Background: an optimization exercise with open tools, aiming at small area, a short achievable clock period and few clock cycles per item. Do not read the settings as production practice.
RTL that was checked went through simulation tests only; none was proved equivalent to the original.
Not every run is shown, and edits may drop behaviour that the tests do not exercise.
Function not checked in runs 11 and 12: the RTL went through the layout flow alone.

$ cat flow/run.sh
#!/bin/bash
# synth_recipe.tcl (not shown) runs the flow's synth.tcl, then flattens the netlist and writes it again
# the make line also repeats each setting of config.mk as NAME=value (left out here)
make -C /OpenROAD-flow-scripts/flow DESIGN_CONFIG=/design/flow/config.mk WORK_HOME=/design/flow/orfs CLKGATE_MAP_FILE= SYNTH_SCRIPT=/design/flow/synth_recipe.tcl finish
$ cat flow/config.mk
export PLATFORM = sky130hd
export DESIGN_NAME = square_root_float
export DESIGN_NICKNAME = square_root_float
export VERILOG_FILES = /design/flow/design.v
export SDC_FILE = /design/flow/constraint.sdc
export NUM_CORES = 4
export LEC_CHECK = 0
export CAP_MARGIN = 20
export CORE_MARGIN = 2
export CORE_UTILIZATION = 40
export SLEW_MARGIN = 20
$ cat flow/constraint.sdc
create_clock -name core_clock -period 11.0 [get_ports {clk}]
set_input_delay 2.2000 -clock core_clock [delete_from_list [all_inputs] [get_ports {clk}]]
set_output_delay 2.2000 -clock core_clock [all_outputs]
set_load 0.01 [all_outputs]
$ cat flow/design.v
module register_param #(
    parameter BIT_LENGTH = 2048
) (
    input clk, rst,
    input load,
    input [BIT_LENGTH - 1 : 0] parIn,
    output reg [BIT_LENGTH - 1 : 0] parOut
);
    always@(posedge clk, posedge rst) begin
        if (rst == 1)
            parOut <= 0;
        else begin
            if (load == 1)
                parOut <= parIn;
        end
    end
endmodule
module adder #(
    parameter BIT_LENGTH = 32
) (
    input signed [BIT_LENGTH - 1 : 0] in1, in2,
    input mode,  
    output signed [BIT_LENGTH - 1 : 0] out
);
    assign out = (mode == 1) ? (in1 + in2) : (in1 - in2);
endmodule
module square_root_cordic_DP #(
    parameter NUM_ITER = 16
) (
    input clk, rst,
    input [31:0] u,
    input loadS, loadE, loadM,
    input loadE_out,
    input [1:0] src_x,
    input src_y,
    input loadX, loadY,
    input init_cnt, en_cnt,
    output [31:0] out,
    output co, repeat_iter, neg, zero_flag, one_flag
);
    wire [7:0] E_val, E_in;
    wire [8:0] shift_E;
    wire [8:0] out_sub_E;
    assign E_in = u[30:23];
    register_param #(.BIT_LENGTH(8)) E_Reg(
        .clk(clk),
        .rst(rst),
        .load(loadE),
        .parIn(E_in),
        .parOut(E_val)
    );
    wire [7:0] E_out;
    register_param #(.BIT_LENGTH(8)) E_out_Reg(
        .clk(clk),
        .rst(rst),
        .load(loadE_out),
        .parIn(shift_E[7:0]),
        .parOut(E_out)
    );
    assign out_sub_E = $unsigned(9'd127) + $unsigned(E_val);
    assign shift_E = out_sub_E >> 1;
    wire [22:0] M_val, M_in;
    assign M_in = u[22:0];
    register_param #(.BIT_LENGTH(23)) M_Reg(
        .clk(clk),
        .rst(rst),
        .load(loadM),
        .parIn(M_in),
        .parOut(M_val)
    );
    wire S_val, S_in;
    assign S_in = u[31];
    register_param #(.BIT_LENGTH(1)) S_Reg(
        .clk(clk),
        .rst(rst),
        .load(loadS),
        .parIn(S_in),
        .parOut(S_val)
    );
    assign neg = (S_val == 1'b1) ? 1'b1 : 1'b0;
    wire signed [26:0] x_y_in, x_0, y_0;
    assign x_y_in = (E_val[0] == 1) ? {4'b0001, M_val} : {3'b001, M_val, 1'b0};
    assign x_0 = x_y_in + {5'b0, 1'b1, 21'b0};  
    assign y_0 = x_y_in - {5'b0, 1'b1, 21'b0};  
    assign one_flag = (x_y_in == {4'b0001, 23'b0}) ? 1'b1 : 1'b0;
    wire signed [26:0] x_in, y_in, x_val, y_val;
    register_param #(.BIT_LENGTH(27)) X_Reg(
        .clk(clk),
        .rst(rst),
        .load(loadX),
        .parIn(x_in),
        .parOut(x_val)
    );
    register_param #(.BIT_LENGTH(27)) Y_Reg(
        .clk(clk),
        .rst(rst),
        .load(loadY),
        .parIn(y_in),
        .parOut(y_val)
    );
    wire phi_vector; 
    assign phi_vector = (y_val[26] == 1) ? 1'b1 : 1'b0;
    wire signed [26:0] x_shift, y_shift, out_adder_x, out_adder_y;
    adder #(.BIT_LENGTH(27)) X_Adder(
        .in1(x_val),
        .in2(y_shift),
        .mode(phi_vector),
        .out(out_adder_x)
    );
    adder #(.BIT_LENGTH(27)) Y_Adder(
        .in1(y_val),
        .in2(x_shift),
        .mode(phi_vector),
        .out(out_adder_y)
    );
    reg [$clog2(NUM_ITER) : 0] iter;
    always @(posedge clk, posedge rst) begin
        if (rst == 1)
            iter <= 0;
        else begin
            if (init_cnt == 1)
                iter <= 1;
            else if (en_cnt == 1)
                iter <= iter + 1;
        end
    end
    assign co = (iter == NUM_ITER) ? 1'b1 : 1'b0;
    assign repeat_iter = (iter == 4 || iter == 13) ? 1'b1 : 1'b0;
    assign x_shift = x_val >>> iter;
    assign y_shift = y_val >>> iter;
    wire signed [26:0] x_scaled;
    wire signed [53:0] product;
    assign product = x_val * {27'b0001_0011_0101_0001_1110_1000_100};
    assign x_scaled = product[49:23];
    assign x_in = (src_x == 2'b00) ? x_0 :
                  (src_x == 2'b01) ? out_adder_x :
                  (src_x == 2'b10) ? x_scaled :
                  27'b0;
    assign y_in = (src_y == 1'b0) ? y_0 : out_adder_y;
    assign zero_flag = ({S_val, E_val, M_val} == 0) ? 1 : 0;
    assign out[31] = S_val;
    assign out[30:23] = (zero_flag == 1) ? E_val : E_out;
    assign out[22:0] = (zero_flag == 1 || one_flag == 1) ? M_val : x_val[22:0];
endmodule
module square_root_cordic_CU (
    input clk, rst,
    input start,
    input co, repeat_iter, neg, zero_flag, one_flag,
    output reg loadS, loadE, loadM,
    output reg loadE_out,
    output reg [1:0] src_x,
    output reg src_y,
    output reg loadX, loadY,
    output reg init_cnt, en_cnt,
    output reg done, neg_flag
);
    parameter [3:0] IDLE = 0, INIT = 1, EXP = 2, NEG = 3, CALC = 4, REPEAT = 5, SCALE = 6, DONE = 7, ONE = 8;
    reg [3:0] ps, ns;
    always @(ps, start, neg, repeat_iter, co, zero_flag, one_flag) begin
        case (ps)
            IDLE: ns = (start == 1) ? INIT : IDLE;
            INIT: ns = (start == 1) ? INIT : EXP;
            EXP: ns = (neg == 1) ? NEG :
                      (zero_flag == 1) ? DONE : 
                      (one_flag == 1) ? ONE : CALC;
            NEG: ns = IDLE;
            ONE: ns = DONE;
            CALC: ns = (co == 1) ? SCALE :(repeat_iter == 1 ? REPEAT : CALC);
            REPEAT: ns = CALC;
            SCALE: ns = DONE;
            DONE: ns = IDLE; 
            default: ns = IDLE;
        endcase
    end
    always @(ps, repeat_iter) begin
        loadS = 0;
        loadE = 0;
        loadM = 0;
        loadE_out = 0;
        src_x = 0;
        src_y = 0;
        loadX = 0;
        loadY = 0;
        init_cnt = 0;
        en_cnt = 0;
        done = 0;
        neg_flag = 0;
        case (ps)
            IDLE: ;
            INIT: begin
                loadS = 1;
                loadE = 1;
                loadM = 1;
            end
            EXP: begin
                src_x = 2'b00;
                src_y = 0;
                loadX = 1;
                loadY = 1;
                init_cnt = 1;
            end 
            NEG: begin
                done = 1;
                neg_flag = 1;
            end
            CALC: begin
                en_cnt = ~repeat_iter;
                src_x = 2'b01;
                src_y = 1;
                loadX = 1;
                loadY = 1;
            end
            REPEAT: begin
                en_cnt = 1;
                src_x = 2'b01;
                src_y = 1;
                loadX = 1;
                loadY = 1;
            end
            SCALE: begin
                src_x = 2'b10;
                loadX = 1;
                loadE_out = 1;
            end
            ONE: begin
                loadE_out = 1;
            end
            DONE: done = 1;
            default: ;
        endcase
    end
    always @(posedge clk or posedge rst) begin
        if (rst == 1)
            ps <= IDLE;
        else 
            ps <= ns;
    end
endmodule
module square_root_float #(
    parameter NUM_ITER = 16
) (
    input clk, rst,
    input start,
    input [31:0] u,
    output [31:0] out,
    output done, neg_flag
);
    wire loadS, loadE, loadM;
    wire loadE_out;
    wire [1:0] src_x;
    wire src_y;
    wire loadX, loadY;
    wire init_cnt, en_cnt;
    wire co, repeat_iter, neg, zero_flag, one_flag;
    square_root_cordic_DP #(.NUM_ITER(NUM_ITER) ) DP (
        .clk(clk),
        .rst(rst),
        .u(u),
        .loadS(loadS),
        .loadE(loadE),
        .loadM(loadM),
        .loadE_out(loadE_out),
        .src_x(src_x),
        .src_y(src_y),
        .loadX(loadX),
        .loadY(loadY),
        .init_cnt(init_cnt),
        .en_cnt(en_cnt),
        .out(out),
        .co(co),
        .repeat_iter(repeat_iter),
        .neg(neg),
        .zero_flag(zero_flag),
        .one_flag(one_flag)
    );
    square_root_cordic_CU CU (
        .clk(clk),
        .rst(rst),
        .start(start),
        .co(co),
        .repeat_iter(repeat_iter),
        .neg(neg),
        .zero_flag(zero_flag),
        .one_flag(one_flag),
        .loadS(loadS),
        .loadE(loadE),
        .loadM(loadM),
        .loadE_out(loadE_out),
        .src_x(src_x),
        .src_y(src_y),
        .loadX(loadX),
        .loadY(loadY),
        .init_cnt(init_cnt),
        .en_cnt(en_cnt),
        .done(done),
        .neg_flag(neg_flag)
    );
endmodule
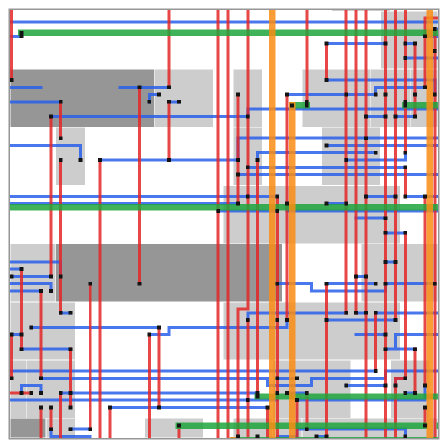
Run 1: zoomed window
Window x 48 to 68, y 165 to 185 um. Cells in gray, sequential cells in the stronger gray; small squares are vias.
| layer | color |
|---|---|
| M3 | green |
| M1 | blue |
| M2 | red |
| M4 | orange |
sequential cells in the window: 2
netlist names of flops here include: DP.iter (2)
cells with their middle in the window: 20

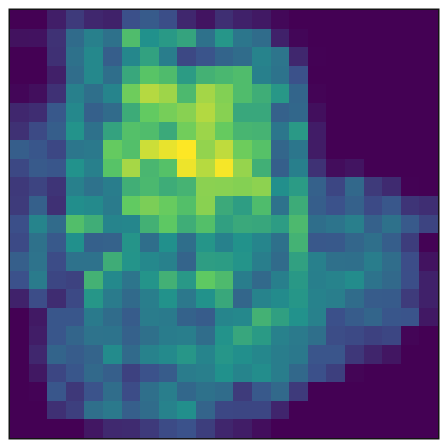
Run 1: wire density map
The die is cut into 23 by 23 equal tiles; dark purple is low, yellow is high, scaled to the fullest tile. Values are wire area over tile area, all layers added.
tiles over half the peak: 23%
mean over tiles: 0.20
nearly empty tiles: 22%

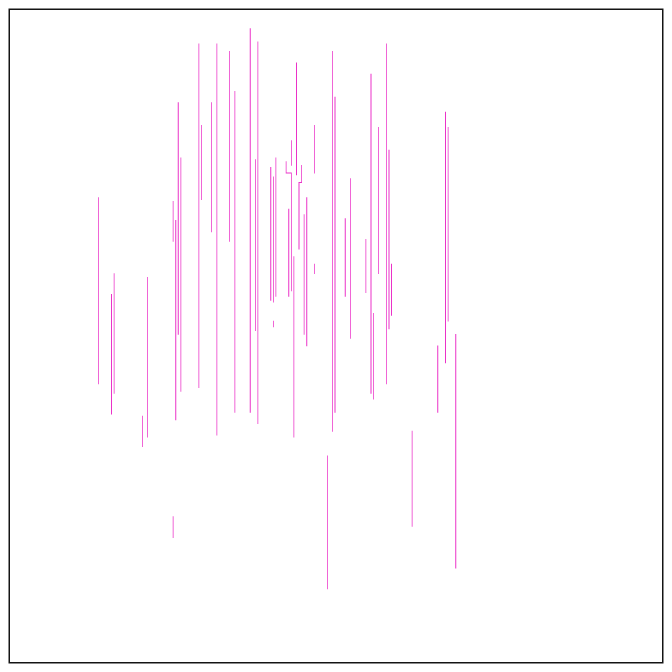
Run 1: the metal 4 layer
main direction: vertical
share of all routed wire: 4.4%

==> results.json, run 1 <==
{
  "outcome": "complete, no violations",
  "clk_latency_ns": 0.39,
  "finalSetupTns_ns": 0,
  "required_ns": 11.25,
  "gp_congestion": 1.01,
  "initial_core_util": 0.402,
  "r2r_start": "DP.X_Reg.parOut[10]",
  "drt-pass1-iter-count": 5,
  "num-nets-final": 2831,
  "rows": 84,
  "drtIter0Drc": 1502,
  "syn_area_mm2": 0.0211,
  "syn-mean-instance-area_um2": 9.29,
  "synth_top_cell_area_share": 0.199,
  "grtUsageTotal": 0.253,
  "synth_cell_types": 87,
  "grt_antenna_before_repair": 0,
  "cts_buffer_depth": 2,
  "grt_max_degree": 75,
  "start_kind": "flop",
  "avgRoutedWirePerCell_um": 22.5,
  "avgViaCountPerCell": 5.80,
  "yosysSeqAreaShare": 0.122,
  "post_cts_resized": 0,
  "fin_worst_skew_ns": 0.0169,
  "cts_buffers": 9,
  "dp.cells": 2962,
  "synthTopCellsByCount": "inv_1 (304), ha_1 (302), fa_1 (209)",
  "yosys_most_used_dff": "dfrtp_1",
  "cp-end-kind": "flop",
  "antenna_cells": 0,
  "fin_area_mm2": 0.0228,
  "area_delta_synth_final_pct": 8.10,
  "route.detailed.drc": 0,
  "die_area_mm2": 0.0545,
  "nFillCells": 5193,
  "finalSetupViolCount": 0,
  "ys_ff_latch": 103,
  "grt_pass1_vias": 17800,
  "max_slew_margin": 0.177,
  "synth_edf_count": 0,
  "critPathLaunch": "DP.X_Reg.parOut[10]",
  "cts_tree": "built",
  "setup_ws_ns": 3.35,
  "maxSlewViolCount": 0,
  "grt_first_pass_wirelength_mm": 105,
  "dp_worst_setup_slack_ns": 3.30,
  "chipWidth_um": 233,
  "dp_hpwl_mm": 53.5,
  "synthesis.nets": 2813
}
Testbench counts for the RTL of run 1, summed over its fixed seeds: cycles 36,800, items 1,600.
-- run 1: state kept, by name (all words and copies together), names as in the netlist --
| signal | cells |
|---|---|
| CU.ps | 4 |
| DP.E_Reg.parOut | 8 |
| DP.E_out_Reg.parOut | 8 |
| DP.M_Reg.parOut | 23 |
| DP.S_Reg.parOut | 1 |
| DP.X_Reg.parOut | 27 |
| DP.Y_Reg.parOut | 27 |
| DP.iter | 5 |
-- run 1: worst max-delay path, cell delays in order (launching register included) --
cell	delay, ns
dfrtp_1	0.93
ha_1	0.38
inv_1	0.14
fa_1	0.46
fa_1	0.53
inv_1	0.04
ha_1	0.27
inv_1	0.05
fa_1	0.48
inv_1	0.06
fa_1	0.42
ha_1	0.28
ha_1	0.30
a21oi_1	0.13
o21ai_0	0.17
a211oi_1	0.60
o21a_1	0.33
a21oi_1	0.19
a31oi_1	0.53
o21ai_0	0.38
a221oi_1	0.44
mux2i_1	0.28
o211ai_1	0.12
-- run 1: final timing paths --
path / endpoint / slack, ns / depth (start not counted)
max in group asynchronous: DP.iter[0] / 7.52 / 3
worst max-delay path: DP.X_Reg.parOut[26] / 3.35 / 22
worst max register to register: DP.X_Reg.parOut[26] / 3.35 / 22
worst min-delay path: DP.E_out_Reg.parOut[6] / 0.52 / 1
worst min register to register: DP.E_out_Reg.parOut[6] / 0.52 / 1
min in group asynchronous: DP.M_Reg.parOut[11] / 2.26 / 2
-- run 1: final cells by class --
type / count / area (um2) / share of cell area
multi-input cells: 1767 / 17000 / 0.745
repair buffers: 96 / 891 / 0.0391
flip-flops and latches: 103 / 2580 / 0.113
inverters: 308 / 1160 / 0.0509
clock inverters: 7 / 90.1 / 0.00396
well taps: 688 / 861 / 0.0378
clock buffers: 9 / 225 / 0.00989
-- run 1: per-layer routing --
metal | global-route usage | vias to the layer above | wire length [um]
met5 | 0 | - | 0
met4 | 0.0949 | 0 | 2920
met3 | 0.0331 | 114 | 4060
met2 | 0.416 | 615 | 31100
met1 | 0.339 | 8580 | 29000
li1 | - | 7978 | -
-- run 1: cells by family (layout without fill, tap and decap cells) --
| group | after synthesis | count (layout) | share of synthesized area |
|---|---|---|---|
| xor+xnor | 118 | 118 | 0.0491 |
| simple gates | 470 | 470 | 0.111 |
| buf+inv | 397 | 420 | 0.0746 |
| flops | 103 | 103 | 0.122 |
| mux | 162 | 162 | 0.110 |
| fa+ha+maj | 511 | 511 | 0.378 |
| compound gates | 506 | 506 | 0.156 |
-- run 1: cells in the final DEF, fill, tap and decap left out, types with 27 or more instances in the layout --
| cell | instances |
|---|---|
| a21oi_1 | 130 |
| o21ai_0 | 101 |
| nand2_1 | 119 |
| xnor2_1 | 71 |
| a31oi_1 | 28 |
| a21o_1 | 45 |
| ha_1 | 302 |
| dfrtp_1 | 100 |
| clkdlybuf4s50_1 | 68 |
| xor2_1 | 47 |
| mux4_2 | 50 |
| nor2b_1 | 28 |
| fa_1 | 209 |
| o211ai_1 | 27 |
| inv_1 | 303 |
| and2_1 | 39 |
| nor2_1 | 131 |
| mux2_2 | 42 |
| mux2i_1 | 67 |
| buf_4 | 28 |
-- run 1: per-stage QoR --
step,util,hold WS [ns]
after CTS,0.435,0.526
final,0.435,0.521
after global placement,0.429,0.488
after floorplan,-,0.473
after global routing,0.435,0.550
after detailed placement,0.429,0.503
Run 1, routed clock nets over the placement:
Scale bar: 50 um.
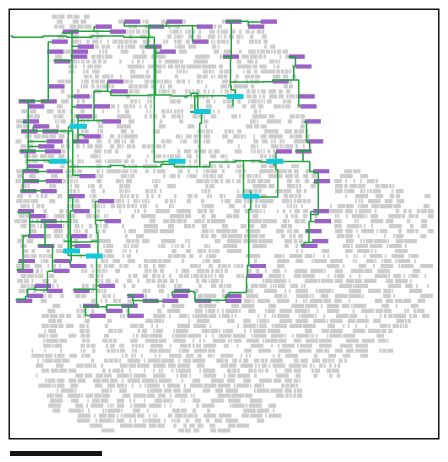

## Run 2: what changed since run 1
==> flow/design.v (replaced) <==
module square_root_float (
    input clk, rst,
    input start,
    input [31:0] u,
    output [31:0] out,
    output done, neg_flag
);
    reg        busy;
    reg  [4:0] cnt;
    reg  [3:0] sh;           
    reg [25:0] X;            
    reg [25:0] Y;            
    reg  [7:0] e_out;
    reg        sgn, spec;
    wire [7:0]  E = u[30:23];
    wire [22:0] M = u[22:0];
    wire        m_zero = (M == 23'd0);
    wire        zero = (E == 8'd0) & m_zero;
    wire        one  = E[0] & m_zero;
    wire [8:0]  e_sum = 9'd127 + {1'b0, E};
    always @(posedge clk) begin
        sgn   <= u[31];
        spec  <= zero | one;
        e_out <= zero ? 8'd0 : e_sum[8:1];
    end
    wire [25:0] v  = E[0] ? {3'b001, M} : {2'b01, M, 1'b0};
    wire [25:0] x0 = v + 26'h020_0000;
    wire [25:0] y0 = v - 26'h020_0000;
    wire horner = (cnt >= 5'd19);
    wire copy   = (cnt >= 5'd18);
    wire fin    = (cnt == 5'd27) | ((cnt == 5'd1) & (sgn | spec));
    assign done     = busy & fin;
    assign neg_flag = sgn;
    assign out      = {sgn, e_out, Y[22:0] & {23{~spec}}};
    wire [4:0] cnt_n = busy ? cnt + 5'd1 : 5'd1;
    reg [3:0] sh_n;
    always @(*) begin
        case (cnt_n)
            5'd1:  sh_n = 4'd0;    
            5'd2:  sh_n = 4'd1;
            5'd3:  sh_n = 4'd2;
            5'd4:  sh_n = 4'd3;
            5'd5:  sh_n = 4'd3;    
            5'd6:  sh_n = 4'd4;
            5'd7:  sh_n = 4'd5;
            5'd8:  sh_n = 4'd6;
            5'd9:  sh_n = 4'd7;
            5'd10: sh_n = 4'd8;
            5'd11: sh_n = 4'd9;
            5'd12: sh_n = 4'd10;
            5'd13: sh_n = 4'd11;
            5'd14: sh_n = 4'd12;
            5'd15: sh_n = 4'd12;   
            5'd16: sh_n = 4'd13;
            5'd17: sh_n = 4'd14;
            5'd18: sh_n = 4'd15;   
            5'd19: sh_n = 4'd3;    
            5'd20: sh_n = 4'd1;    
            5'd21: sh_n = 4'd3;    
            5'd22: sh_n = 4'd2;    
            default: sh_n = 4'd1;  
        endcase
    end
    reg h_inv;
    always @(*) begin
        case (cnt)
            5'd20, 5'd21, 5'd24, 5'd25: h_inv = 1'b1;
            default: h_inv = 1'b0;
        endcase
    end
    always @(posedge clk, posedge rst) begin
        if (rst) begin
            busy <= 1'b0;
            cnt  <= 5'd0;
        end else begin
            cnt <= cnt_n;
            if (!busy)
                busy <= start;
            else if (fin)
                busy <= 1'b0;
        end
    end
    always @(posedge clk)
        sh <= sh_n;
    wire        ysgn = Y[25];
    wire        sub  = ~ysgn;
    wire signed [25:0] y_h = {Y[25], Y[25:1]};
    wire [25:0] x_h  = {1'b0, X[25:1]};
    wire [25:0] y_sh = y_h >>> sh;
    wire [25:0] x_sh = x_h >> sh;
    wire        x_inv = horner ? h_inv : sub;
    wire        x_cin = horner ? 1'b0  : sub;
    wire [25:0] xadd = X + (y_sh ^ {26{x_inv}}) + {25'd0, x_cin};
    wire [25:0] yadd = Y + (x_sh ^ {26{sub}}) + {25'd0, sub};
    always @(posedge clk) begin
        if (!busy) begin
            X <= x0;
            Y <= y0;
        end else begin
            X <= horner ? X : xadd;
            Y <= copy ? xadd : yadd;
        end
    end
endmodule
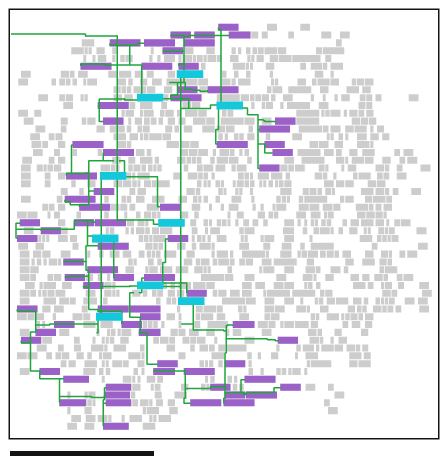
Run 2: routed clock nets over the placement
Scale bar: 50 um.
[clock wires] green | length: 1130 um
[clock-net drivers] cyan | count: 9
[flip-flops] purple | count: 72
routed clock nets: 10

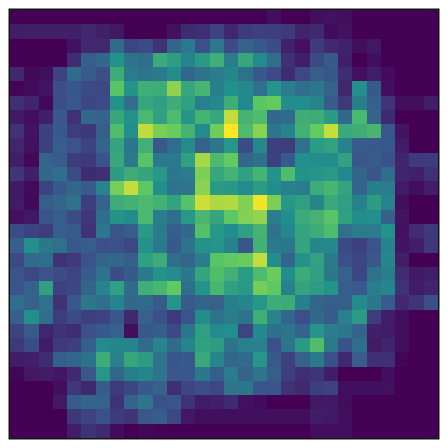
Run 2: wire density map
The die is cut into 30 by 30 equal tiles; dark purple is low, yellow is high, scaled to the fullest tile. Values are wire area over tile area, all layers added.
tiles over half the peak: 20%
nearly empty tiles: 15%
mean over tiles: 0.19
emptiest ninth of the die: lower right
fullest tile: 0.65

==> run 2 against run 1 <==
  * Highest routed layer unchanged
  * Hold slack better by 0.13 ns
  * Via count down 56%
  * Final area down 58%
  * Critical endpoint is now Y[24]
  * Worst setup slack better by 2.3 ns
  * Global-route usage down 1.5 points
  * Count of clock-buffer cells in the layout up 1
  * Cell count down 55%
  * Largest cell class unchanged
  * Register-to-register slack better by 2.3 ns
  * Sequential share of layout area up 6.8 points
  * Core utilization up 3.3 points
==> results.json, run 2 <==
{
  "outcome": "complete, no violations",
  "overflow": 0,
  "syn_area_mm2": 0.00839,
  "worstPathMaxFanout": 43,
  "critPathKind": "flop to flop",
  "synth_top_cell_by_area": "dfxtp_1",
  "r2r.worst_path.cells": 17,
  "maxCapViolCount": 0,
  "synth_compound_area_frac": 0.234,
  "drtIter0Drc": 654,
  "initial_core_util": 0.410,
  "cp-end-kind": "flop",
  "synth_cell_types": 78,
  "ys_ff_latch": 72,
  "layout_commonest_cell": "a21oi_1",
  "rsz0062_at_grt": "false",
  "synth_fa_ha_area_frac": 0.101,
  "grt_antenna_before_repair": 0,
  "max_stage_delay_ns": 0.96,
  "io_pins": 69,
  "synth_warnings": 1,
  "synth_top_cell_area_share": 0.0955,
  "r2r-end": "Y[24]",
  "r2r_slack_ns": 5.63,
  "use_met1": 0.362,
  "min_path_type": "flop to flop",
  "die_y_um": 149,
  "gr-usage-met2": 0.349,
  "final_layout_size_suffix_gt1_frac": 0.0728,
  "fin_worst_skew_ns": 0.0101,
  "synth-simple-area-share": 0.173,
  "route.vias.total": 7683,
  "holdCritStartpoint": "busy",
  "top_regs": "X x26, Y x26, e_out x8",
  "timing.hold.ws_ns": 0.651,
  "max_slew_margin": 0.306,
  "fin_crit_sh": 0.488,
  "antenna_cells": 0,
  "synth_edf_count": 26,
  "cts_setup_buffers": 0,
  "timing.critical_path.mode_cell": "a21oi_1",
  "grt_first_pass_wirelength_mm": 40.6,
  "placeableCoreArea_mm2": 0.0204,
  "arrival_ns": 5.59,
  "yosysSeqAreaShare": 0.207,
  "maxSlewViolCount": 0,
  "synthXorXnorAreaFrac": 0.109,
  "grt_max_degree": 66,
  "cts_buffer_depth": 2,
  "path_cells": "inv_2 > mux4_2 > nor2_1 > a21oi_1 > xor2_1 > fa_1 > fa_1 > nor2b_1 > o211ai_1 > a21oi_1 > a211oi_1 > o21ai_1 > a311o_1 > a21o_1 > a21oi_1 > xnor2_1 > a221o_1",
  "start_kind": "flop",
  "finalSetupViolCount": 0,
  "cp_top_family": "compound AO/OA/AOI/OAI gates",
  "num-nets-final": 1154,
  "drt-pass1-iter-count": 5,
  "dp_hpwl_mm": 20.0,
  "route.detailed.drc": 0,
  "synthMuxAreaShare": 0.138,
  "yosys_most_used_dff": "dfxtp_1",
  "timing.fmax_mhz": 186,
  "portBuffers": 68,
  "final_core_util": 0.468,
  "min_path_cells": 3,
  "ant_nets": 0,
  "die_area_mm2": 0.0221,
  "critPathSlowestCell": "dfxtp_2",
  "gp_congestion": 0.932,
  "dpl_cell_area_mm2": 0.00926,
  "area_delta_synth_final_pct": 13.9,
  "grt-busiest-layer": "met1",
  "hold_buffers": 0,
  "syn-mean-instance-area_um2": 8.21,
  "synthTopCellsByCount": "a21oi_1 (105), nand2_1 (88), nor2_1 (82)",
  "avgRoutedWirePerCell_um": 19.5,
  "required_ns": 11.22,
  "cts_tree": "built",
  "synthArstFlopShare": 0.0833,
  "wl_mm": 25.9,
  "ys_top_cells_by_area": "dfxtp_1 (9.5%), ha_1 (9.4%), edfxtp_1 (9.3%)",
  "synth_top_family_by_area": "compound AO/OA/AOI/OAI gates",
  "rows": 52,
  "clk_latency_ns": 0.34,
  "synth.most_common_cell": "a21oi_1",
  "avgViaCountPerCell": 5.79,
  "r2r_start": "sh[0]",
  "fin_area_mm2": 0.00955,
  "min_to": "busy",
  "final_cell_mix": "a21oi_1 (105), nand2_1 (88), nor2_1 (82), clkdlybuf4s50_1 (68)",
  "chipWidth_um": 149,
  "critPathBufInv": 1,
  "met3_usage": 0.0394,
  "synthesis.nets": 1122,
  "finalSetupTns_ns": 0,
  "grt_pass1_vias": 7187,
  "tightest_slew_ns": 1.04,
  "grtUsageTotal": 0.238,
  "post_cts_resized": 0,
  "syn_inst": 1021,
  "hold_viol": 0,
  "fin_crit_ns": 5.37
}
Testbench counts for the RTL of run 2, summed over its fixed seeds: cycles 44,800, items 1,600.
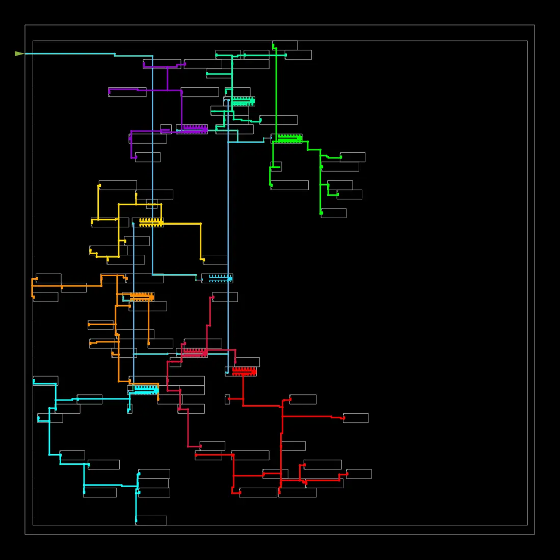
Run 2: CTS result over the die
cts bufs inserted: 9
H-tree lvl count: 3
clock tree sinks: 72
FF+latch count: 72
Root Buffer: clkbuf_16

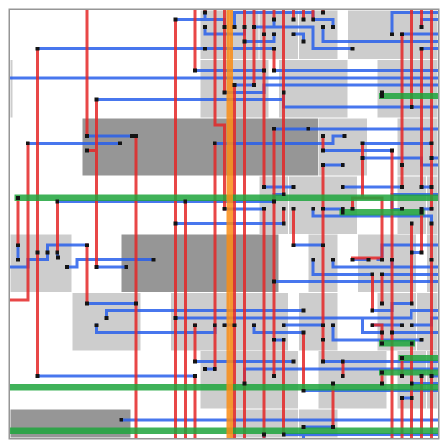
Run 2: zoomed window
Window x 27 to 47, y 102 to 122 um. Cells in gray, sequential cells in the stronger gray; small squares are vias.
| layer | color |
|---|---|
| M4 | orange |
| M1 | blue |
| M3 | green |
| M2 | red |
cells with their middle in the window: 27
most frequent: a21oi_1 (4)
netlist names of flops here include: X (2), Y (1)
sequential cells in the window: 3

[run 2: cell count changes after synthesis, sizes merged, moves of 31 or more]
cell / before / now
inv: 304 / 23
ha: 302 / 63
fa: 209 / 3
dfrtp: 103 / 6
nor2: 133 / 82
dfxtp: 0 / 40
o21ai: 107 / 69
mux2: 43 / 10
mux4: 50 / 17
nand2: 119 / 88
[run 2: kinds of logic after synthesis]
logic type / count (synthesis)
AO/OA/AOI/OAI: 307
XOR/XNOR: 104
flip-flops: 72
adder cells (fa/ha/maj): 66
AND/OR/NAND/NOR: 297
multiplexers: 93
buffers and inverters: 82
[run 2: worst max-delay path by stage]
stage	to	cells after the start	startpoint	slack (ns)
floorplan	X[24]	21	sh[0]	6.33
global placement	Y[24]	17	sh[0]	4.92
detailed placement	Y[24]	17	sh[0]	4.80
CTS	Y[24]	17	sh[0]	4.78
global route	Y[24]	17	sh[0]	5.24
finish	Y[24]	17	sh[0]	5.63
[run 2: worst min-delay path: stages (launching register included)]
cell	delay (ns)
dfrtp_2	0.40
inv_1	0.07
nor3_1	0.06
nor2_1	0.09
[run 2: area by class of cell]
class / count / area (um2)
clock buffers: 10 / 229
flip-flops and latches: 72 / 1740
well taps: 270 / 338
inverters: 25 / 93.8
multi-input cells: 867 / 6330
clock inverters: 6 / 68.8
repair buffers: 78 / 756
fillers: 2061 / 10900
[run 2: through the flow]
stage	setup slack, ns	instances
finish	5.63	1328
global route	5.24	1328
CTS	4.78	1328
detailed placement	4.80	1312
global placement	4.92	1312
floorplan	6.33	1021
[run 2: metal layers]
layer | up-vias | part of all wire
met5 | - | 0
met4 | 0 | 0.015
met3 | 23 | 0.086
met2 | 284 | 0.42
met1 | 3586 | 0.48
li1 | 3790 | -
## Run 3: what changed since run 2
==> flow/design.v (replaced) <==
module square_root_float (
    input clk, rst,
    input start,
    input [31:0] u,
    output [31:0] out,
    output done, neg_flag
);
    reg        busy;
    reg  [4:0] cnt;          
    reg        hor;          
    reg        cpy;          
    reg  [3:0] shx;          
    reg  [3:0] shy_b;        
    reg        xinv, xcin;   
    reg        yinv;         
    reg        fill;         
    reg [24:0] X;
    reg        X25;
    reg [24:0] Y;
    reg  [7:0] e_out;
    reg        sgn, spec;
    wire [7:0]  E = u[30:23];
    wire [22:0] M = u[22:0];
    wire        m_zero = (M == 23'd0);
    wire        zero = (E == 8'd0) & m_zero;
    wire        one  = E[0] & m_zero;
    wire [8:0]  e_sum = 9'd127 + {1'b0, E};
    always @(posedge clk) begin
        sgn   <= u[31];
        spec  <= zero | one;
        e_out <= zero ? 8'd0 : e_sum[8:1];
    end
    wire [25:0] v  = E[0] ? {3'b001, M} : {2'b01, M, 1'b0};
    wire [25:0] x0 = v + 26'h020_0000;
    wire [25:0] y0 = v - 26'h020_0000;
    wire signed [24:0] y_h  = {fill, Y[24:1]};
    wire        [24:0] x_h  = {X25, X[24:1]};
    wire        [24:0] y_sh = y_h >>> shx;
    wire        [24:0] x_sh = x_h >> (~shy_b);
    wire [25:0] xs = {X, 1'b1} + {y_sh ^ {25{xinv}}, xcin};
    wire [25:0] ys = {Y, 1'b1} + {x_sh ^ {25{yinv}}, yinv};
    wire [24:0] xadd = xs[25:1];
    wire [24:0] yadd = ys[25:1];
    always @(posedge clk) begin
        if (!busy) begin
            X   <= x0[24:0];
            X25 <= x0[25];
            Y   <= y0[24:0];
        end else begin
            X   <= hor ? X : xadd;
            X25 <= 1'b0;
            Y   <= cpy ? xadd : yadd;
        end
    end
    wire fin = (cnt == 5'd27) | ((cnt == 5'd1) & (sgn | spec));
    assign done     = busy & fin;
    assign neg_flag = sgn;
    assign out      = {sgn, e_out, Y[22:0] & {23{~spec}}};
    wire [4:0] cnt_n = busy ? cnt + 5'd1 : 5'd1;
    wire       hor_n = (cnt_n >= 5'd19);
    wire       cpy_n = (cnt_n >= 5'd18);
    reg [3:0] sh_n;
    reg       hinv_n;
    always @(*) begin
        hinv_n = 1'b0;
        case (cnt_n)
            5'd1:  sh_n = 4'd0;    
            5'd2:  sh_n = 4'd1;
            5'd3:  sh_n = 4'd2;
            5'd4:  sh_n = 4'd3;
            5'd5:  sh_n = 4'd3;    
            5'd6:  sh_n = 4'd4;
            5'd7:  sh_n = 4'd5;
            5'd8:  sh_n = 4'd6;
            5'd9:  sh_n = 4'd7;
            5'd10: sh_n = 4'd8;
            5'd11: sh_n = 4'd9;
            5'd12: sh_n = 4'd10;
            5'd13: sh_n = 4'd11;
            5'd14: sh_n = 4'd12;
            5'd15: sh_n = 4'd12;   
            5'd16: sh_n = 4'd13;
            5'd17: sh_n = 4'd14;
            5'd18: sh_n = 4'd15;   
            5'd19: sh_n = 4'd3;    
            5'd20: begin sh_n = 4'd1; hinv_n = 1'b1; end   
            5'd21: begin sh_n = 4'd3; hinv_n = 1'b1; end   
            5'd22: sh_n = 4'd2;    
            5'd23: sh_n = 4'd1;    
            5'd24: begin sh_n = 4'd1; hinv_n = 1'b1; end   
            5'd25: begin sh_n = 4'd1; hinv_n = 1'b1; end   
            default: sh_n = 4'd1;  
        endcase
    end
    wire yneg_n = busy & yadd[24];
    always @(posedge clk) begin
        hor   <= hor_n;
        cpy   <= cpy_n;
        shx   <= sh_n;
        shy_b <= ~sh_n;
        xinv  <= hor_n ? hinv_n : ~yneg_n;
        xcin  <= ~hor_n & ~yneg_n;
        yinv  <= ~yneg_n;
        fill  <= ~hor_n & yneg_n;
    end
    always @(posedge clk, posedge rst) begin
        if (rst) begin
            busy <= 1'b0;
            cnt  <= 5'd0;
        end else begin
            cnt <= cnt_n;
            if (!busy)
                busy <= start;
            else if (fin)
                busy <= 1'b0;
        end
    end
endmodule
--- a/flow/config.mk
+++ b/flow/config.mk
@@ -5,6 +5,7 @@
 export SDC_FILE = /design/flow/constraint.sdc
 export NUM_CORES = 4
 export LEC_CHECK = 0
+export ABC_CLOCK_PERIOD_IN_PS = 3000
 export CAP_MARGIN = 20
 export CORE_MARGIN = 2
 export CORE_UTILIZATION = 40
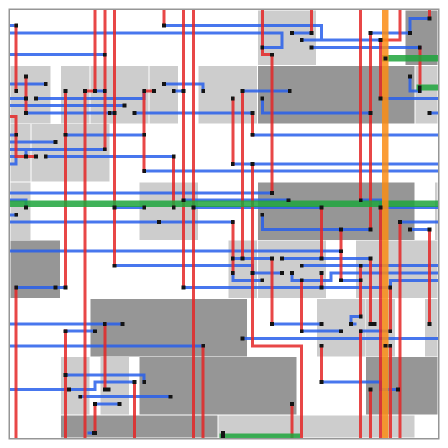
Run 3: zoomed window
Window x 28 to 48, y 105 to 125 um. Cells in gray, sequential cells in the stronger gray; small squares are vias.
| layer | color |
|---|---|
| M2 | red |
| M4 | orange |
| M3 | green |
| M1 | blue |
sequential cells in the window: 4
netlist names of flops here include: shy_b (2)
cells with their middle in the window: 21
most frequent: dfxtp_1 (4), inv_1 (3)

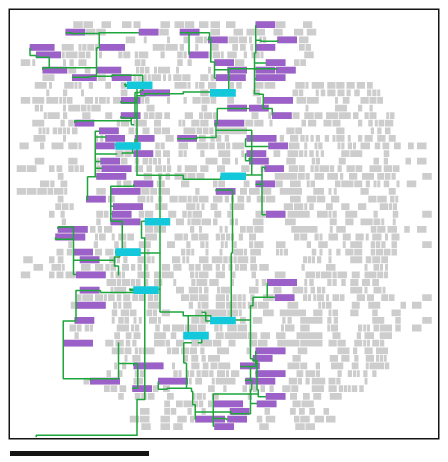
Run 3: routed clock nets over the placement
Scale bar: 50 um.
[clock-net drivers] cyan | count: 9
[clock wires] green | length: 1270 um
[flip-flops] purple | count: 81
routed clock nets: 10

==> run 3 against run 2 <==
  * First-iteration DRC count down 0.31%
  * Critical path depth down 2
  * Global-route usage fell by 0.32 points
  * Sequential share of layout area rose by 0.66 points
  * Via count rose by 9.2%
  * Synthesized cell count increased by 9.4%
  * Fmax up 5.4%
  * Critical path type unchanged
  * Highest routed layer unchanged
==> results.json, run 3 <==
{
  "outcome": "complete, no violations",
  "synth_cell_types": 76,
  "synth_top_cell_by_area": "dfxtp_1",
  "max_slew_margin": 0.319,
  "fin_crit_ns": 5.09,
  "die_area_mm2": 0.0236,
  "grt_max_degree": 70,
  "num-nets-final": 1244,
  "fin_worst_skew_ns": 0.0161,
  "top_regs": "X x25, Y x25, e_out x8",
  "gr-usage-met2": 0.357,
  "synthesis.nets": 1220,
  "clk_latency_ns": 0.35,
  "route.vias.total": 8391,
  "min_path_cells": 2,
  "required_ns": 11.07,
  "chipWidth_um": 153,
  "gp_congestion": 1.01,
  "critPathKind": "flop to flop",
  "worstPathMaxFanout": 23,
  "avgRoutedWirePerCell_um": 19.6,
  "io_pins": 69,
  "maxCapViolCount": 0,
  "final_core_util": 0.461,
  "syn_inst": 1117,
  "cts_buffer_depth": 2,
  "finalSetupViolCount": 0,
  "met3_usage": 0.0354,
  "finalSetupTns_ns": 0,
  "grt_first_pass_wirelength_mm": 43.8,
  "start_kind": "flop",
  "die_y_um": 153,
  "syn-mean-instance-area_um2": 8.00,
  "hold_viol": 0,
  "overflow": 0,
  "synth_top_cell_area_share": 0.112,
  "antenna_cells": 0,
  "yosysSeqAreaShare": 0.213,
  "min_path_type": "flop to flop",
  "final_layout_size_suffix_gt1_frac": 0.0672,
  "grt_pass1_vias": 7639,
  "drtIter0Drc": 652,
  "area_delta_synth_final_pct": 13.0,
  "layout_commonest_cell": "nand2_1",
  "avgViaCountPerCell": 5.88,
  "wl_mm": 27.9,
  "r2r.worst_path.cells": 15,
  "hold_buffers": 0,
  "synth_edf_count": 25,
  "dp_hpwl_mm": 22.1,
  "grtUsageTotal": 0.234,
  "rsz0062_at_grt": "false",
  "synth_warnings": 1,
  "initial_core_util": 0.408,
  "cts_tree": "built",
  "cts_root_buf": "clkbuf_16"
}
Testbench counts for the RTL of run 3, summed over its fixed seeds: cycles 44,800, items 1,600.
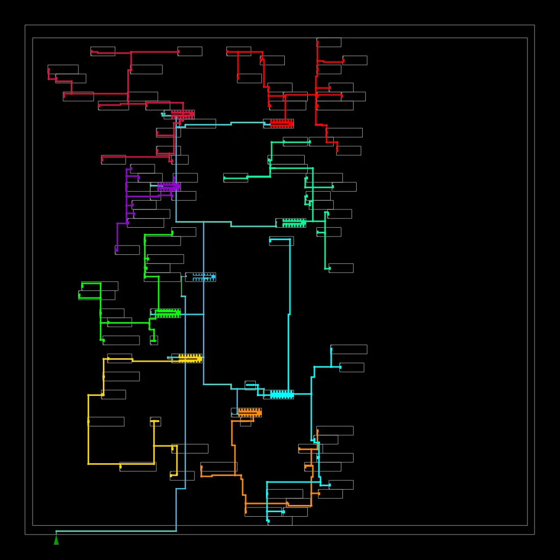
Run 3: CTS result over the die
clock tree sinks: 81
FF+latch count: 81

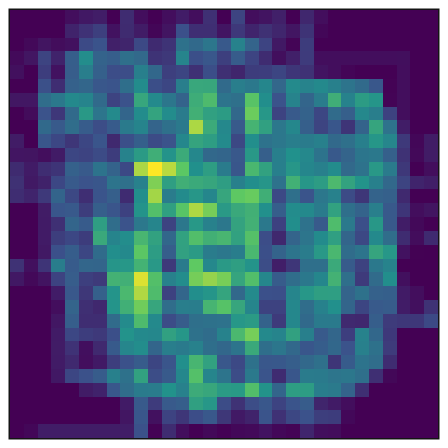
Run 3: wire density map
The die is cut into 31 by 31 equal tiles; dark purple is low, yellow is high, scaled to the fullest tile. Values are wire area over tile area, all layers added.
densest ninth of the die: center
mean over tiles: 0.19
nearly empty tiles: 18%

run 3: changes by cell type after synthesis, sizes merged, moves of 11 or more:
cell,previous run,this run
nand2,88,99
nand3,12,24
o21ai,69,83
nor3,8,21
xnor2,60,72
inv,23,38
a21oi,107,96
xor2,44,29
mux2,10,25
clkbuf,41,56
run 3: final cells by class:
type	count	area (um2)
multi-input combinational	931	6630
timing repair buffer	78	756
sequential	81	1900
tap	280	350
clock buffer	10	239
clock inverter	6	71.3
inverter	40	150
fill	2211	11800
run 3: worst max-delay path, stage by stage (launching register included):
cell	delay, ns
dfxtp_1	0.77
inv_1	0.50
nor2_1	0.21
a21oi_1	0.07
mux2_2	0.31
mux2i_1	0.19
xnor2_1	0.12
ha_1	0.42
nand4_1	0.17
a2111oi_0	0.38
o21ai_0	0.25
a2111oi_0	0.75
or3_1	0.27
o31a_1	0.18
xnor2_1	0.13
a21oi_1	0.08
run 3: per-layer routing:
layer / vias up / wire length, um
li1: 4122 / -
met1: 3984 / 13600
met2: 258 / 12100
met3: 27 / 1860
met4: 0 / 375
met5: - / 0
run 3: final timing paths:
| kind | startpoint | to | slack (ns) |
|---|---|---|---|
| setup / recovery | shx[0] | X[21] | 5.91 |
| hold / removal | cnt[2] | busy | 0.62 |
| setup reg to reg | shx[0] | X[21] | 5.91 |
| hold reg to reg | cnt[2] | busy | 0.62 |
| max in group asynchronous | rst | busy | 8.74 |
| min in group asynchronous | rst | cnt[0] | 2.05 |
run 3: stage by stage:
| step | setup slack [ns] | hold WS (ns) | instance area (um2) |
|---|---|---|---|
| final | 5.91 | 0.624 | 10100 |
| after global routing | 5.56 | 0.682 | 10100 |
| after CTS | 5.88 | 0.632 | 10100 |
| after detailed placement | 6.06 | 0.612 | 9790 |
| after global placement | 6.05 | 0.610 | 9790 |
| after floorplan | 6.76 | 0.567 | 8940 |
run 3: cell families after synthesis:
kind of cell | after synthesis | share of synthesized area
compound gates | 337 | 0.241
xor+xnor | 101 | 0.0990
fa+ha+maj | 68 | 0.0960
buf+inv | 105 | 0.0455
flops | 81 | 0.213
mux | 99 | 0.131
simple gates | 326 | 0.174
## Run 4: what changed since run 3
--- a/flow/config.mk
+++ b/flow/config.mk
@@ -5,8 +5,7 @@
 export SDC_FILE = /design/flow/constraint.sdc
 export NUM_CORES = 4
 export LEC_CHECK = 0
-export ABC_CLOCK_PERIOD_IN_PS = 3000
-export CAP_MARGIN = 20
+export CAP_MARGIN = 50
 export CORE_MARGIN = 2
 export CORE_UTILIZATION = 40
-export SLEW_MARGIN = 20
+export SLEW_MARGIN = 70
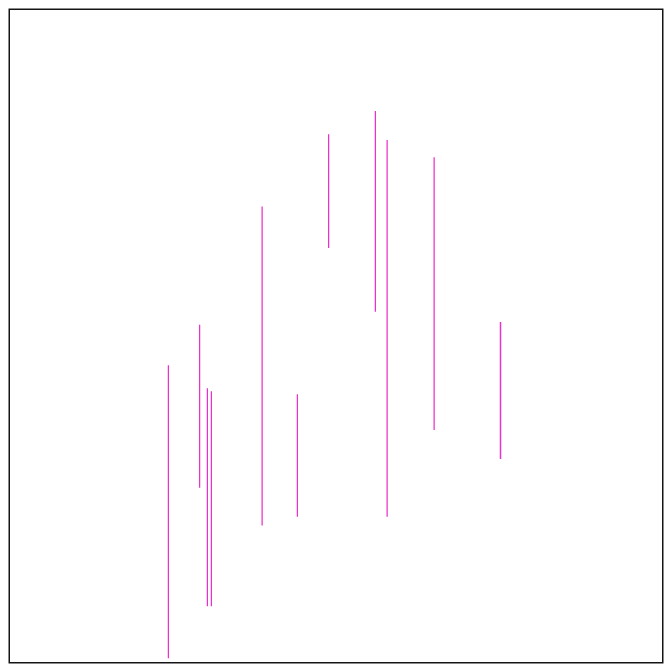
Run 4: the metal 4 layer
nets with wire on the layer: 10
share of all routed wire: 2.0%
main direction: vertical
wire length on this layer: 569 um

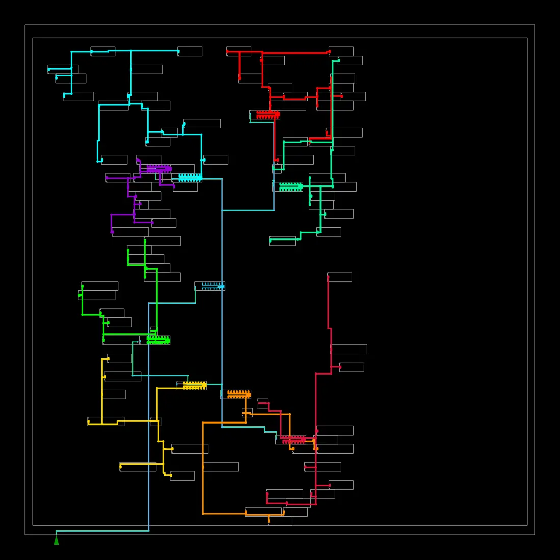
Run 4: CTS result over the die

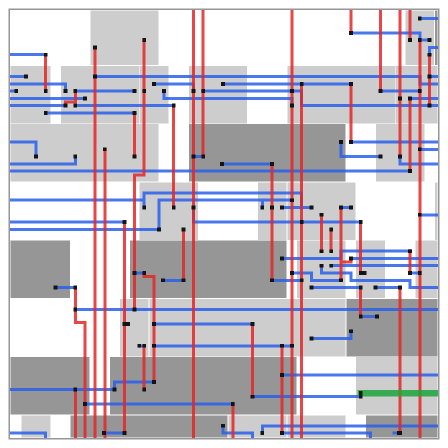
Run 4: zoomed window
Window x 28 to 48, y 105 to 125 um. Cells in gray, sequential cells in the stronger gray; small squares are vias.
| layer | color |
|---|---|
| M2 | red |
| M1 | blue |
| M3 | green |
cells with their middle in the window: 21
sequential cells in the window: 5
most frequent: dfxtp_1 (4), nor2_1 (2), inv_1 (2)

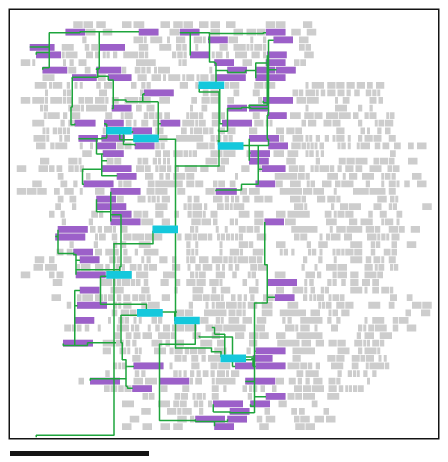
Run 4: routed clock nets over the placement
Scale bar: 50 um.
[flip-flops] purple | count: 81
[clock-net drivers] cyan | count: 9
[clock wires] green | length: 1250 um
routed clock nets: 10

==> run 4 against run 3 <==
  * Critical endpoint is now Y[24]
  * Largest cell class unchanged
  * Count of clock-buffer cells in the layout is the same
  * Final area grew 1.9%
  * Clock skew shrank 0.0038 ns
  * Synthesized cell count is the same
  * First-iteration DRC count shrank 6.7%
==> results.json, run 4 <==
{
  "clk_pin_slew_ns": 0.07,
  "critPathKind": "flop to flop",
  "num-nets-final": 1245,
  "holdCritStartpoint": "cnt[2]",
  "gr-usage-met2": 0.353,
  "synth_compound_area_frac": 0.241,
  "min_to": "busy",
  "r2r_slack_ns": 6.27,
  "avgRoutedWirePerCell_um": 19.7,
  "chipWidth_um": 153,
  "avgViaCountPerCell": 5.91,
  "met3_usage": 0.0371,
  "route.vias.total": 8437,
  "cts_num_sinks": 81,
  "overflow": 0,
  "worstPathMaxFanout": 31,
  "grt_pass1_vias": 7753,
  "grtUsageTotal": 0.233,
  "drt-pass1-iter-count": 5,
  "die_y_um": 153,
  "synth_top_family_by_area": "compound AO/OA/AOI/OAI gates",
  "fin_area_mm2": 0.0103,
  "initial_core_util": 0.408,
  "synth_fa_ha_area_frac": 0.0960,
  "synth-simple-area-share": 0.174,
  "synth_top_cell_area_share": 0.112,
  "r2r-end": "Y[24]",
  "syn_area_mm2": 0.00894,
  "synth.most_common_cell": "nand2_1",
  "route.detailed.drc": 0,
  "final_layout_size_suffix_gt1_frac": 0.0968,
  "finalSetupViolCount": 0,
  "dp_hpwl_mm": 22.2,
  "synth_warnings": 1,
  "grt_first_pass_wirelength_mm": 43.5,
  "clk_latency_ns": 0.35,
  "cts_buffer_depth": 2,
  "dpl_cell_area_mm2": 0.00990,
  "min_path_cells": 2,
  "critPathLaunch": "shy_b[0]",
  "hold_buffers": 0,
  "final_cell_mix": "nand2_1 (98), a21oi_1 (95), nor2_1 (77), o21ai_0 (75), xnor2_1 (69)",
  "fin_worst_skew_ns": 0.0123,
  "wl_mm": 28.1,
  "outcome": "complete, no violations",
  "grt_max_degree": 70,
  "cts_tree": "built",
  "gp_congestion": 1.01,
  "min_path_type": "flop to flop",
  "timing.hold.ws_ns": 0.634,
  "antenna_cells": 0,
  "required_ns": 11.28,
  "top_regs": "X x25, Y x25, e_out x8",
  "r2r_start": "shy_b[0]",
  "start_kind": "flop",
  "cp-end-kind": "flop",
  "yosysSeqAreaShare": 0.213,
  "maxCapViolCount": 0,
  "fin_crit_ns": 4.73,
  "layout_commonest_cell": "nand2_1",
  "max_slew_margin": 0.655,
  "ys_ff_latch": 81,
  "syn-mean-instance-area_um2": 8.00,
  "io_pins": 69,
  "synthMuxAreaShare": 0.131,
  "tightest_slew_ns": 0.513,
  "syn_inst": 1117,
  "area_delta_synth_final_pct": 15.1,
  "synthXorXnorAreaFrac": 0.0990,
  "synth_cell_types": 76,
  "die_area_mm2": 0.0236,
  "synth_top_cell_by_area": "dfxtp_1",
  "synth_edf_count": 25,
  "fin_crit_sh": 0.430,
  "cts_root_buf": "clkbuf_16",
  "r2r.worst_path.cells": 13,
  "drtIter0Drc": 608,
  "finalSetupTns_ns": 0,
  "synthesis.nets": 1220,
  "hold_viol": 0,
  "rsz0062_at_grt": "false"
}
-- run 4: logic make-up after synthesis --
kind of cell	Yosys count
buffers and inverters	105
flip-flops	81
AO/OA/AOI/OAI	337
AND/OR/NAND/NOR	326
adder cells (fa/ha/maj)	68
XOR/XNOR	101
multiplexers	99
-- run 4: area by class of cell --
cell class              count  area (um2)
well taps                 280         350
multi-input cells         931        6780
flip-flops and latches     81        1920
inverters                  40         158
repair buffers             79         795
fillers                  2218       11600
clock buffers              10         239
clock inverters             6        47.5
-- run 4: per-layer routing --
layer | routed length (um) | share of wire
met5 | 0 | 0
met4 | 569 | 0.020
met3 | 1990 | 0.071
met2 | 12200 | 0.43
met1 | 13300 | 0.47
-- run 4: worst max-delay path by stage --
stage               slack [ns]    end
global placement          6.05  X[21]
detailed placement        6.22  Y[24]
floorplan                 6.76  X[21]
global route              6.01  Y[24]
CTS                       6.21  Y[24]
finish                    6.27  Y[24]
-- run 4: through the flow --
stage	setup WS (ns)	cells	util
floorplan	6.76	1117	-
global placement	6.05	1410	0.447
detailed placement	6.22	1410	0.452
CTS	6.21	1426	0.466
global route	6.01	1427	0.470
finish	6.27	1427	0.470
-- run 4: worst max-delay path, stage by stage (launching register included) --
cell and delay (ns):
dfxtp_1 0.32, buf_6 0.27, mux4_1 0.67, mux4_2 0.56
xor2_1 0.17, ha_1 0.33, a211oi_1 0.36, o21ai_0 0.22
a32o_1 0.32, a221o_1 0.41, a21oi_1 0.30, nor3_2 0.14
or4_1 0.48, o211ai_1 0.09
Run 4, wire density map:
The die is cut into 31 by 31 equal tiles; dark purple is low, yellow is high, scaled to the fullest tile. Values are wire area over tile area, all layers added.
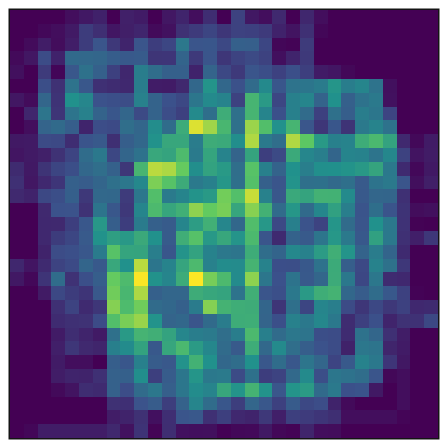

## Run 5: what changed since run 4
--- a/flow/config.mk
+++ b/flow/config.mk
@@ -8,4 +8,4 @@
 export CAP_MARGIN = 50
 export CORE_MARGIN = 2
 export CORE_UTILIZATION = 40
-export SLEW_MARGIN = 70
+export SLEW_MARGIN = 80
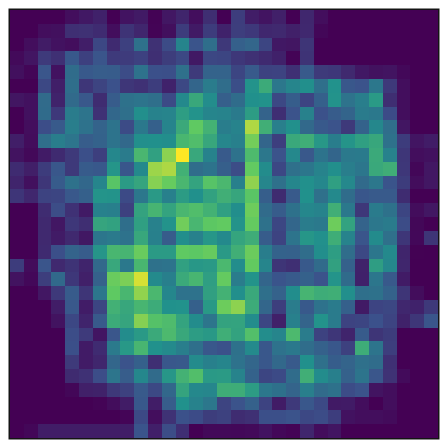
Run 5: wire density map
The die is cut into 31 by 31 equal tiles; dark purple is low, yellow is high, scaled to the fullest tile. Values are wire area over tile area, all layers added.
fullest tile: 0.70
densest ninth of the die: center
nearly empty tiles: 17%
tiles over half the peak: 18%

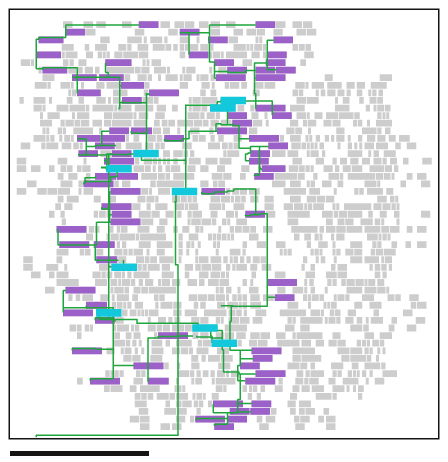
Run 5: routed clock nets over the placement
Scale bar: 50 um.
[flip-flops] purple | count: 81
[clock-net drivers] cyan | count: 9
[clock wires] green | length: 1230 um
routed clock nets: 10

==> run 5 against run 4 <==
  * Still clean on timing, DRC and antenna
  * Area after synthesis unchanged
  * Cell count is 1.8% higher
  * Synthesized cell count did not move
  * Fmax down 18%
  * Core utilization grew 3.4 points
  * Clock skew fell by 0.00088 ns
  * Routed wire length increased by 2.3%
  * Sequential share of layout area decreased by 1.1 points
  * Critical path type unchanged
==> results.json, run 5 <==
{
  "cts_buffer_depth": 2,
  "synth.most_common_cell": "nand2_1",
  "rsz0062_at_grt": "false",
  "initial_core_util": 0.408,
  "die_y_um": 153,
  "gp_congestion": 1.01,
  "timing.hold.ws_ns": 0.600,
  "maxCapViolCount": 0,
  "drtIter0Drc": 619,
  "timing.critical_path.mode_cell": "clkdlybuf4s50_1",
  "avgViaCountPerCell": 5.90,
  "outcome": "complete, no violations",
  "cts_num_sinks": 81,
  "num-nets-final": 1271,
  "drt-pass1-iter-count": 5,
  "final_cell_mix": "nand2_1 (94), a21oi_1 (90), nor2_1 (75), clkdlybuf4s50_1 (75), xnor2_1 (62)",
  "syn_area_mm2": 0.00894,
  "hold_buffers": 0,
  "synth_top_cell_area_share": 0.112,
  "top_regs": "X x25, Y x25, e_out x8",
  "final_layout_size_suffix_gt1_frac": 0.170,
  "final_cells": 1453,
  "max_slew_margin": 0.776,
  "fin_crit_sh": 0.526,
  "cts_tree": "built",
  "dp.cells": 1432,
  "syn_inst": 1117,
  "yosysSeqAreaShare": 0.213,
  "tightest_slew_ns": 0.336,
  "route.vias.total": 8573,
  "synth_edf_count": 25,
  "syn-mean-instance-area_um2": 8.00,
  "r2r.worst_path.cells": 20,
  "finalSetupViolCount": 0,
  "cp_top_family": "buffers and inverters",
  "clk_latency_ns": 0.35,
  "maxSlewViolCount": 0,
  "synth_top_cell_by_area": "dfxtp_1",
  "start_kind": "flop",
  "antenna_cells": 0,
  "avgRoutedWirePerCell_um": 19.8,
  "route.detailed.drc": 0,
  "r2r-end": "X[21]",
  "die_area_mm2": 0.0236,
  "grt_max_degree": 39,
  "min_path_cells": 1,
  "clk_pin_slew_ns": 0.07,
  "chipWidth_um": 153,
  "synth_cell_types": 76,
  "ys_ff_latch": 81,
  "layout_commonest_cell": "nand2_1",
  "io_pins": 69,
  "required_ns": 11.10,
  "fin_crit_ns": 5.79,
  "overflow": 0,
  "worstPathMaxFanout": 31,
  "grt_first_pass_wirelength_mm": 44.8,
  "min_path_type": "flop to flop",
  "grtUsageTotal": 0.239,
  "area_delta_synth_final_pct": 23.4,
  "path_cells": "clkbuf_8 > mux2_2 > nor2_1 > a21oi_1 > mux2_2 > mux2i_1 > xnor2_1 > ha_1 > nand4_1 > a2111oi_4 > clkdlybuf4s50_1 > o21ai_2 > a2111oi_4 > clkdlybuf4s50_1 > clkdlybuf4s50_1 > clkdlybuf4s25_1 > or3_1 > o31a_1 > xnor2_1 > a21oi_1",
  "min_to": "cnt[0]",
  "dp_hpwl_mm": 22.9,
  "synth_warnings": 1,
  "final_core_util": 0.504,
  "grt_pass1_vias": 7903,
  "critPathKind": "flop to flop",
  "cp-end-kind": "flop",
  "synthesis.nets": 1220,
  "critPathBufInv": 5,
  "finalSetupTns_ns": 0,
  "critPathSlowestCell": "clkdlybuf4s50_1",
  "hold_viol": 0,
  "holdCritStartpoint": "cnt[0]",
  "wl_mm": 28.8
}
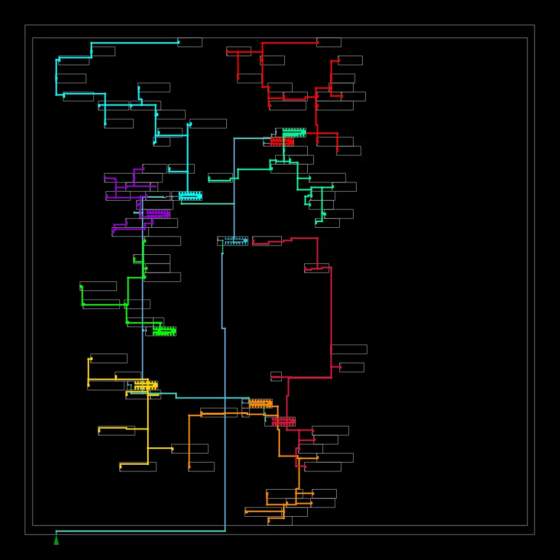
Run 5: CTS result over the die

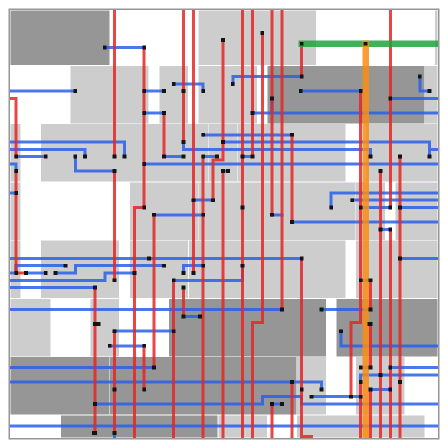
Run 5: zoomed window
Window x 28 to 48, y 105 to 125 um. Cells in gray, sequential cells in the stronger gray; small squares are vias.
| layer | color |
|---|---|
| M4 | orange |
| M3 | green |
| M2 | red |
| M1 | blue |
netlist names of flops here include: shx (2)
cells with their middle in the window: 25
sequential cells in the window: 6
most frequent: dfxtp_4 (3)

[run 5: cell counts after synthesis]
Identical to the previous run, type by type.
[run 5: layout make-up]
| cell class | instances | area (um2) |
|---|---|---|
| inverters | 40 | 170 |
| flip-flops and latches | 81 | 1930 |
| clock buffers | 10 | 239 |
| multi-input cells | 931 | 7220 |
| fillers | 2112 | 10900 |
| clock inverters | 6 | 46.3 |
| well taps | 280 | 350 |
| repair buffers | 105 | 1070 |
[run 5: cells by family (layout without fill, tap and decap cells)]
| group | count (synthesis) | in the layout | synth area share |
|---|---|---|---|
| flip-flops | 81 | 81 | 0.213 |
| AND/OR/NAND/NOR | 326 | 326 | 0.174 |
| multiplexers | 99 | 99 | 0.131 |
| AO/OA/AOI/OAI | 337 | 337 | 0.241 |
| buffers and inverters | 105 | 161 | 0.0455 |
| adder cells (fa/ha/maj) | 68 | 68 | 0.0960 |
| XOR/XNOR | 101 | 101 | 0.0990 |
[run 5: stage by stage]
step	instance area (um2)	setup slack, ns
final	11000	5.22
after global placement	9790	6.05
after floorplan	8940	6.76
after global routing	11000	4.95
after CTS	10700	5.33
after detailed placement	10400	5.35
[run 5: worst max-delay path by stage]
stage               slack, ns  cells after the start    end
finish                   5.22                     20  X[21]
global route             4.95                     20  Y[19]
CTS                      5.33                     20  Y[19]
detailed placement       5.35                     20  X[21]
global placement         6.05                     13  X[21]
floorplan                6.76                     19  X[21]
[run 5: metal layers]
| metal | routed length [um] | global-route usage | vias up |
|---|---|---|---|
| li1 | - | - | 4190 |
| met1 | 13700 | 0.360 | 4093 |
| met2 | 12700 | 0.369 | 261 |
| met3 | 1800 | 0.0261 | 29 |
| met4 | 478 | 0.0507 | 0 |
| met5 | 0 | 0 | - |
## Run 6: what changed since run 5
--- a/flow/config.mk
+++ b/flow/config.mk
@@ -5,7 +5,7 @@
 export SDC_FILE = /design/flow/constraint.sdc
 export NUM_CORES = 4
 export LEC_CHECK = 0
-export CAP_MARGIN = 50
+export CAP_MARGIN = 80
 export CORE_MARGIN = 2
 export CORE_UTILIZATION = 40
-export SLEW_MARGIN = 80
+export SLEW_MARGIN = 90
==> run 6 against run 5 <==
  * The run now fails in 3_5_place_dp
  * Synthesized cell count unchanged
  * Area after synthesis unchanged
==> results.json, run 6 <==
{
  "io_pins": 69,
  "initial_core_util": 0.408,
  "yosys_most_used_dff": "dfxtp_1",
  "synth_warnings": 1,
  "rows": 54,
  "syn_inst": 1117,
  "synth_top_cell_by_area": "dfxtp_1",
  "synthTopCellsByCount": "nand2_1 (99), a21oi_1 (95), o21ai_0 (81)",
  "ys_ff_latch": 81,
  "synth.most_common_cell": "nand2_1",
  "yosysSeqAreaShare": 0.213,
  "first-error": "[ERROR DPL-0038] Utilization greater than 100%, impossible to legalize",
  "ys_top_cells_by_area": "dfxtp_1 (11%), ha_1 (9.4%), edfxtp_1 (8.4%)",
  "synth_edf_count": 25,
  "synthesis.nets": 1220,
  "gp_congestion": 1.01,
  "portBuffers": 68,
  "synth_cell_types": 76,
  "synthArstFlopShare": 0.0741,
  "syn-mean-instance-area_um2": 8.00,
  "die_y_um": 153,
  "syn_area_mm2": 0.00894,
  "outcome": "stopped before the end",
  "haltStage": "3_5_place_dp",
  "synth_top_cell_area_share": 0.112,
  "chipWidth_um": 153
}
==> run 6: cell counts after synthesis <==
No cell type changed its count.
==> run 6: worst max path at each step <==
stage	startpoint	endpoint	slack, ns	depth (start not counted)
3_3_place_gp	shx[0]	X[21]	6.05	13
2_1_floorplan	shx[1]	X[21]	6.76	19
==> run 6: cell families after synthesis <==
logic type,share of synthesized area
compound gates,0.241
xor+xnor,0.0990
fa+ha+maj,0.0960
buf+inv,0.0455
flops,0.213
mux,0.131
simple gates,0.174
==> run 6: metrics by stage <==
stage             std cells
floorplan              1117
global placement       1410
## Run 7: what changed since run 6
--- a/flow/config.mk
+++ b/flow/config.mk
@@ -5,7 +5,7 @@
 export SDC_FILE = /design/flow/constraint.sdc
 export NUM_CORES = 4
 export LEC_CHECK = 0
-export CAP_MARGIN = 80
+export CAP_MARGIN = 70
 export CORE_MARGIN = 2
 export CORE_UTILIZATION = 40
-export SLEW_MARGIN = 90
+export SLEW_MARGIN = 70
==> run 7 against run 6 <==
  * Now clean on timing, DRC and antenna
  * Synthesized cell count is the same
  * Area after synthesis is the same
==> results.json, run 7 <==
{
  "die_area_mm2": 0.0236,
  "ant_nets": 0,
  "synth_cell_types": 76,
  "cts_root_buf": "clkbuf_16",
  "synth_top_cell_by_area": "dfxtp_1",
  "worstPathMaxFanout": 31,
  "dp_hpwl_mm": 22.2,
  "num-nets-final": 1245,
  "portBuffers": 68,
  "path_cells": "buf_6 > mux4_1 > mux4_2 > xor2_1 > ha_1 > a211oi_1 > o21ai_0 > a32o_1 > a221o_1 > a21oi_1 > nor3_2 > or4_1 > o211ai_1",
  "setup_ws_ns": 6.27,
  "grt_first_pass_wirelength_mm": 43.5,
  "die_y_um": 153,
  "critPathSlowestCell": "mux4_1",
  "hold_buffers": 0,
  "post_cts_resized": 0,
  "rows": 54,
  "dp_worst_setup_slack_ns": 6.22,
  "finalSetupViolCount": 0,
  "fin_crit_ns": 4.73,
  "fin_crit_sh": 0.430,
  "yosysSeqAreaShare": 0.213,
  "clk_pin_slew_ns": 0.07,
  "r2r_slack_ns": 6.27,
  "syn_area_mm2": 0.00894,
  "r2r_start": "shy_b[0]",
  "grt_max_degree": 70,
  "maxSlewViolCount": 0,
  "placeableCoreArea_mm2": 0.0219,
  "route.vias.total": 8437,
  "synth_edf_count": 25,
  "cts_buffer_depth": 2,
  "drt-pass1-iter-count": 5,
  "grtUsageTotal": 0.233,
  "synth_top_cell_area_share": 0.112,
  "route.detailed.drc": 0,
  "syn_inst": 1117,
  "overflow": 0,
  "grt_antenna_before_repair": 0,
  "max_slew_margin": 0.655,
  "fin_worst_skew_ns": 0.0123,
  "io_pins": 69,
  "final_cell_mix": "nand2_1 (98), a21oi_1 (95), nor2_1 (77), o21ai_0 (75), xnor2_1 (69)",
  "maxCapViolCount": 0,
  "finalSetupTns_ns": 0,
  "antenna_cells": 0,
  "synthArstFlopShare": 0.0741,
  "final_cells": 1427,
  "synthTopCellsByCount": "nand2_1 (99), a21oi_1 (95), o21ai_0 (81)",
  "wl_mm": 28.1,
  "initial_core_util": 0.408,
  "multiInputGateArea_mm2": 0.00678,
  "ys_top_cells_by_area": "dfxtp_1 (11%), ha_1 (9.4%), edfxtp_1 (8.4%)",
  "area_delta_synth_final_pct": 15.1,
  "clk_latency_ns": 0.35,
  "yosys_most_used_dff": "dfxtp_1",
  "hold_viol": 0,
  "register_area_mm2": 0.00192,
  "syn-mean-instance-area_um2": 8.00,
  "layout_commonest_cell": "nand2_1",
  "ys_ff_latch": 81,
  "gp_congestion": 1.01,
  "h-tree-depth": 3,
  "min_path_type": "flop to flop",
  "chipWidth_um": 153,
  "cp-end-kind": "flop",
  "synth_warnings": 1,
  "min_to": "busy",
  "fin_area_mm2": 0.0103,
  "cts_setup_buffers": 0,
  "synthesis.nets": 1220,
  "timing.fmax_mhz": 211,
  "max_stage_delay_ns": 0.67,
  "timing.hold.ws_ns": 0.634,
  "holdCritStartpoint": "cnt[2]",
  "dp.cells": 1410,
  "start_kind": "flop",
  "drtIter0Drc": 608,
  "cts_tree": "built",
  "arrival_ns": 5.01,
  "required_ns": 11.28,
  "dpl_cell_area_mm2": 0.00990,
  "critPathKind": "flop to flop",
  "tightest_slew_ns": 0.513,
  "top_regs": "X x25, Y x25, e_out x8",
  "r2r.worst_path.cells": 13,
  "cts_buffers": 9,
  "avgRoutedWirePerCell_um": 19.7,
  "grt_pass1_vias": 7753,
  "nFillCells": 2218,
  "critPathBufInv": 1,
  "outcome": "complete, no violations",
  "synth.most_common_cell": "nand2_1"
}
==> run 7: area by class of cell <==
| class | instances | share of cell area |
|---|---|---|
| clock buffer | 10 | 0.0232 |
| clock inverter | 6 | 0.00462 |
| inverter | 40 | 0.0153 |
| multi-input combinational | 931 | 0.659 |
| sequential | 81 | 0.186 |
| tap | 280 | 0.0341 |
| timing repair buffer | 79 | 0.0772 |
==> run 7: tightest hold or removal path, stage by stage (launching register included) <==
cell and delay (ns):
dfrtp_1 0.42, a211oi_1 0.08, nor2_1 0.10
==> run 7: per-layer routing <==
layer  share of wire  global-route usage
met1            0.47               0.345
met2            0.43               0.353
met3           0.071              0.0371
met4           0.020              0.0594
met5               0                   0
==> run 7: logic make-up after synthesis <==
family,share of synthesized area
multiplexers,0.131
adder cells (fa/ha/maj),0.0960
AND/OR/NAND/NOR,0.174
flip-flops,0.213
XOR/XNOR,0.0990
buffers and inverters,0.0455
AO/OA/AOI/OAI,0.241
==> run 7: how the worst max path moves through the flow <==
stage | slack [ns] | startpoint | cells past startpoint | to
floorplan | 6.76 | shx[1] | 19 | X[21]
global placement | 6.05 | shx[0] | 13 | X[21]
detailed placement | 6.22 | shy_b[0] | 13 | Y[24]
CTS | 6.21 | shy_b[0] | 13 | Y[24]
global route | 6.01 | shy_b[0] | 13 | Y[24]
finish | 6.27 | shy_b[0] | 13 | Y[24]
## Run 8: what changed since run 7
--- a/flow/config.mk
+++ b/flow/config.mk
@@ -5,7 +5,7 @@
 export SDC_FILE = /design/flow/constraint.sdc
 export NUM_CORES = 4
 export LEC_CHECK = 0
-export CAP_MARGIN = 70
+export CAP_MARGIN = 20
 export CORE_MARGIN = 2
 export CORE_UTILIZATION = 40
-export SLEW_MARGIN = 70
+export SLEW_MARGIN = 20
==> run 8 against run 7 <==
  * Still clean
  * Hold slack lost 0.0097 ns
  * Fmax decreased by 7.1%
  * Global-route usage up 0.12 points
  * Via count shrank 0.55%
  * First-iteration DRC count up 7.2%
==> results.json, run 8 <==
{
  "syn_area_mm2": 0.00894,
  "grt_first_pass_wirelength_mm": 43.8,
  "route.detailed.drc": 0,
  "h-tree-depth": 3,
  "synth.most_common_cell": "nand2_1",
  "multiInputGateArea_mm2": 0.00663,
  "cts_root_buf": "clkbuf_16",
  "gp_congestion": 1.01,
  "io_pins": 69,
  "die_y_um": 153,
  "clk_pin_slew_ns": 0.07,
  "maxCapViolCount": 0,
  "synth_top_cell_area_share": 0.112,
  "outcome": "complete, no violations",
  "arrival_ns": 5.16,
  "wl_mm": 27.9,
  "max_slew_margin": 0.319,
  "max_stage_delay_ns": 0.77,
  "grt_antenna_before_repair": 0,
  "min_path_type": "flop to flop",
  "cts_buffers": 9,
  "timing.fmax_mhz": 196,
  "cp-end-kind": "flop",
  "drtIter0Drc": 652,
  "timing.hold.ws_ns": 0.624,
  "required_ns": 11.07,
  "final_cell_mix": "nand2_1 (99), a21oi_1 (95), o21ai_0 (81), nor2_1 (79), xnor2_1 (72)",
  "top_regs": "X x25, Y x25, e_out x8",
  "yosys_most_used_dff": "dfxtp_1",
  "syn-mean-instance-area_um2": 8.00,
  "avgRoutedWirePerCell_um": 19.6,
  "syn_inst": 1117,
  "critPathSlowestCell": "dfxtp_1",
  "chipWidth_um": 153,
  "path_cells": "inv_1 > nor2_1 > a21oi_1 > mux2_2 > mux2i_1 > xnor2_1 > ha_1 > nand4_1 > a2111oi_0 > o21ai_0 > a2111oi_0 > or3_1 > o31a_1 > xnor2_1 > a21oi_1",
  "tightest_slew_ns": 1.02,
  "antenna_cells": 0,
  "critPathBufInv": 1,
  "register_area_mm2": 0.00190,
  "maxSlewViolCount": 0,
  "r2r_slack_ns": 5.91,
  "hold_viol": 0,
  "critPathKind": "flop to flop",
  "initial_core_util": 0.408,
  "cp-endpoint": "X[21]",
  "r2r_start": "shx[0]",
  "clk_latency_ns": 0.35,
  "grtUsageTotal": 0.234,
  "synth_edf_count": 25,
  "ys_ff_latch": 81,
  "finalSetupTns_ns": 0,
  "yosysSeqAreaShare": 0.213,
  "hold_buffers": 0,
  "portBuffers": 68,
  "fin_crit_ns": 5.09,
  "post_cts_resized": 0,
  "synth_top_cell_by_area": "dfxtp_1",
  "worstPathMaxFanout": 23,
  "r2r.worst_path.cells": 15,
  "finalSetupViolCount": 0,
  "grt_pass1_vias": 7639,
  "ant_nets": 0,
  "overflow": 0,
  "num-nets-final": 1244,
  "synth_cell_types": 76,
  "synthesis.nets": 1220
}
## run 8: cell families after synthesis
family / share of synthesized area
fa+ha+maj: 0.0960
xor+xnor: 0.0990
compound gates: 0.241
simple gates: 0.174
mux: 0.131
buf+inv: 0.0455
flops: 0.213
## run 8: through the flow
| step | setup slack [ns] | instances |
|---|---|---|
| 3_3_place_gp | 6.05 | 1410 |
| 2_1_floorplan | 6.76 | 1117 |
| 5_1_grt | 5.56 | 1426 |
| 3_5_place_dp | 6.06 | 1410 |
| 4_1_cts | 5.88 | 1426 |
| 6_report | 5.91 | 1426 |
## run 8: worst min-delay path by stage
stage                  end  slack (ns)    from
floorplan           cnt[0]        0.57  cnt[0]
global placement      busy        0.61  cnt[2]
detailed placement    busy        0.61  cnt[2]
CTS                   busy        0.63  cnt[2]
global route          busy        0.68  cnt[2]
finish                busy        0.62  cnt[2]
## run 8: layout make-up
type / count / share of cell area
multi-input combinational: 931 / 0.656
sequential: 81 / 0.188
timing repair buffer: 78 / 0.0748
tap: 280 / 0.0347
clock buffer: 10 / 0.0237
inverter: 40 / 0.0149
clock inverter: 6 / 0.00706
## run 8: metal layers
metal / routed length, um / global-route usage / up-vias / part of all wire
met5: 0 / 0 / - / 0
met4: 375 / 0.0454 / 0 / 0.013
met3: 1860 / 0.0354 / 27 / 0.067
met2: 12100 / 0.357 / 258 / 0.43
met1: 13600 / 0.352 / 3984 / 0.49
li1: - / - / 4122 / -
## run 8: worst min-delay path: cells and delay by family (launching register included)
kind	cells	cell delay, ns
simple gates	1	0.10
flops	1	0.41
compound gates	1	0.08
## Run 9: what changed since run 8
==> flow/flow/run.sh (new file) <==
#!/bin/bash
# Standard ORFS layout (standard.sh, unchanged synthesis), with the
# timing repair after floorplan, CTS and global routing asked to leave a
# setup slack margin, so that it sizes and buffers the critical paths.
set -euo pipefail
bash standard.sh SETUP_SLACK_MARGIN=7 finish > standard.log 2>&1
==> flow/standard.sh (new file) <==
#!/bin/bash
# synth_recipe.tcl (not shown) runs the flow's synth.tcl, then flattens the netlist and writes it again
# the make line also repeats each setting of config.mk as NAME=value (left out here)
make -C /OpenROAD-flow-scripts/flow DESIGN_CONFIG=/design/flow/config.mk WORK_HOME=/design/flow/orfs CLKGATE_MAP_FILE= SYNTH_SCRIPT=/design/flow/synth_recipe.tcl "${@:-finish}"
--- a/flow/config.mk
+++ b/flow/config.mk
@@ -5,7 +5,7 @@
 export SDC_FILE = /design/flow/constraint.sdc
 export NUM_CORES = 4
 export LEC_CHECK = 0
-export CAP_MARGIN = 20
+export CAP_MARGIN = 50
 export CORE_MARGIN = 2
 export CORE_UTILIZATION = 40
-export SLEW_MARGIN = 20
+export SLEW_MARGIN = 70
removed: flow/run.sh
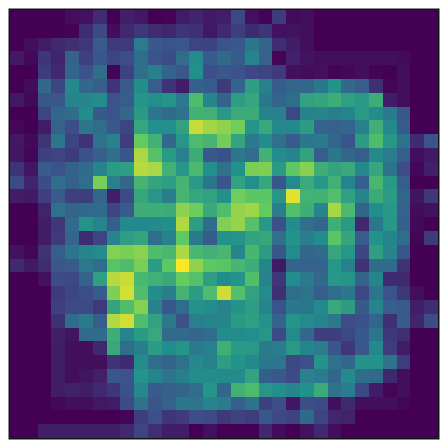
Run 9: wire density map
The die is cut into 31 by 31 equal tiles; dark purple is low, yellow is high, scaled to the fullest tile. Values are wire area over tile area, all layers added.
densest ninth of the die: center
mean over tiles: 0.21
nearly empty tiles: 16%
fullest tile: 0.67
tiles over half the peak: 23%

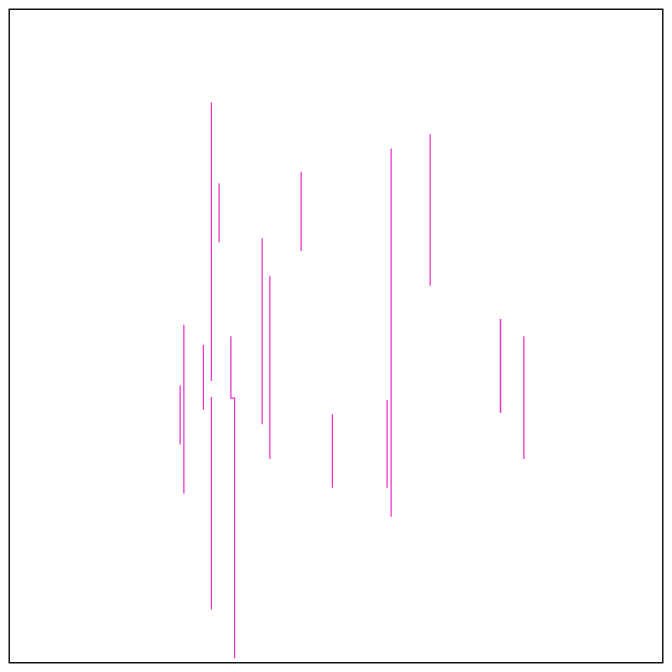
Run 9: the metal 4 layer
nets with wire on the layer: 14
longest straight run: 86.4 um
wire length on this layer: 587 um
main direction: vertical

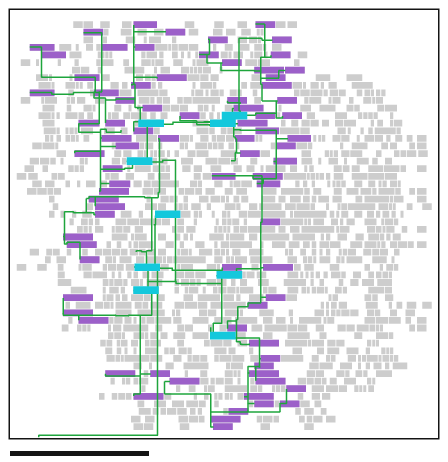
Run 9: routed clock nets over the placement
Scale bar: 50 um.
[flip-flops] purple | count: 81
[clock wires] green | length: 1360 um
[clock-net drivers] cyan | count: 9
routed clock nets: 10

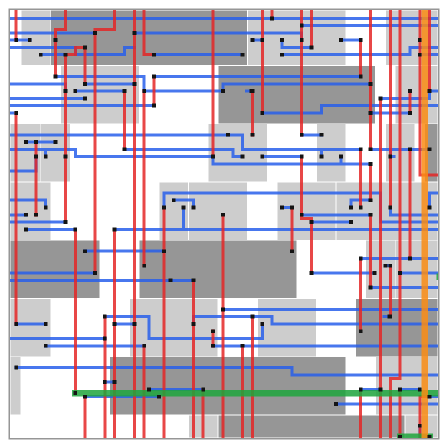
Run 9: zoomed window
Window x 28 to 48, y 105 to 125 um. Cells in gray, sequential cells in the stronger gray; small squares are vias.
| layer | color |
|---|---|
| M4 | orange |
| M3 | green |
| M2 | red |
| M1 | blue |
most frequent: dfxtp_1 (3)
cells with their middle in the window: 21
sequential cells in the window: 6

==> run 9 against run 8 <==
  * Critical path depth decreased by 3
  * Non-clock buffer count is 38 higher
  * Hold slack better by 0.057 ns
  * Via count grew 3.2%
  * Area after synthesis is the same
  * Worst setup slack better by 0.91 ns
  * Still clean on timing, DRC and antenna
  * Clock skew down 0.0050 ns
  * Global-route usage rose by 1.2 points
  * Flip-flop and latch count unchanged
  * Register-to-register slack better by 0.91 ns
==> results.json, run 9 <==
{
  "dp_hpwl_mm": 22.3,
  "timing.hold.ws_ns": 0.681,
  "path_cells": "mux4_2 > mux4_2 > xor2_1 > ha_1 > a211oi_2 > o21ai_2 > a32o_2 > a221o_2 > a31oi_4 > o311ai_0 > a31oi_1 > a211oi_1",
  "maxCapViolCount": 0,
  "synthesis.nets": 1220,
  "fin_worst_skew_ns": 0.0111,
  "die_area_mm2": 0.0236,
  "clk_latency_ns": 0.35,
  "cts_buffer_depth": 2,
  "grt_pass1_vias": 7985,
  "start_kind": "flop",
  "synth_cell_types": 76,
  "outcome": "complete, no violations",
  "placeableCoreArea_mm2": 0.0219,
  "min_to": "cnt[0]",
  "antenna_cells": 0,
  "drtIter0Drc": 593,
  "finalSetupViolCount": 0,
  "drt-pass1-iter-count": 5,
  "cp-end-kind": "flop",
  "critPathKind": "flop to flop",
  "area_delta_synth_final_pct": 27.0,
  "r2r.worst_path.cells": 12,
  "die_y_um": 153,
  "portBuffers": 68,
  "avgViaCountPerCell": 5.91,
  "syn-mean-instance-area_um2": 8.00,
  "nFillCells": 2078,
  "rows": 54,
  "top_regs": "X x25, Y x25, e_out x8",
  "maxSlewViolCount": 0,
  "rsz0062_at_grt": "true",
  "grt_antenna_before_repair": 0,
  "num-nets-final": 1282,
  "max_slew_margin": 0.669,
  "synth_warnings": 1,
  "cts_num_sinks": 81,
  "h-tree-depth": 3,
  "syn_area_mm2": 0.00894,
  "syn_inst": 1117,
  "timing.critical_path.mode_cell": "mux4_2",
  "tightest_slew_ns": 0.492,
  "min_path_type": "flop to flop",
  "arrival_ns": 4.41,
  "cts_tree": "built",
  "yosysSeqAreaShare": 0.213,
  "layout_commonest_cell": "nand2_1",
  "ant_nets": 0,
  "grt_max_degree": 39,
  "cts_buffers": 9,
  "grtUsageTotal": 0.246,
  "io_pins": 69,
  "synth.most_common_cell": "nand2_1",
  "r2r-end": "Y[20]",
  "gp_congestion": 0.952,
  "grt_first_pass_wirelength_mm": 45.5,
  "synth_top_cell_area_share": 0.112,
  "route.vias.total": 8659,
  "worstPathMaxFanout": 5,
  "hold_viol": 0,
  "min_path_cells": 1,
  "synth_edf_count": 25,
  "required_ns": 11.22,
  "clk_pin_slew_ns": 0.08,
  "ys_top_cells_by_area": "dfxtp_1 (11%), ha_1 (9.4%), edfxtp_1 (8.4%)",
  "fin_crit_ns": 4.18,
  "synthArstFlopShare": 0.0741,
  "r2r_start": "X[15]",
  "critPathSlowestCell": "mux4_2",
  "final_layout_size_suffix_gt1_frac": 0.210,
  "initial_core_util": 0.408,
  "max_stage_delay_ns": 0.54,
  "ys_ff_latch": 81,
  "wl_mm": 30.2,
  "avgRoutedWirePerCell_um": 20.6,
  "synth_top_cell_by_area": "dfxtp_1",
  "cts_root_buf": "clkbuf_16",
  "route.detailed.drc": 0,
  "r2r_slack_ns": 6.82,
  "finalSetupTns_ns": 0,
  "yosys_most_used_dff": "dfxtp_1",
  "synthTopCellsByCount": "nand2_1 (99), a21oi_1 (95), o21ai_0 (81)",
  "fin_crit_sh": 0.380,
  "timing.fmax_mhz": 239,
  "overflow": 0,
  "chipWidth_um": 153,
  "holdCritStartpoint": "cnt[0]",
  "final_cell_mix": "nand2_1 (97), a21oi_1 (80), nor2_1 (75), clkdlybuf4s50_1 (67), xnor2_1 (61)"
}
[run 9: changes by cell type in the layout (fill, tap and decap cells not counted), sizes merged]
cell | previous run | this run
bufinv | 1 | 0
clkinvlp | 0 | 2
bufbuf | 0 | 3
clkdlybuf4s50 | 68 | 67
buf | 10 | 45
[run 9: cell families (layout without fill, tap and decap cells)]
logic type | after synthesis | count (layout) | synth area share
AOI/OAI and AO/OA | 337 | 337 | 0.241
and+or+nand+nor | 326 | 326 | 0.174
buffers and inverters | 105 | 172 | 0.0455
xor gates and xnor gates | 101 | 101 | 0.0990
muxes | 99 | 99 | 0.131
DFF | 81 | 81 | 0.213
adders and majority gates | 68 | 68 | 0.0960
[run 9: per-stage QoR]
step / cell area [um2] / instances / util / setup slack [ns]
floorplan: 8950 / 1117 / - / 7.03
global placement: 9790 / 1409 / 0.447 / 6.12
detailed placement: 9920 / 1410 / 0.453 / 6.36
CTS: 10900 / 1453 / 0.496 / 6.91
global route: 11400 / 1464 / 0.519 / 6.71
finish: 11400 / 1464 / 0.519 / 6.82
[run 9: final cells by class]
| cell class | instances | area [um2] | area share |
|---|---|---|---|
| clock buffers | 9 | 225 | 0.0198 |
| multi-input cells | 931 | 7410 | 0.653 |
| inverters | 40 | 164 | 0.0144 |
| flip-flops and latches | 81 | 1930 | 0.170 |
| repair buffers | 116 | 1210 | 0.107 |
| well taps | 280 | 350 | 0.0309 |
| clock inverters | 7 | 52.6 | 0.00463 |
[run 9: per-layer routing]
layer,vias to the layer above,wire length [um],GRT usage
li1,4189,-,-
met1,4141,14200,0.363
met2,295,13400,0.382
met3,34,2060,0.0337
met4,0,587,0.0568
met5,-,0,0
[run 9: worst max-delay path by stage]
| stage | startpoint | to | cells past startpoint |
|---|---|---|---|
| floorplan | shx[1] | X[21] | 19 |
| global placement | shx[0] | X[21] | 13 |
| detailed placement | shy_b[0] | Y[24] | 13 |
| CTS | shy_b[0] | Y[22] | 13 |
| global route | X[13] | Y[24] | 12 |
| finish | X[15] | Y[20] | 12 |
[run 9: worst max-delay path: cells and delay by family, from the launching register on]
family	cells	cell delay (ns)
flip-flops	1	0.52
adder cells (fa/ha/maj)	1	0.34
multiplexers	2	1.06
XOR/XNOR	1	0.17
AO/OA/AOI/OAI	8	1.96
[run 9: what timing repair did]
item,CTS,global route
hold buffers,0,0
pin swaps,40,50
buffers inserted,22,11
gates cloned,5,0
endpoints found under the setup margin,30,41
gates resized for setup,102,76
Run 9, CTS result over the die:
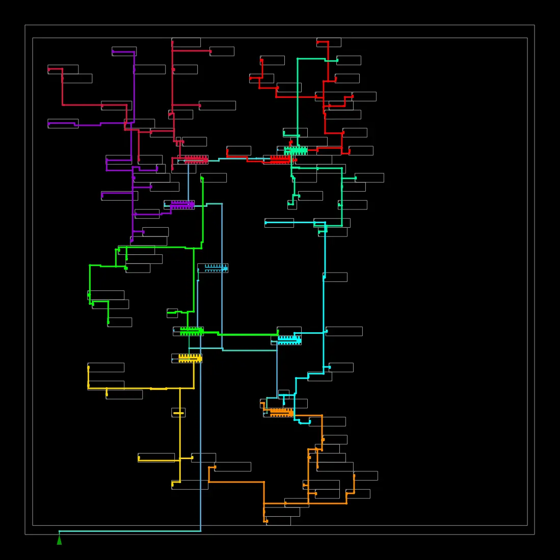

## Run 10: what changed since run 9
==> flow/flow/run.sh (replaced) <==
#!/bin/bash
# Standard ORFS layout (standard.sh, unchanged synthesis), with the
# timing repair after floorplan, CTS and global routing asked to leave a
# setup slack margin, so that it sizes and buffers the critical paths.
set -euo pipefail
bash standard.sh SETUP_SLACK_MARGIN=6.3 finish > standard.log 2>&1
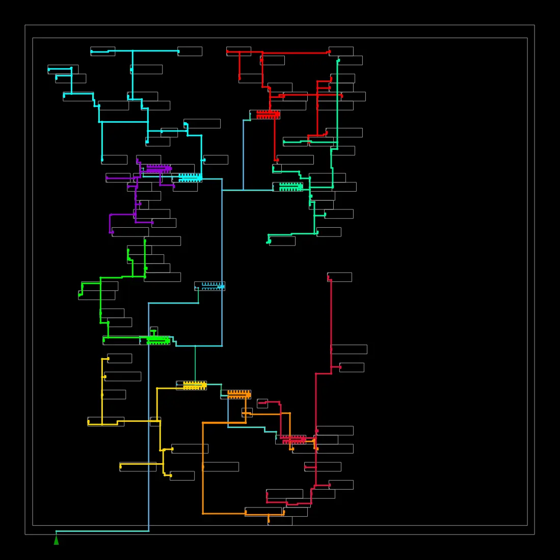
Run 10: CTS result over the die

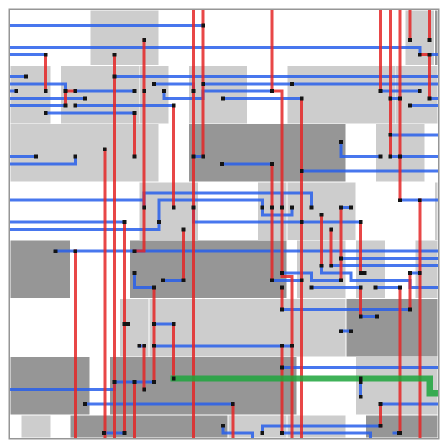
Run 10: zoomed window
Window x 28 to 48, y 105 to 125 um. Cells in gray, sequential cells in the stronger gray; small squares are vias.
| layer | color |
|---|---|
| M3 | green |
| M2 | red |
| M1 | blue |
cells with their middle in the window: 21
most frequent: dfxtp_1 (4), nor2_1 (2), inv_1 (2)
sequential cells in the window: 5

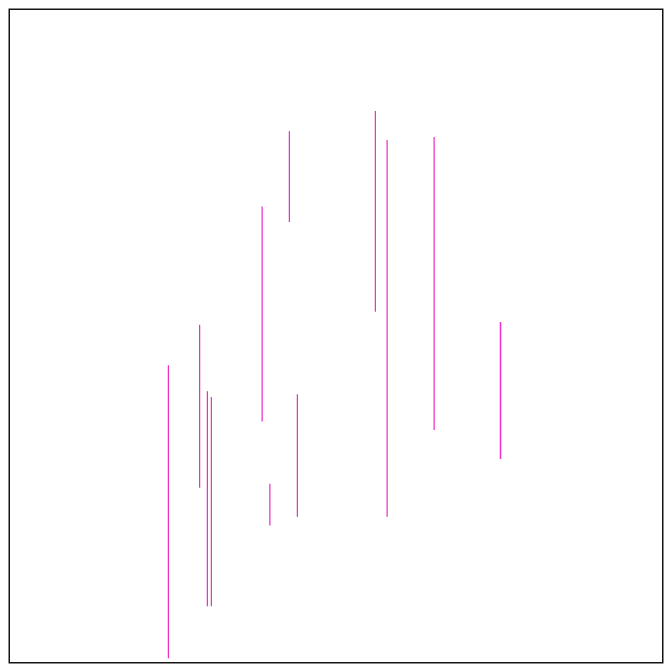
Run 10: the metal 4 layer
nets with wire on the layer: 10
main direction: vertical
longest straight run: 88.4 um
wire length on this layer: 552 um
share of all routed wire: 2.0%

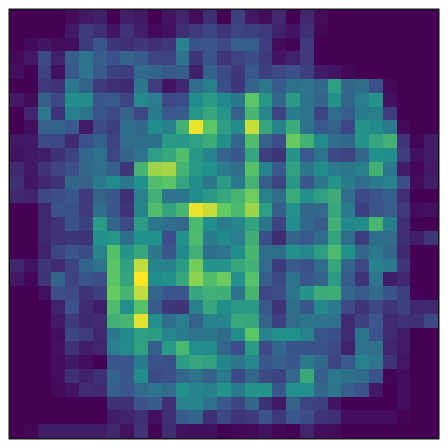
Run 10: wire density map
The die is cut into 31 by 31 equal tiles; dark purple is low, yellow is high, scaled to the fullest tile. Values are wire area over tile area, all layers added.
nearly empty tiles: 17%
tiles over half the peak: 16%
fullest tile: 0.71
mean over tiles: 0.19

==> run 10 against run 9 <==
  * Still clean
  * Non-clock buffer count is 37 lower
  * Area after synthesis stayed put
  * First-iteration DRC count is 6.6% higher
  * Global-route usage is 1.3 points lower
  * Final area is 9.0% lower
  * Die area stayed put
  * Critical path type is now flop to output port
  * Critical endpoint is now done
==> results.json, run 10 <==
{
  "h-tree-depth": 3,
  "synth_edf_count": 25,
  "syn_area_mm2": 0.00894,
  "tightest_slew_ns": 0.497,
  "r2r.worst_path.cells": 13,
  "yosys_most_used_dff": "dfxtp_1",
  "syn-mean-instance-area_um2": 8.00,
  "avgRoutedWirePerCell_um": 19.7,
  "final_cell_mix": "nand2_1 (98), a21oi_1 (94), nor2_1 (77), o21ai_0 (75), xnor2_1 (69)",
  "grtUsageTotal": 0.234,
  "arrival_ns": 2.29,
  "ant_nets": 0,
  "min_to": "busy",
  "dp_hpwl_mm": 22.2,
  "fin_crit_ns": 4.49,
  "maxSlewViolCount": 0,
  "clk_pin_slew_ns": 0.07,
  "start_kind": "flop",
  "synth_top_cell_by_area": "dfxtp_1",
  "holdCritStartpoint": "cnt[2]",
  "max_slew_margin": 0.666,
  "critPathKind": "flop to output port",
  "grt_antenna_before_repair": 0,
  "gp_congestion": 1.01,
  "synthArstFlopShare": 0.0741,
  "outcome": "complete, no violations",
  "maxCapViolCount": 0,
  "cts_num_sinks": 81,
  "layout_commonest_cell": "nand2_1",
  "finalSetupViolCount": 0,
  "initial_core_util": 0.408,
  "synth_warnings": 1,
  "grt_max_degree": 70,
  "synth.most_common_cell": "nand2_1",
  "final_layout_size_suffix_gt1_frac": 0.101,
  "rsz0062_at_grt": "false",
  "io_pins": 69,
  "timing.hold.ws_ns": 0.635,
  "min_path_cells": 2,
  "num-nets-final": 1245,
  "portBuffers": 68,
  "overflow": 0,
  "synth_top_cell_area_share": 0.112,
  "cts_root_buf": "clkbuf_16",
  "r2r-end": "Y[22]",
  "ys_ff_latch": 81,
  "synthTopCellsByCount": "nand2_1 (99), a21oi_1 (95), o21ai_0 (81)",
  "synthesis.nets": 1220,
  "r2r_slack_ns": 6.52,
  "route.detailed.drc": 0,
  "max_stage_delay_ns": 0.60,
  "cp-end-kind": "output port",
  "area_delta_synth_final_pct": 15.5,
  "yosysSeqAreaShare": 0.213,
  "timing.fmax_mhz": 223,
  "top_regs": "X x25, Y x25, e_out x8",
  "cts_tree": "built",
  "route.vias.total": 8431,
  "syn_inst": 1117,
  "wl_mm": 28.1,
  "critPathLaunch": "busy",
  "cts_buffers": 9,
  "required_ns": 8.80,
  "grt_first_pass_wirelength_mm": 43.6,
  "placeableCoreArea_mm2": 0.0219,
  "min_path_type": "flop to flop",
  "antenna_cells": 0,
  "avgViaCountPerCell": 5.91,
  "final_core_util": 0.472,
  "fin_worst_skew_ns": 0.0142,
  "cts_buffer_depth": 2,
  "hold_buffers": 0,
  "chipWidth_um": 153,
  "critPathSlowestCell": "clkdlybuf4s50_1",
  "synth_cell_types": 76,
  "drt-pass1-iter-count": 5,
  "die_y_um": 153
}
[run 10: cell count changes in the layout (fill, tap and decap cells not counted), sizes merged]
cell and change:
buf -34, inv -1, bufbuf -3, clkdlybuf4s50 +1
[run 10: final cells by class]
| type | count | area (um2) |
|---|---|---|
| fillers | 2213 | 11600 |
| multi-input cells | 931 | 6810 |
| flip-flops and latches | 81 | 1920 |
| repair buffers | 79 | 807 |
| well taps | 280 | 350 |
| clock buffers | 10 | 239 |
| inverters | 40 | 158 |
| clock inverters | 6 | 47.5 |
[run 10: worst max-delay path by stage]
stage	to	slack, ns
floorplan	X[21]	6.76
global placement	X[21]	6.05
detailed placement	Y[24]	6.22
CTS	done	6.39
global route	Y[22]	6.31
finish	done	6.51
[run 10: cells by family after synthesis]
family	synth area share
buffers and inverters	0.0455
multiplexers	0.131
AO/OA/AOI/OAI	0.241
AND/OR/NAND/NOR	0.174
flip-flops	0.213
XOR/XNOR	0.0990
adder cells (fa/ha/maj)	0.0960
[run 10: timing repair]
action	4_1_cts	5_1_grt
hold endpoints to repair	0	0
setup endpoints to repair	5	9
resized for setup	2	8
[run 10: stage by stage]
| step | cells | worst slack (ns) |
|---|---|---|
| floorplan | 1117 | 6.76 |
| global placement | 1410 | 6.05 |
| detailed placement | 1410 | 6.22 |
| CTS | 1426 | 6.39 |
| global route | 1427 | 6.31 |
| finish | 1427 | 6.51 |
[run 10: critical path: cells and delay by family (launching register included)]
family | cells | cell delay [ns]
compound gates | 1 | 0.41
buf+inv | 3 | 1.16
flops | 1 | 0.36
[run 10: metal layers]
layer	vias to the layer above	GRT usage	part of all wire
met4	0	0.0594	0.020
met2	241	0.354	0.43
met3	26	0.0371	0.062
met1	4040	0.345	0.48
met5	-	0	0
li1	4124	-	-
Run 10, routed clock nets over the placement:
Scale bar: 50 um.
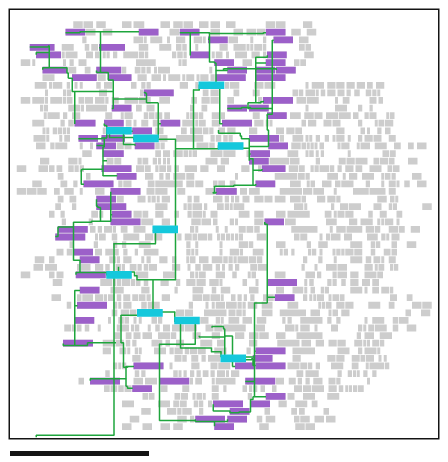

## Run 11: what changed since run 10
--- a/flow/design.v
+++ b/flow/design.v
@@ -1,3 +1,32 @@
+module adder #(
+    parameter W = 25
+) (
+    input  [W - 1 : 0] a, b,
+    input              cin,
+    output [W - 1 : 0] s
+);
+    localparam L = $clog2(W);
+    wire [W - 1 : 0] p0 = a ^ b;
+    wire [W - 1 : 0] g  [0 : L];
+    wire [W - 1 : 0] p  [0 : L];
+    assign g[0] = {a[W - 1 : 1] & b[W - 1 : 1], (a[0] & b[0]) | (p0[0] & cin)};
+    assign p[0] = p0;
+    genvar l, i;
+    generate
+        for (l = 0; l < L; l = l + 1) begin : lvl
+            for (i = 0; i < W; i = i + 1) begin : col
+                if ((i >> l) % 2 == 1) begin : cmb
+                    assign g[l + 1][i] = g[l][i] | (p[l][i] & g[l][((i >> l) << l) - 1]);
+                    assign p[l + 1][i] = p[l][i] & p[l][((i >> l) << l) - 1];
+                end else begin : thru
+                    assign g[l + 1][i] = g[l][i];
+                    assign p[l + 1][i] = p[l][i];
+                end
+            end
+        end
+    endgenerate
+    assign s = p0 ^ {g[L][W - 2 : 0], cin};
+endmodule
 module square_root_float (
     input clk, rst,
     input start,
@@ -9,10 +38,8 @@
     reg  [4:0] cnt;          
     reg        hor;          
     reg        cpy;          
-    reg  [3:0] shx;          
-    reg  [3:0] shy_b;        
+    reg  [3:0] sh;           
     reg        xinv, xcin;   
-    reg        yinv;         
     reg        fill;         
     reg [24:0] X;
     reg        X25;
@@ -35,12 +62,11 @@
     wire [25:0] y0 = v - 26'h020_0000;
     wire signed [24:0] y_h  = {fill, Y[24:1]};
     wire        [24:0] x_h  = {X25, X[24:1]};
-    wire        [24:0] y_sh = y_h >>> shx;
-    wire        [24:0] x_sh = x_h >> (~shy_b);
-    wire [25:0] xs = {X, 1'b1} + {y_sh ^ {25{xinv}}, xcin};
-    wire [25:0] ys = {Y, 1'b1} + {x_sh ^ {25{yinv}}, yinv};
-    wire [24:0] xadd = xs[25:1];
-    wire [24:0] yadd = ys[25:1];
+    wire        [24:0] y_sh = y_h >>> sh;
+    wire        [24:0] x_sh = x_h >> sh;
+    wire [24:0] xadd, yadd;
+    adder #(.W(25)) X_Adder (.a(X), .b(y_sh ^ {25{xinv}}), .cin(xcin), .s(xadd));
+    adder #(.W(25)) Y_Adder (.a(Y), .b(x_sh ^ {25{xinv}}), .cin(xinv), .s(yadd));
     always @(posedge clk) begin
         if (!busy) begin
             X   <= x0[24:0];
@@ -96,11 +122,9 @@
     always @(posedge clk) begin
         hor   <= hor_n;
         cpy   <= cpy_n;
-        shx   <= sh_n;
-        shy_b <= ~sh_n;
+        sh    <= sh_n;
         xinv  <= hor_n ? hinv_n : ~yneg_n;
         xcin  <= ~hor_n & ~yneg_n;
-        yinv  <= ~yneg_n;
         fill  <= ~hor_n & yneg_n;
     end
     always @(posedge clk, posedge rst) begin
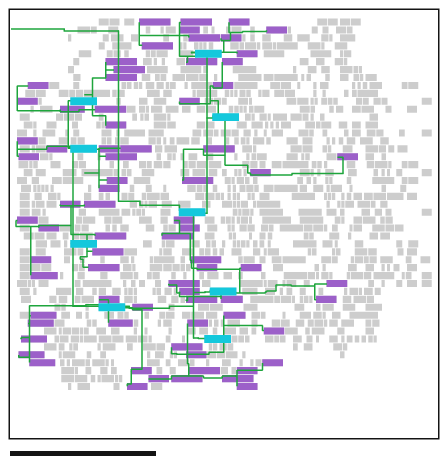
Run 11: routed clock nets over the placement
Scale bar: 50 um.
[clock-net drivers] cyan | count: 9
[clock wires] green | length: 1170 um
[flip-flops] purple | count: 76
routed clock nets: 10

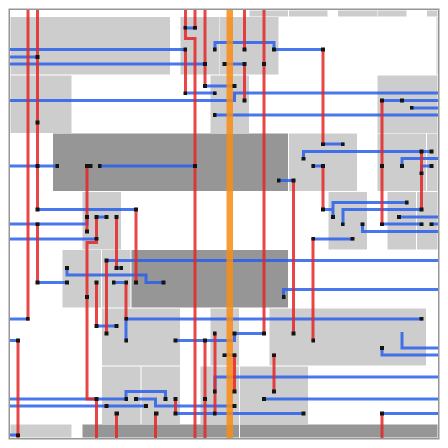
Run 11: zoomed window
Window x 27 to 47, y 100 to 120 um. Cells in gray, sequential cells in the stronger gray; small squares are vias.
| layer | color |
|---|---|
| M4 | orange |
| M2 | red |
| M1 | blue |
cells with their middle in the window: 22
most frequent: a21oi_1 (6), o21ai_0 (3)
sequential cells in the window: 2
netlist names of flops here include: X (1), Y (1)

==> run 11 against run 10 <==
  * Flip-flop and latch count shrank 5
  * Still clean on timing, DRC and antenna
  * Routed wire length is 14% lower
  * Critical endpoint is now Y[24]
  * Critical path type is now flop to flop
==> results.json, run 11 <==
{
  "initial_core_util": 0.405,
  "cts_tree": "built",
  "yosys_most_used_dff": "dfxtp_1",
  "cts_root_buf": "clkbuf_16",
  "ant_nets": 0,
  "hold_buffers": 0,
  "syn-mean-instance-area_um2": 8.30,
  "tightest_slew_ns": 0.441,
  "dr_wl_met2_mm": 9.74,
  "timing.fmax_mhz": 226,
  "fin_crit_ns": 4.43,
  "synth_cell_types": 76,
  "h-tree-depth": 3,
  "arrival_ns": 4.67,
  "synth.most_common_cell": "nand2_1",
  "outcome": "complete, no violations",
  "max_slew_margin": 0.704,
  "grtUsageTotal": 0.223,
  "avgViaCountPerCell": 5.66,
  "cts_buffers": 9,
  "synth_top_cell_by_area": "dfxtp_1",
  "syn_inst": 985,
  "routed.top_layer": "met4",
  "cp-end-kind": "flop",
  "dp_worst_setup_slack_ns": 6.46,
  "rsz0062_at_grt": "false",
  "grt_first_pass_wirelength_mm": 37.4,
  "grt_max_degree": 63,
  "holdCritStartpoint": "cnt[2]",
  "min_path_type": "flop to flop",
  "fin_worst_skew_ns": 0.0117,
  "synth_warnings": 2,
  "r2r.worst_path.cells": 15,
  "min_to": "busy",
  "layout_commonest_cell": "nand2_1",
  "synth_fa_ha_area_frac": 0.119,
  "portBuffers": 68,
  "dp.cells": 1273,
  "wl_mm": 24.0,
  "area_delta_synth_final_pct": 17.5,
  "io_pins": 69,
  "yosysSeqAreaShare": 0.220,
  "synth_top_cell_area_share": 0.110,
  "final_cells": 1295,
  "avgRoutedWirePerCell_um": 18.6,
  "required_ns": 11.24,
  "synth_edf_count": 25,
  "synth_top_family_by_area": "compound AO/OA/AOI/OAI gates",
  "finalSetupViolCount": 0,
  "r2r_slack_ns": 6.57,
  "final_core_util": 0.476,
  "r2r-end": "Y[24]",
  "cts_buffer_depth": 2,
  "final_layout_size_suffix_gt1_frac": 0.108,
  "ys_ff_latch": 76,
  "final_cell_mix": "nand2_1 (100), a21oi_1 (84), nor2_1 (78), clkdlybuf4s50_1 (69), ha_1 (60)",
  "die_y_um": 147,
  "chipWidth_um": 147,
  "critPathKind": "flop to flop",
  "num-nets-final": 1127,
  "route.vias.total": 7325,
  "route.detailed.drc": 0,
  "synthXorXnorAreaFrac": 0.101,
  "synthArstFlopShare": 0.0789,
  "critPathLaunch": "sh[0]",
  "synth_compound_area_frac": 0.198,
  "nFillCells": 2038,
  "antenna_cells": 0,
  "dp_hpwl_mm": 18.9,
  "min_path_cells": 2
}
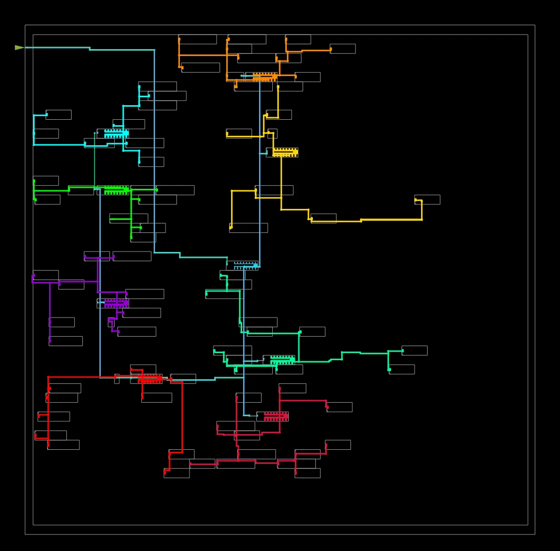
Run 11: CTS result over the die
FF+latch count: 76
clock tree sinks: 76

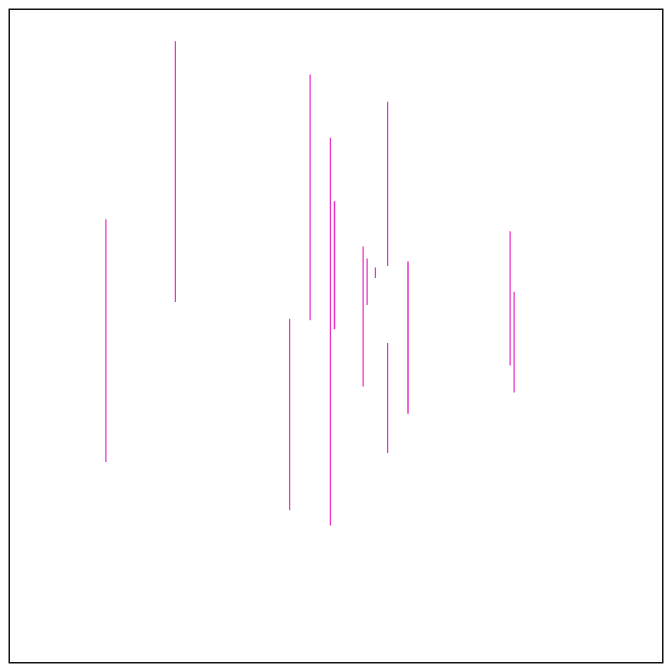
Run 11: the metal 4 layer
main direction: vertical
wire length on this layer: 518 um
share of all routed wire: 2.2%
nets with wire on the layer: 12

run 11: cell types whose count changed after synthesis, sizes merged, moves of 7 or more:
cell / before / now
o21ai: 83 / 58
clkbuf: 56 / 39
buf: 9 / 23
nand3: 24 / 10
xnor2: 72 / 58
a21oi: 96 / 86
fa: 1 / 11
mux2i: 63 / 54
o21bai: 10 / 1
ha: 67 / 60
mux2: 25 / 18
nor3: 21 / 14
xor2: 29 / 36
run 11: logic make-up (layout without fill, tap and decap cells):
| kind of cell | count (synthesis) | count (layout) |
|---|---|---|
| compound gates | 252 | 252 |
| xor+xnor | 94 | 94 |
| flops | 76 | 76 |
| fa+ha+maj | 71 | 71 |
| simple gates | 303 | 303 |
| mux | 88 | 88 |
| buf+inv | 101 | 141 |
run 11: worst max-delay path: stages (launching register included):
cell,delay (ns)
dfxtp_2,0.32
clkbuf_8,0.33
mux4_2,0.56
nand2_1,0.09
o21ai_0,0.16
a21oi_1,0.38
mux2i_1,0.16
fa_1,0.42
nor2b_2,0.18
o2111ai_2,0.15
and3_4,0.23
o211ai_4,0.25
a21oi_1,0.16
or3_1,0.44
and2_0,0.18
a211o_1,0.29
run 11: area by class of cell:
class	instances	area, um2	share of cell area
multi-input combinational	808	6050	0.630
inverter	39	154	0.0160
clock inverter	4	46.3	0.00482
sequential	76	1810	0.189
clock buffer	11	264	0.0275
timing repair buffer	87	936	0.0975
tap	270	338	0.0352
run 11: how the worst max path moves through the flow:
stage | slack, ns | end | cells after the start
6_report | 6.57 | Y[24] | 15
5_1_grt | 6.31 | Y[17] | 16
4_1_cts | 6.44 | Y[24] | 16
3_5_place_dp | 6.46 | Y[24] | 16
3_3_place_gp | 6.29 | Y[24] | 15
2_1_floorplan | 6.75 | X[9] | 20
run 11: layer usage:
layer  vias up  global-route usage
li1       3589                   -
met1      3427               0.333
met2       276               0.323
met3        33              0.0441
met4         0              0.0702
met5         -                   0
run 11: timing repair:
item                       4_1_cts  5_1_grt
buffers inserted                 0        4
resized for setup                0        8
setup endpoints to repair        0       21
run 11: stage by stage:
| stage | hold slack, ns | cell area, um2 |
|---|---|---|
| 2_1_floorplan | 0.603 | 8170 |
| 3_3_place_gp | 0.610 | 9010 |
| 3_5_place_dp | 0.618 | 9150 |
| 4_1_cts | 0.637 | 9460 |
| 5_1_grt | 0.690 | 9600 |
| 6_report | 0.632 | 9600 |
Run 11, wire density map:
The die is cut into 29 by 29 equal tiles; dark purple is low, yellow is high, scaled to the fullest tile. Values are wire area over tile area, all layers added.
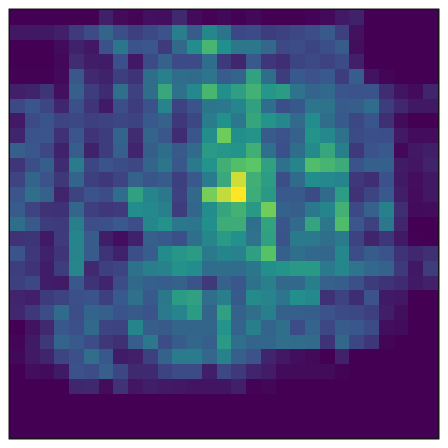

## Run 12: what changed since run 11
--- a/flow/design.v
+++ b/flow/design.v
@@ -1,32 +1,3 @@
-module adder #(
-    parameter W = 25
-) (
-    input  [W - 1 : 0] a, b,
-    input              cin,
-    output [W - 1 : 0] s
-);
-    localparam L = $clog2(W);
-    wire [W - 1 : 0] p0 = a ^ b;
-    wire [W - 1 : 0] g  [0 : L];
-    wire [W - 1 : 0] p  [0 : L];
-    assign g[0] = {a[W - 1 : 1] & b[W - 1 : 1], (a[0] & b[0]) | (p0[0] & cin)};
-    assign p[0] = p0;
-    genvar l, i;
-    generate
-        for (l = 0; l < L; l = l + 1) begin : lvl
-            for (i = 0; i < W; i = i + 1) begin : col
-                if ((i >> l) % 2 == 1) begin : cmb
-                    assign g[l + 1][i] = g[l][i] | (p[l][i] & g[l][((i >> l) << l) - 1]);
-                    assign p[l + 1][i] = p[l][i] & p[l][((i >> l) << l) - 1];
-                end else begin : thru
-                    assign g[l + 1][i] = g[l][i];
-                    assign p[l + 1][i] = p[l][i];
-                end
-            end
-        end
-    endgenerate
-    assign s = p0 ^ {g[L][W - 2 : 0], cin};
-endmodule
 module square_root_float (
     input clk, rst,
     input start,
@@ -38,9 +9,12 @@
     reg  [4:0] cnt;          
     reg        hor;          
     reg        cpy;          
-    reg  [3:0] sh;           
-    reg        xinv, xcin;   
-    reg        fill;         
+    reg  [3:0] shx_a, shx_b;    
+    reg  [3:0] shy_a, shy_b;    
+    reg        xinv_a, xinv_b;  
+    reg        xcin;            
+    reg        yinv_a, yinv_b;  
+    reg        fill;            
     reg [24:0] X;
     reg        X25;
     reg [24:0] Y;
@@ -62,11 +36,18 @@
     wire [25:0] y0 = v - 26'h020_0000;
     wire signed [24:0] y_h  = {fill, Y[24:1]};
     wire        [24:0] x_h  = {X25, X[24:1]};
-    wire        [24:0] y_sh = y_h >>> sh;
-    wire        [24:0] x_sh = x_h >> sh;
-    wire [24:0] xadd, yadd;
-    adder #(.W(25)) X_Adder (.a(X), .b(y_sh ^ {25{xinv}}), .cin(xcin), .s(xadd));
-    adder #(.W(25)) Y_Adder (.a(Y), .b(x_sh ^ {25{xinv}}), .cin(xinv), .s(yadd));
+    wire        [24:0] y_sh_a = y_h >>> shx_a;
+    wire        [24:0] y_sh_b = y_h >>> (~shx_b);
+    wire        [24:0] x_sh_a = x_h >> shy_a;
+    wire        [24:0] x_sh_b = x_h >> (~shy_b);
+    wire        [24:0] y_sh = {y_sh_a[24:12], y_sh_b[11:0]};
+    wire        [24:0] x_sh = {x_sh_a[24:12], x_sh_b[11:0]};
+    wire        [24:0] xmask = {{13{xinv_a}}, {12{~xinv_b}}};
+    wire        [24:0] ymask = {{13{yinv_a}}, {12{~yinv_b}}};
+    wire [25:0] xs = {X, 1'b1} + {y_sh ^ xmask, xcin};
+    wire [25:0] ys = {Y, 1'b1} + {x_sh ^ ymask, yinv_a};
+    wire [24:0] xadd = xs[25:1];
+    wire [24:0] yadd = ys[25:1];
     always @(posedge clk) begin
         if (!busy) begin
             X   <= x0[24:0];
@@ -122,10 +103,16 @@
     always @(posedge clk) begin
         hor   <= hor_n;
         cpy   <= cpy_n;
-        sh    <= sh_n;
-        xinv  <= hor_n ? hinv_n : ~yneg_n;
-        xcin  <= ~hor_n & ~yneg_n;
-        fill  <= ~hor_n & yneg_n;
+        shx_a  <= sh_n;
+        shx_b  <= ~sh_n;
+        shy_a  <= sh_n;
+        shy_b  <= ~sh_n;
+        xinv_a <= hor_n ? hinv_n : ~yneg_n;
+        xinv_b <= hor_n ? ~hinv_n : yneg_n;
+        xcin   <= ~hor_n & ~yneg_n;
+        yinv_a <= ~yneg_n;
+        yinv_b <= yneg_n;
+        fill   <= ~hor_n & yneg_n;
     end
     always @(posedge clk, posedge rst) begin
         if (rst) begin
==> flow/run.sh (new file) <==
#!/bin/bash
# synth_recipe.tcl (not shown) runs the flow's synth.tcl, then flattens the netlist and writes it again
# the make line also repeats each setting of config.mk as NAME=value (left out here)
make -C /OpenROAD-flow-scripts/flow DESIGN_CONFIG=/design/flow/config.mk WORK_HOME=/design/flow/orfs CLKGATE_MAP_FILE= SYNTH_SCRIPT=/design/flow/synth_recipe.tcl finish
--- a/flow/config.mk
+++ b/flow/config.mk
@@ -5,7 +5,7 @@
 export SDC_FILE = /design/flow/constraint.sdc
 export NUM_CORES = 4
 export LEC_CHECK = 0
-export CAP_MARGIN = 50
+export CAP_MARGIN = 20
 export CORE_MARGIN = 2
 export CORE_UTILIZATION = 40
-export SLEW_MARGIN = 70
+export SLEW_MARGIN = 20
removed: flow/flow/run.sh
removed: flow/standard.sh
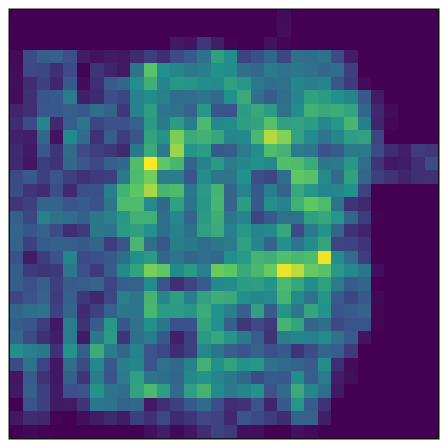
Run 12: wire density map
The die is cut into 32 by 32 equal tiles; dark purple is low, yellow is high, scaled to the fullest tile. Values are wire area over tile area, all layers added.
fullest tile: 0.78
emptiest ninth of the die: lower right
densest ninth of the die: center
mean over tiles: 0.21
tiles over half the peak: 17%

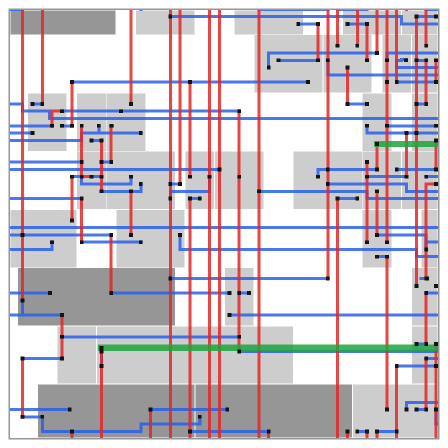
Run 12: zoomed window
Window x 30 to 50, y 109 to 129 um. Cells in gray, sequential cells in the stronger gray; small squares are vias.
| layer | color |
|---|---|
| M3 | green |
| M1 | blue |
| M2 | red |
most frequent: nor2_1 (6)
sequential cells in the window: 3
cells with their middle in the window: 27

==> run 12 against run 11 <==
  * Area after synthesis is 18% higher
  * Routed wire length is 35% higher
  * Critical path depth is 1 higher
  * Clock skew is 0.00073 ns higher
  * Flip-flop and latch count is 7 higher
  * Die area is 17% higher
  * Hold slack better by 0.024 ns
  * Via count is 23% higher
  * Still clean on timing, DRC and antenna
  * Critical path type unchanged
  * Synthesized cell count is 16% higher
  * Global-route usage is 2.7 points higher
  * Count of clock-buffer cells in the layout is 2 lower
  * Fmax is 16% lower
  * Highest routed layer unchanged
==> results.json, run 12 <==
{
  "outcome": "complete, no violations",
  "portBuffers": 68,
  "required_ns": 11.26,
  "min_path_cells": 2,
  "yosysSeqAreaShare": 0.202,
  "finalSetupViolCount": 0,
  "cp_top_family": "compound AO/OA/AOI/OAI gates",
  "tightest_slew_ns": 0.954,
  "num-nets-final": 1266,
  "synth_top_cell_by_area": "dfxtp_1",
  "fin_crit_ns": 5.24,
  "timing.fmax_mhz": 191,
  "nFillCells": 2343,
  "cts_buffer_depth": 2,
  "path_cells": "inv_1 > nor3_1 > a21oi_1 > mux2_2 > o21ai_0 > xor2_1 > inv_1 > fa_1 > nand2b_1 > a21oi_1 > o21ai_1 > o21a_1 > o21ai_0 > a21oi_1 > xor2_1 > a221oi_1",
  "wl_mm": 32.4,
  "synth.most_common_cell": "a21oi_1",
  "fin_worst_skew_ns": 0.0124,
  "post_cts_resized": 0,
  "cp-end-kind": "flop",
  "io_pins": 69,
  "max_stage_delay_ns": 0.92,
  "hold_buffers": 0
}
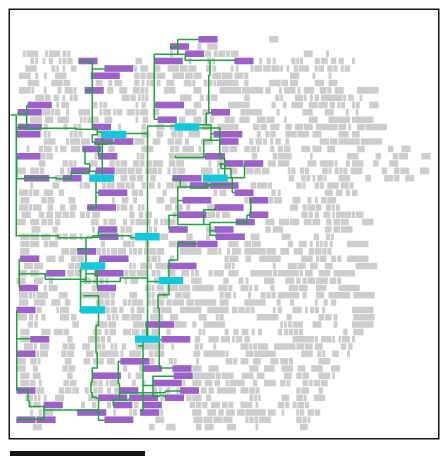
Run 12: routed clock nets over the placement
Scale bar: 50 um.
[flip-flops] purple | count: 83
[clock wires] green | length: 1220 um
[clock-net drivers] cyan | count: 9
routed clock nets: 10

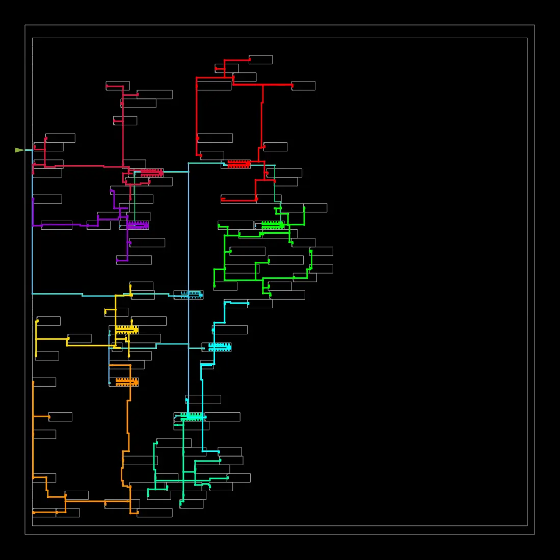
Run 12: CTS result over the die
FF+latch count: 83
clock tree sinks: 83

run 12: changes by cell type after synthesis, moves of 9 or more:
cell     before  now
mux2i_1      54   45
mux4_2       16   42
nor3_1       14   24
nand2_1     101   74
mux2_2       18   28
fa_1         11    2
nor2_1       78   97
and2_1       10   20
nand3_1      10   21
xnor2_1      58   68
a21oi_1      85  113
run 12: worst paths after layout:
check                      endpoint  slack [ns]  startpoint
min                            busy        0.66      cnt[2]
max                           Y[19]        5.76    shy_b[1]
min reg2reg                    busy        0.66      cnt[2]
min in group asynchronous    cnt[0]        2.09         rst
max reg2reg                   Y[19]        5.76    shy_b[1]
max in group asynchronous      busy        8.70         rst
run 12: layout make-up:
class                   count  area, um2  area share
clock inverters             7        124      0.0114
flip-flops and latches     83       1950       0.180
well taps                 319        399      0.0368
clock buffers               9        225      0.0208
repair buffers             80        771      0.0712
inverters                  39        146      0.0135
multi-input cells         949       7220       0.667
run 12: cells by family after synthesis:
kind of cell	share of synthesized area
adder cells (fa/ha/maj)	0.0913
flip-flops	0.202
AND/OR/NAND/NOR	0.167
XOR/XNOR	0.0920
AO/OA/AOI/OAI	0.223
multiplexers	0.178
buffers and inverters	0.0475
run 12: layer usage:
layer,vias up,global-route usage,wire length [um]
li1,4244,-,-
met5,-,0,0
met4,0,0.0756,928
met1,4309,0.352,14300
met3,56,0.0547,2950
met2,392,0.383,14200
run 12: metrics by stage:
step           instances  instance area [um2]  hold slack (ns)   util
2_1_floorplan       1142                 9620            0.553      -
3_3_place_gp        1470                10500            0.637  0.445
3_5_place_dp        1470                10500            0.645  0.445
4_1_cts             1486                10800            0.666  0.460
5_1_grt             1486                10800            0.715  0.460
6_report            1486                10800            0.656  0.460

static timing again, ports no longer ideal:
How much do the figures lean on ideal ports? The routed layouts below were timed once more, with nothing changed but the port constraints.
Step 1 sets driving cells, clkbuf_16 on the clock port and buf_2 on the other inputs (assumed; they add their load-dependent delay and slew).
Step 2, shift: input delay + t, output delay - t, t = (earliest + latest rising clock arrival at the registers) / 2. This alone moves slack from input paths to output paths.
Three values: ideal ports, drivers, drivers and shift; two values: the first two.
run | shift t [ns] | setup WS [ns] | clock arrival spread, ns | worst register clock-pin slew, ns | pins driven straight from the clock port
run 1 | 0.427 | 3.346 / 3.346 / 3.346 | 0.017 / 0.017 | 0.09 / 0.09 | 1
run 2 | 0.381 | 5.631 / 5.631 / 5.631 | 0.010 / 0.010 | 0.07 / 0.07 | 1
run 3 | 0.387 | 5.907 / 5.881 / 5.907 | 0.016 / 0.016 | 0.07 / 0.07 | 1
run 4 | 0.388 | 6.267 / 6.267 / 6.267 | 0.012 / 0.012 | 0.07 / 0.07 | 1
run 5 | 0.392 | 5.215 / 5.215 / 5.215 | 0.012 / 0.011 | 0.07 / 0.07 | 1
run 7 | 0.388 | 6.267 / 6.267 / 6.267 | 0.012 / 0.012 | 0.07 / 0.07 | 1
run 8 | 0.387 | 5.907 / 5.881 / 5.907 | 0.016 / 0.016 | 0.07 / 0.07 | 1
run 9 | 0.386 | 6.819 / 6.819 / 6.752 | 0.011 / 0.011 | 0.08 / 0.08 | 1
run 10 | 0.385 | 6.511 / 6.469 / 6.517 | 0.014 / 0.014 | 0.07 / 0.07 | 1
run 11 | 0.389 | 6.571 / 6.571 / 6.571 | 0.012 / 0.012 | 0.07 / 0.07 | 1
run 12 | 0.386 | 5.758 / 5.758 / 5.758 | 0.013 / 0.012 | 0.07 / 0.07 | 1
After both steps setup and hold are still met in every run listed. The setup slack of run 9, which loses most, moves by 0.000 ns with the drivers and by -0.067 ns with both steps.
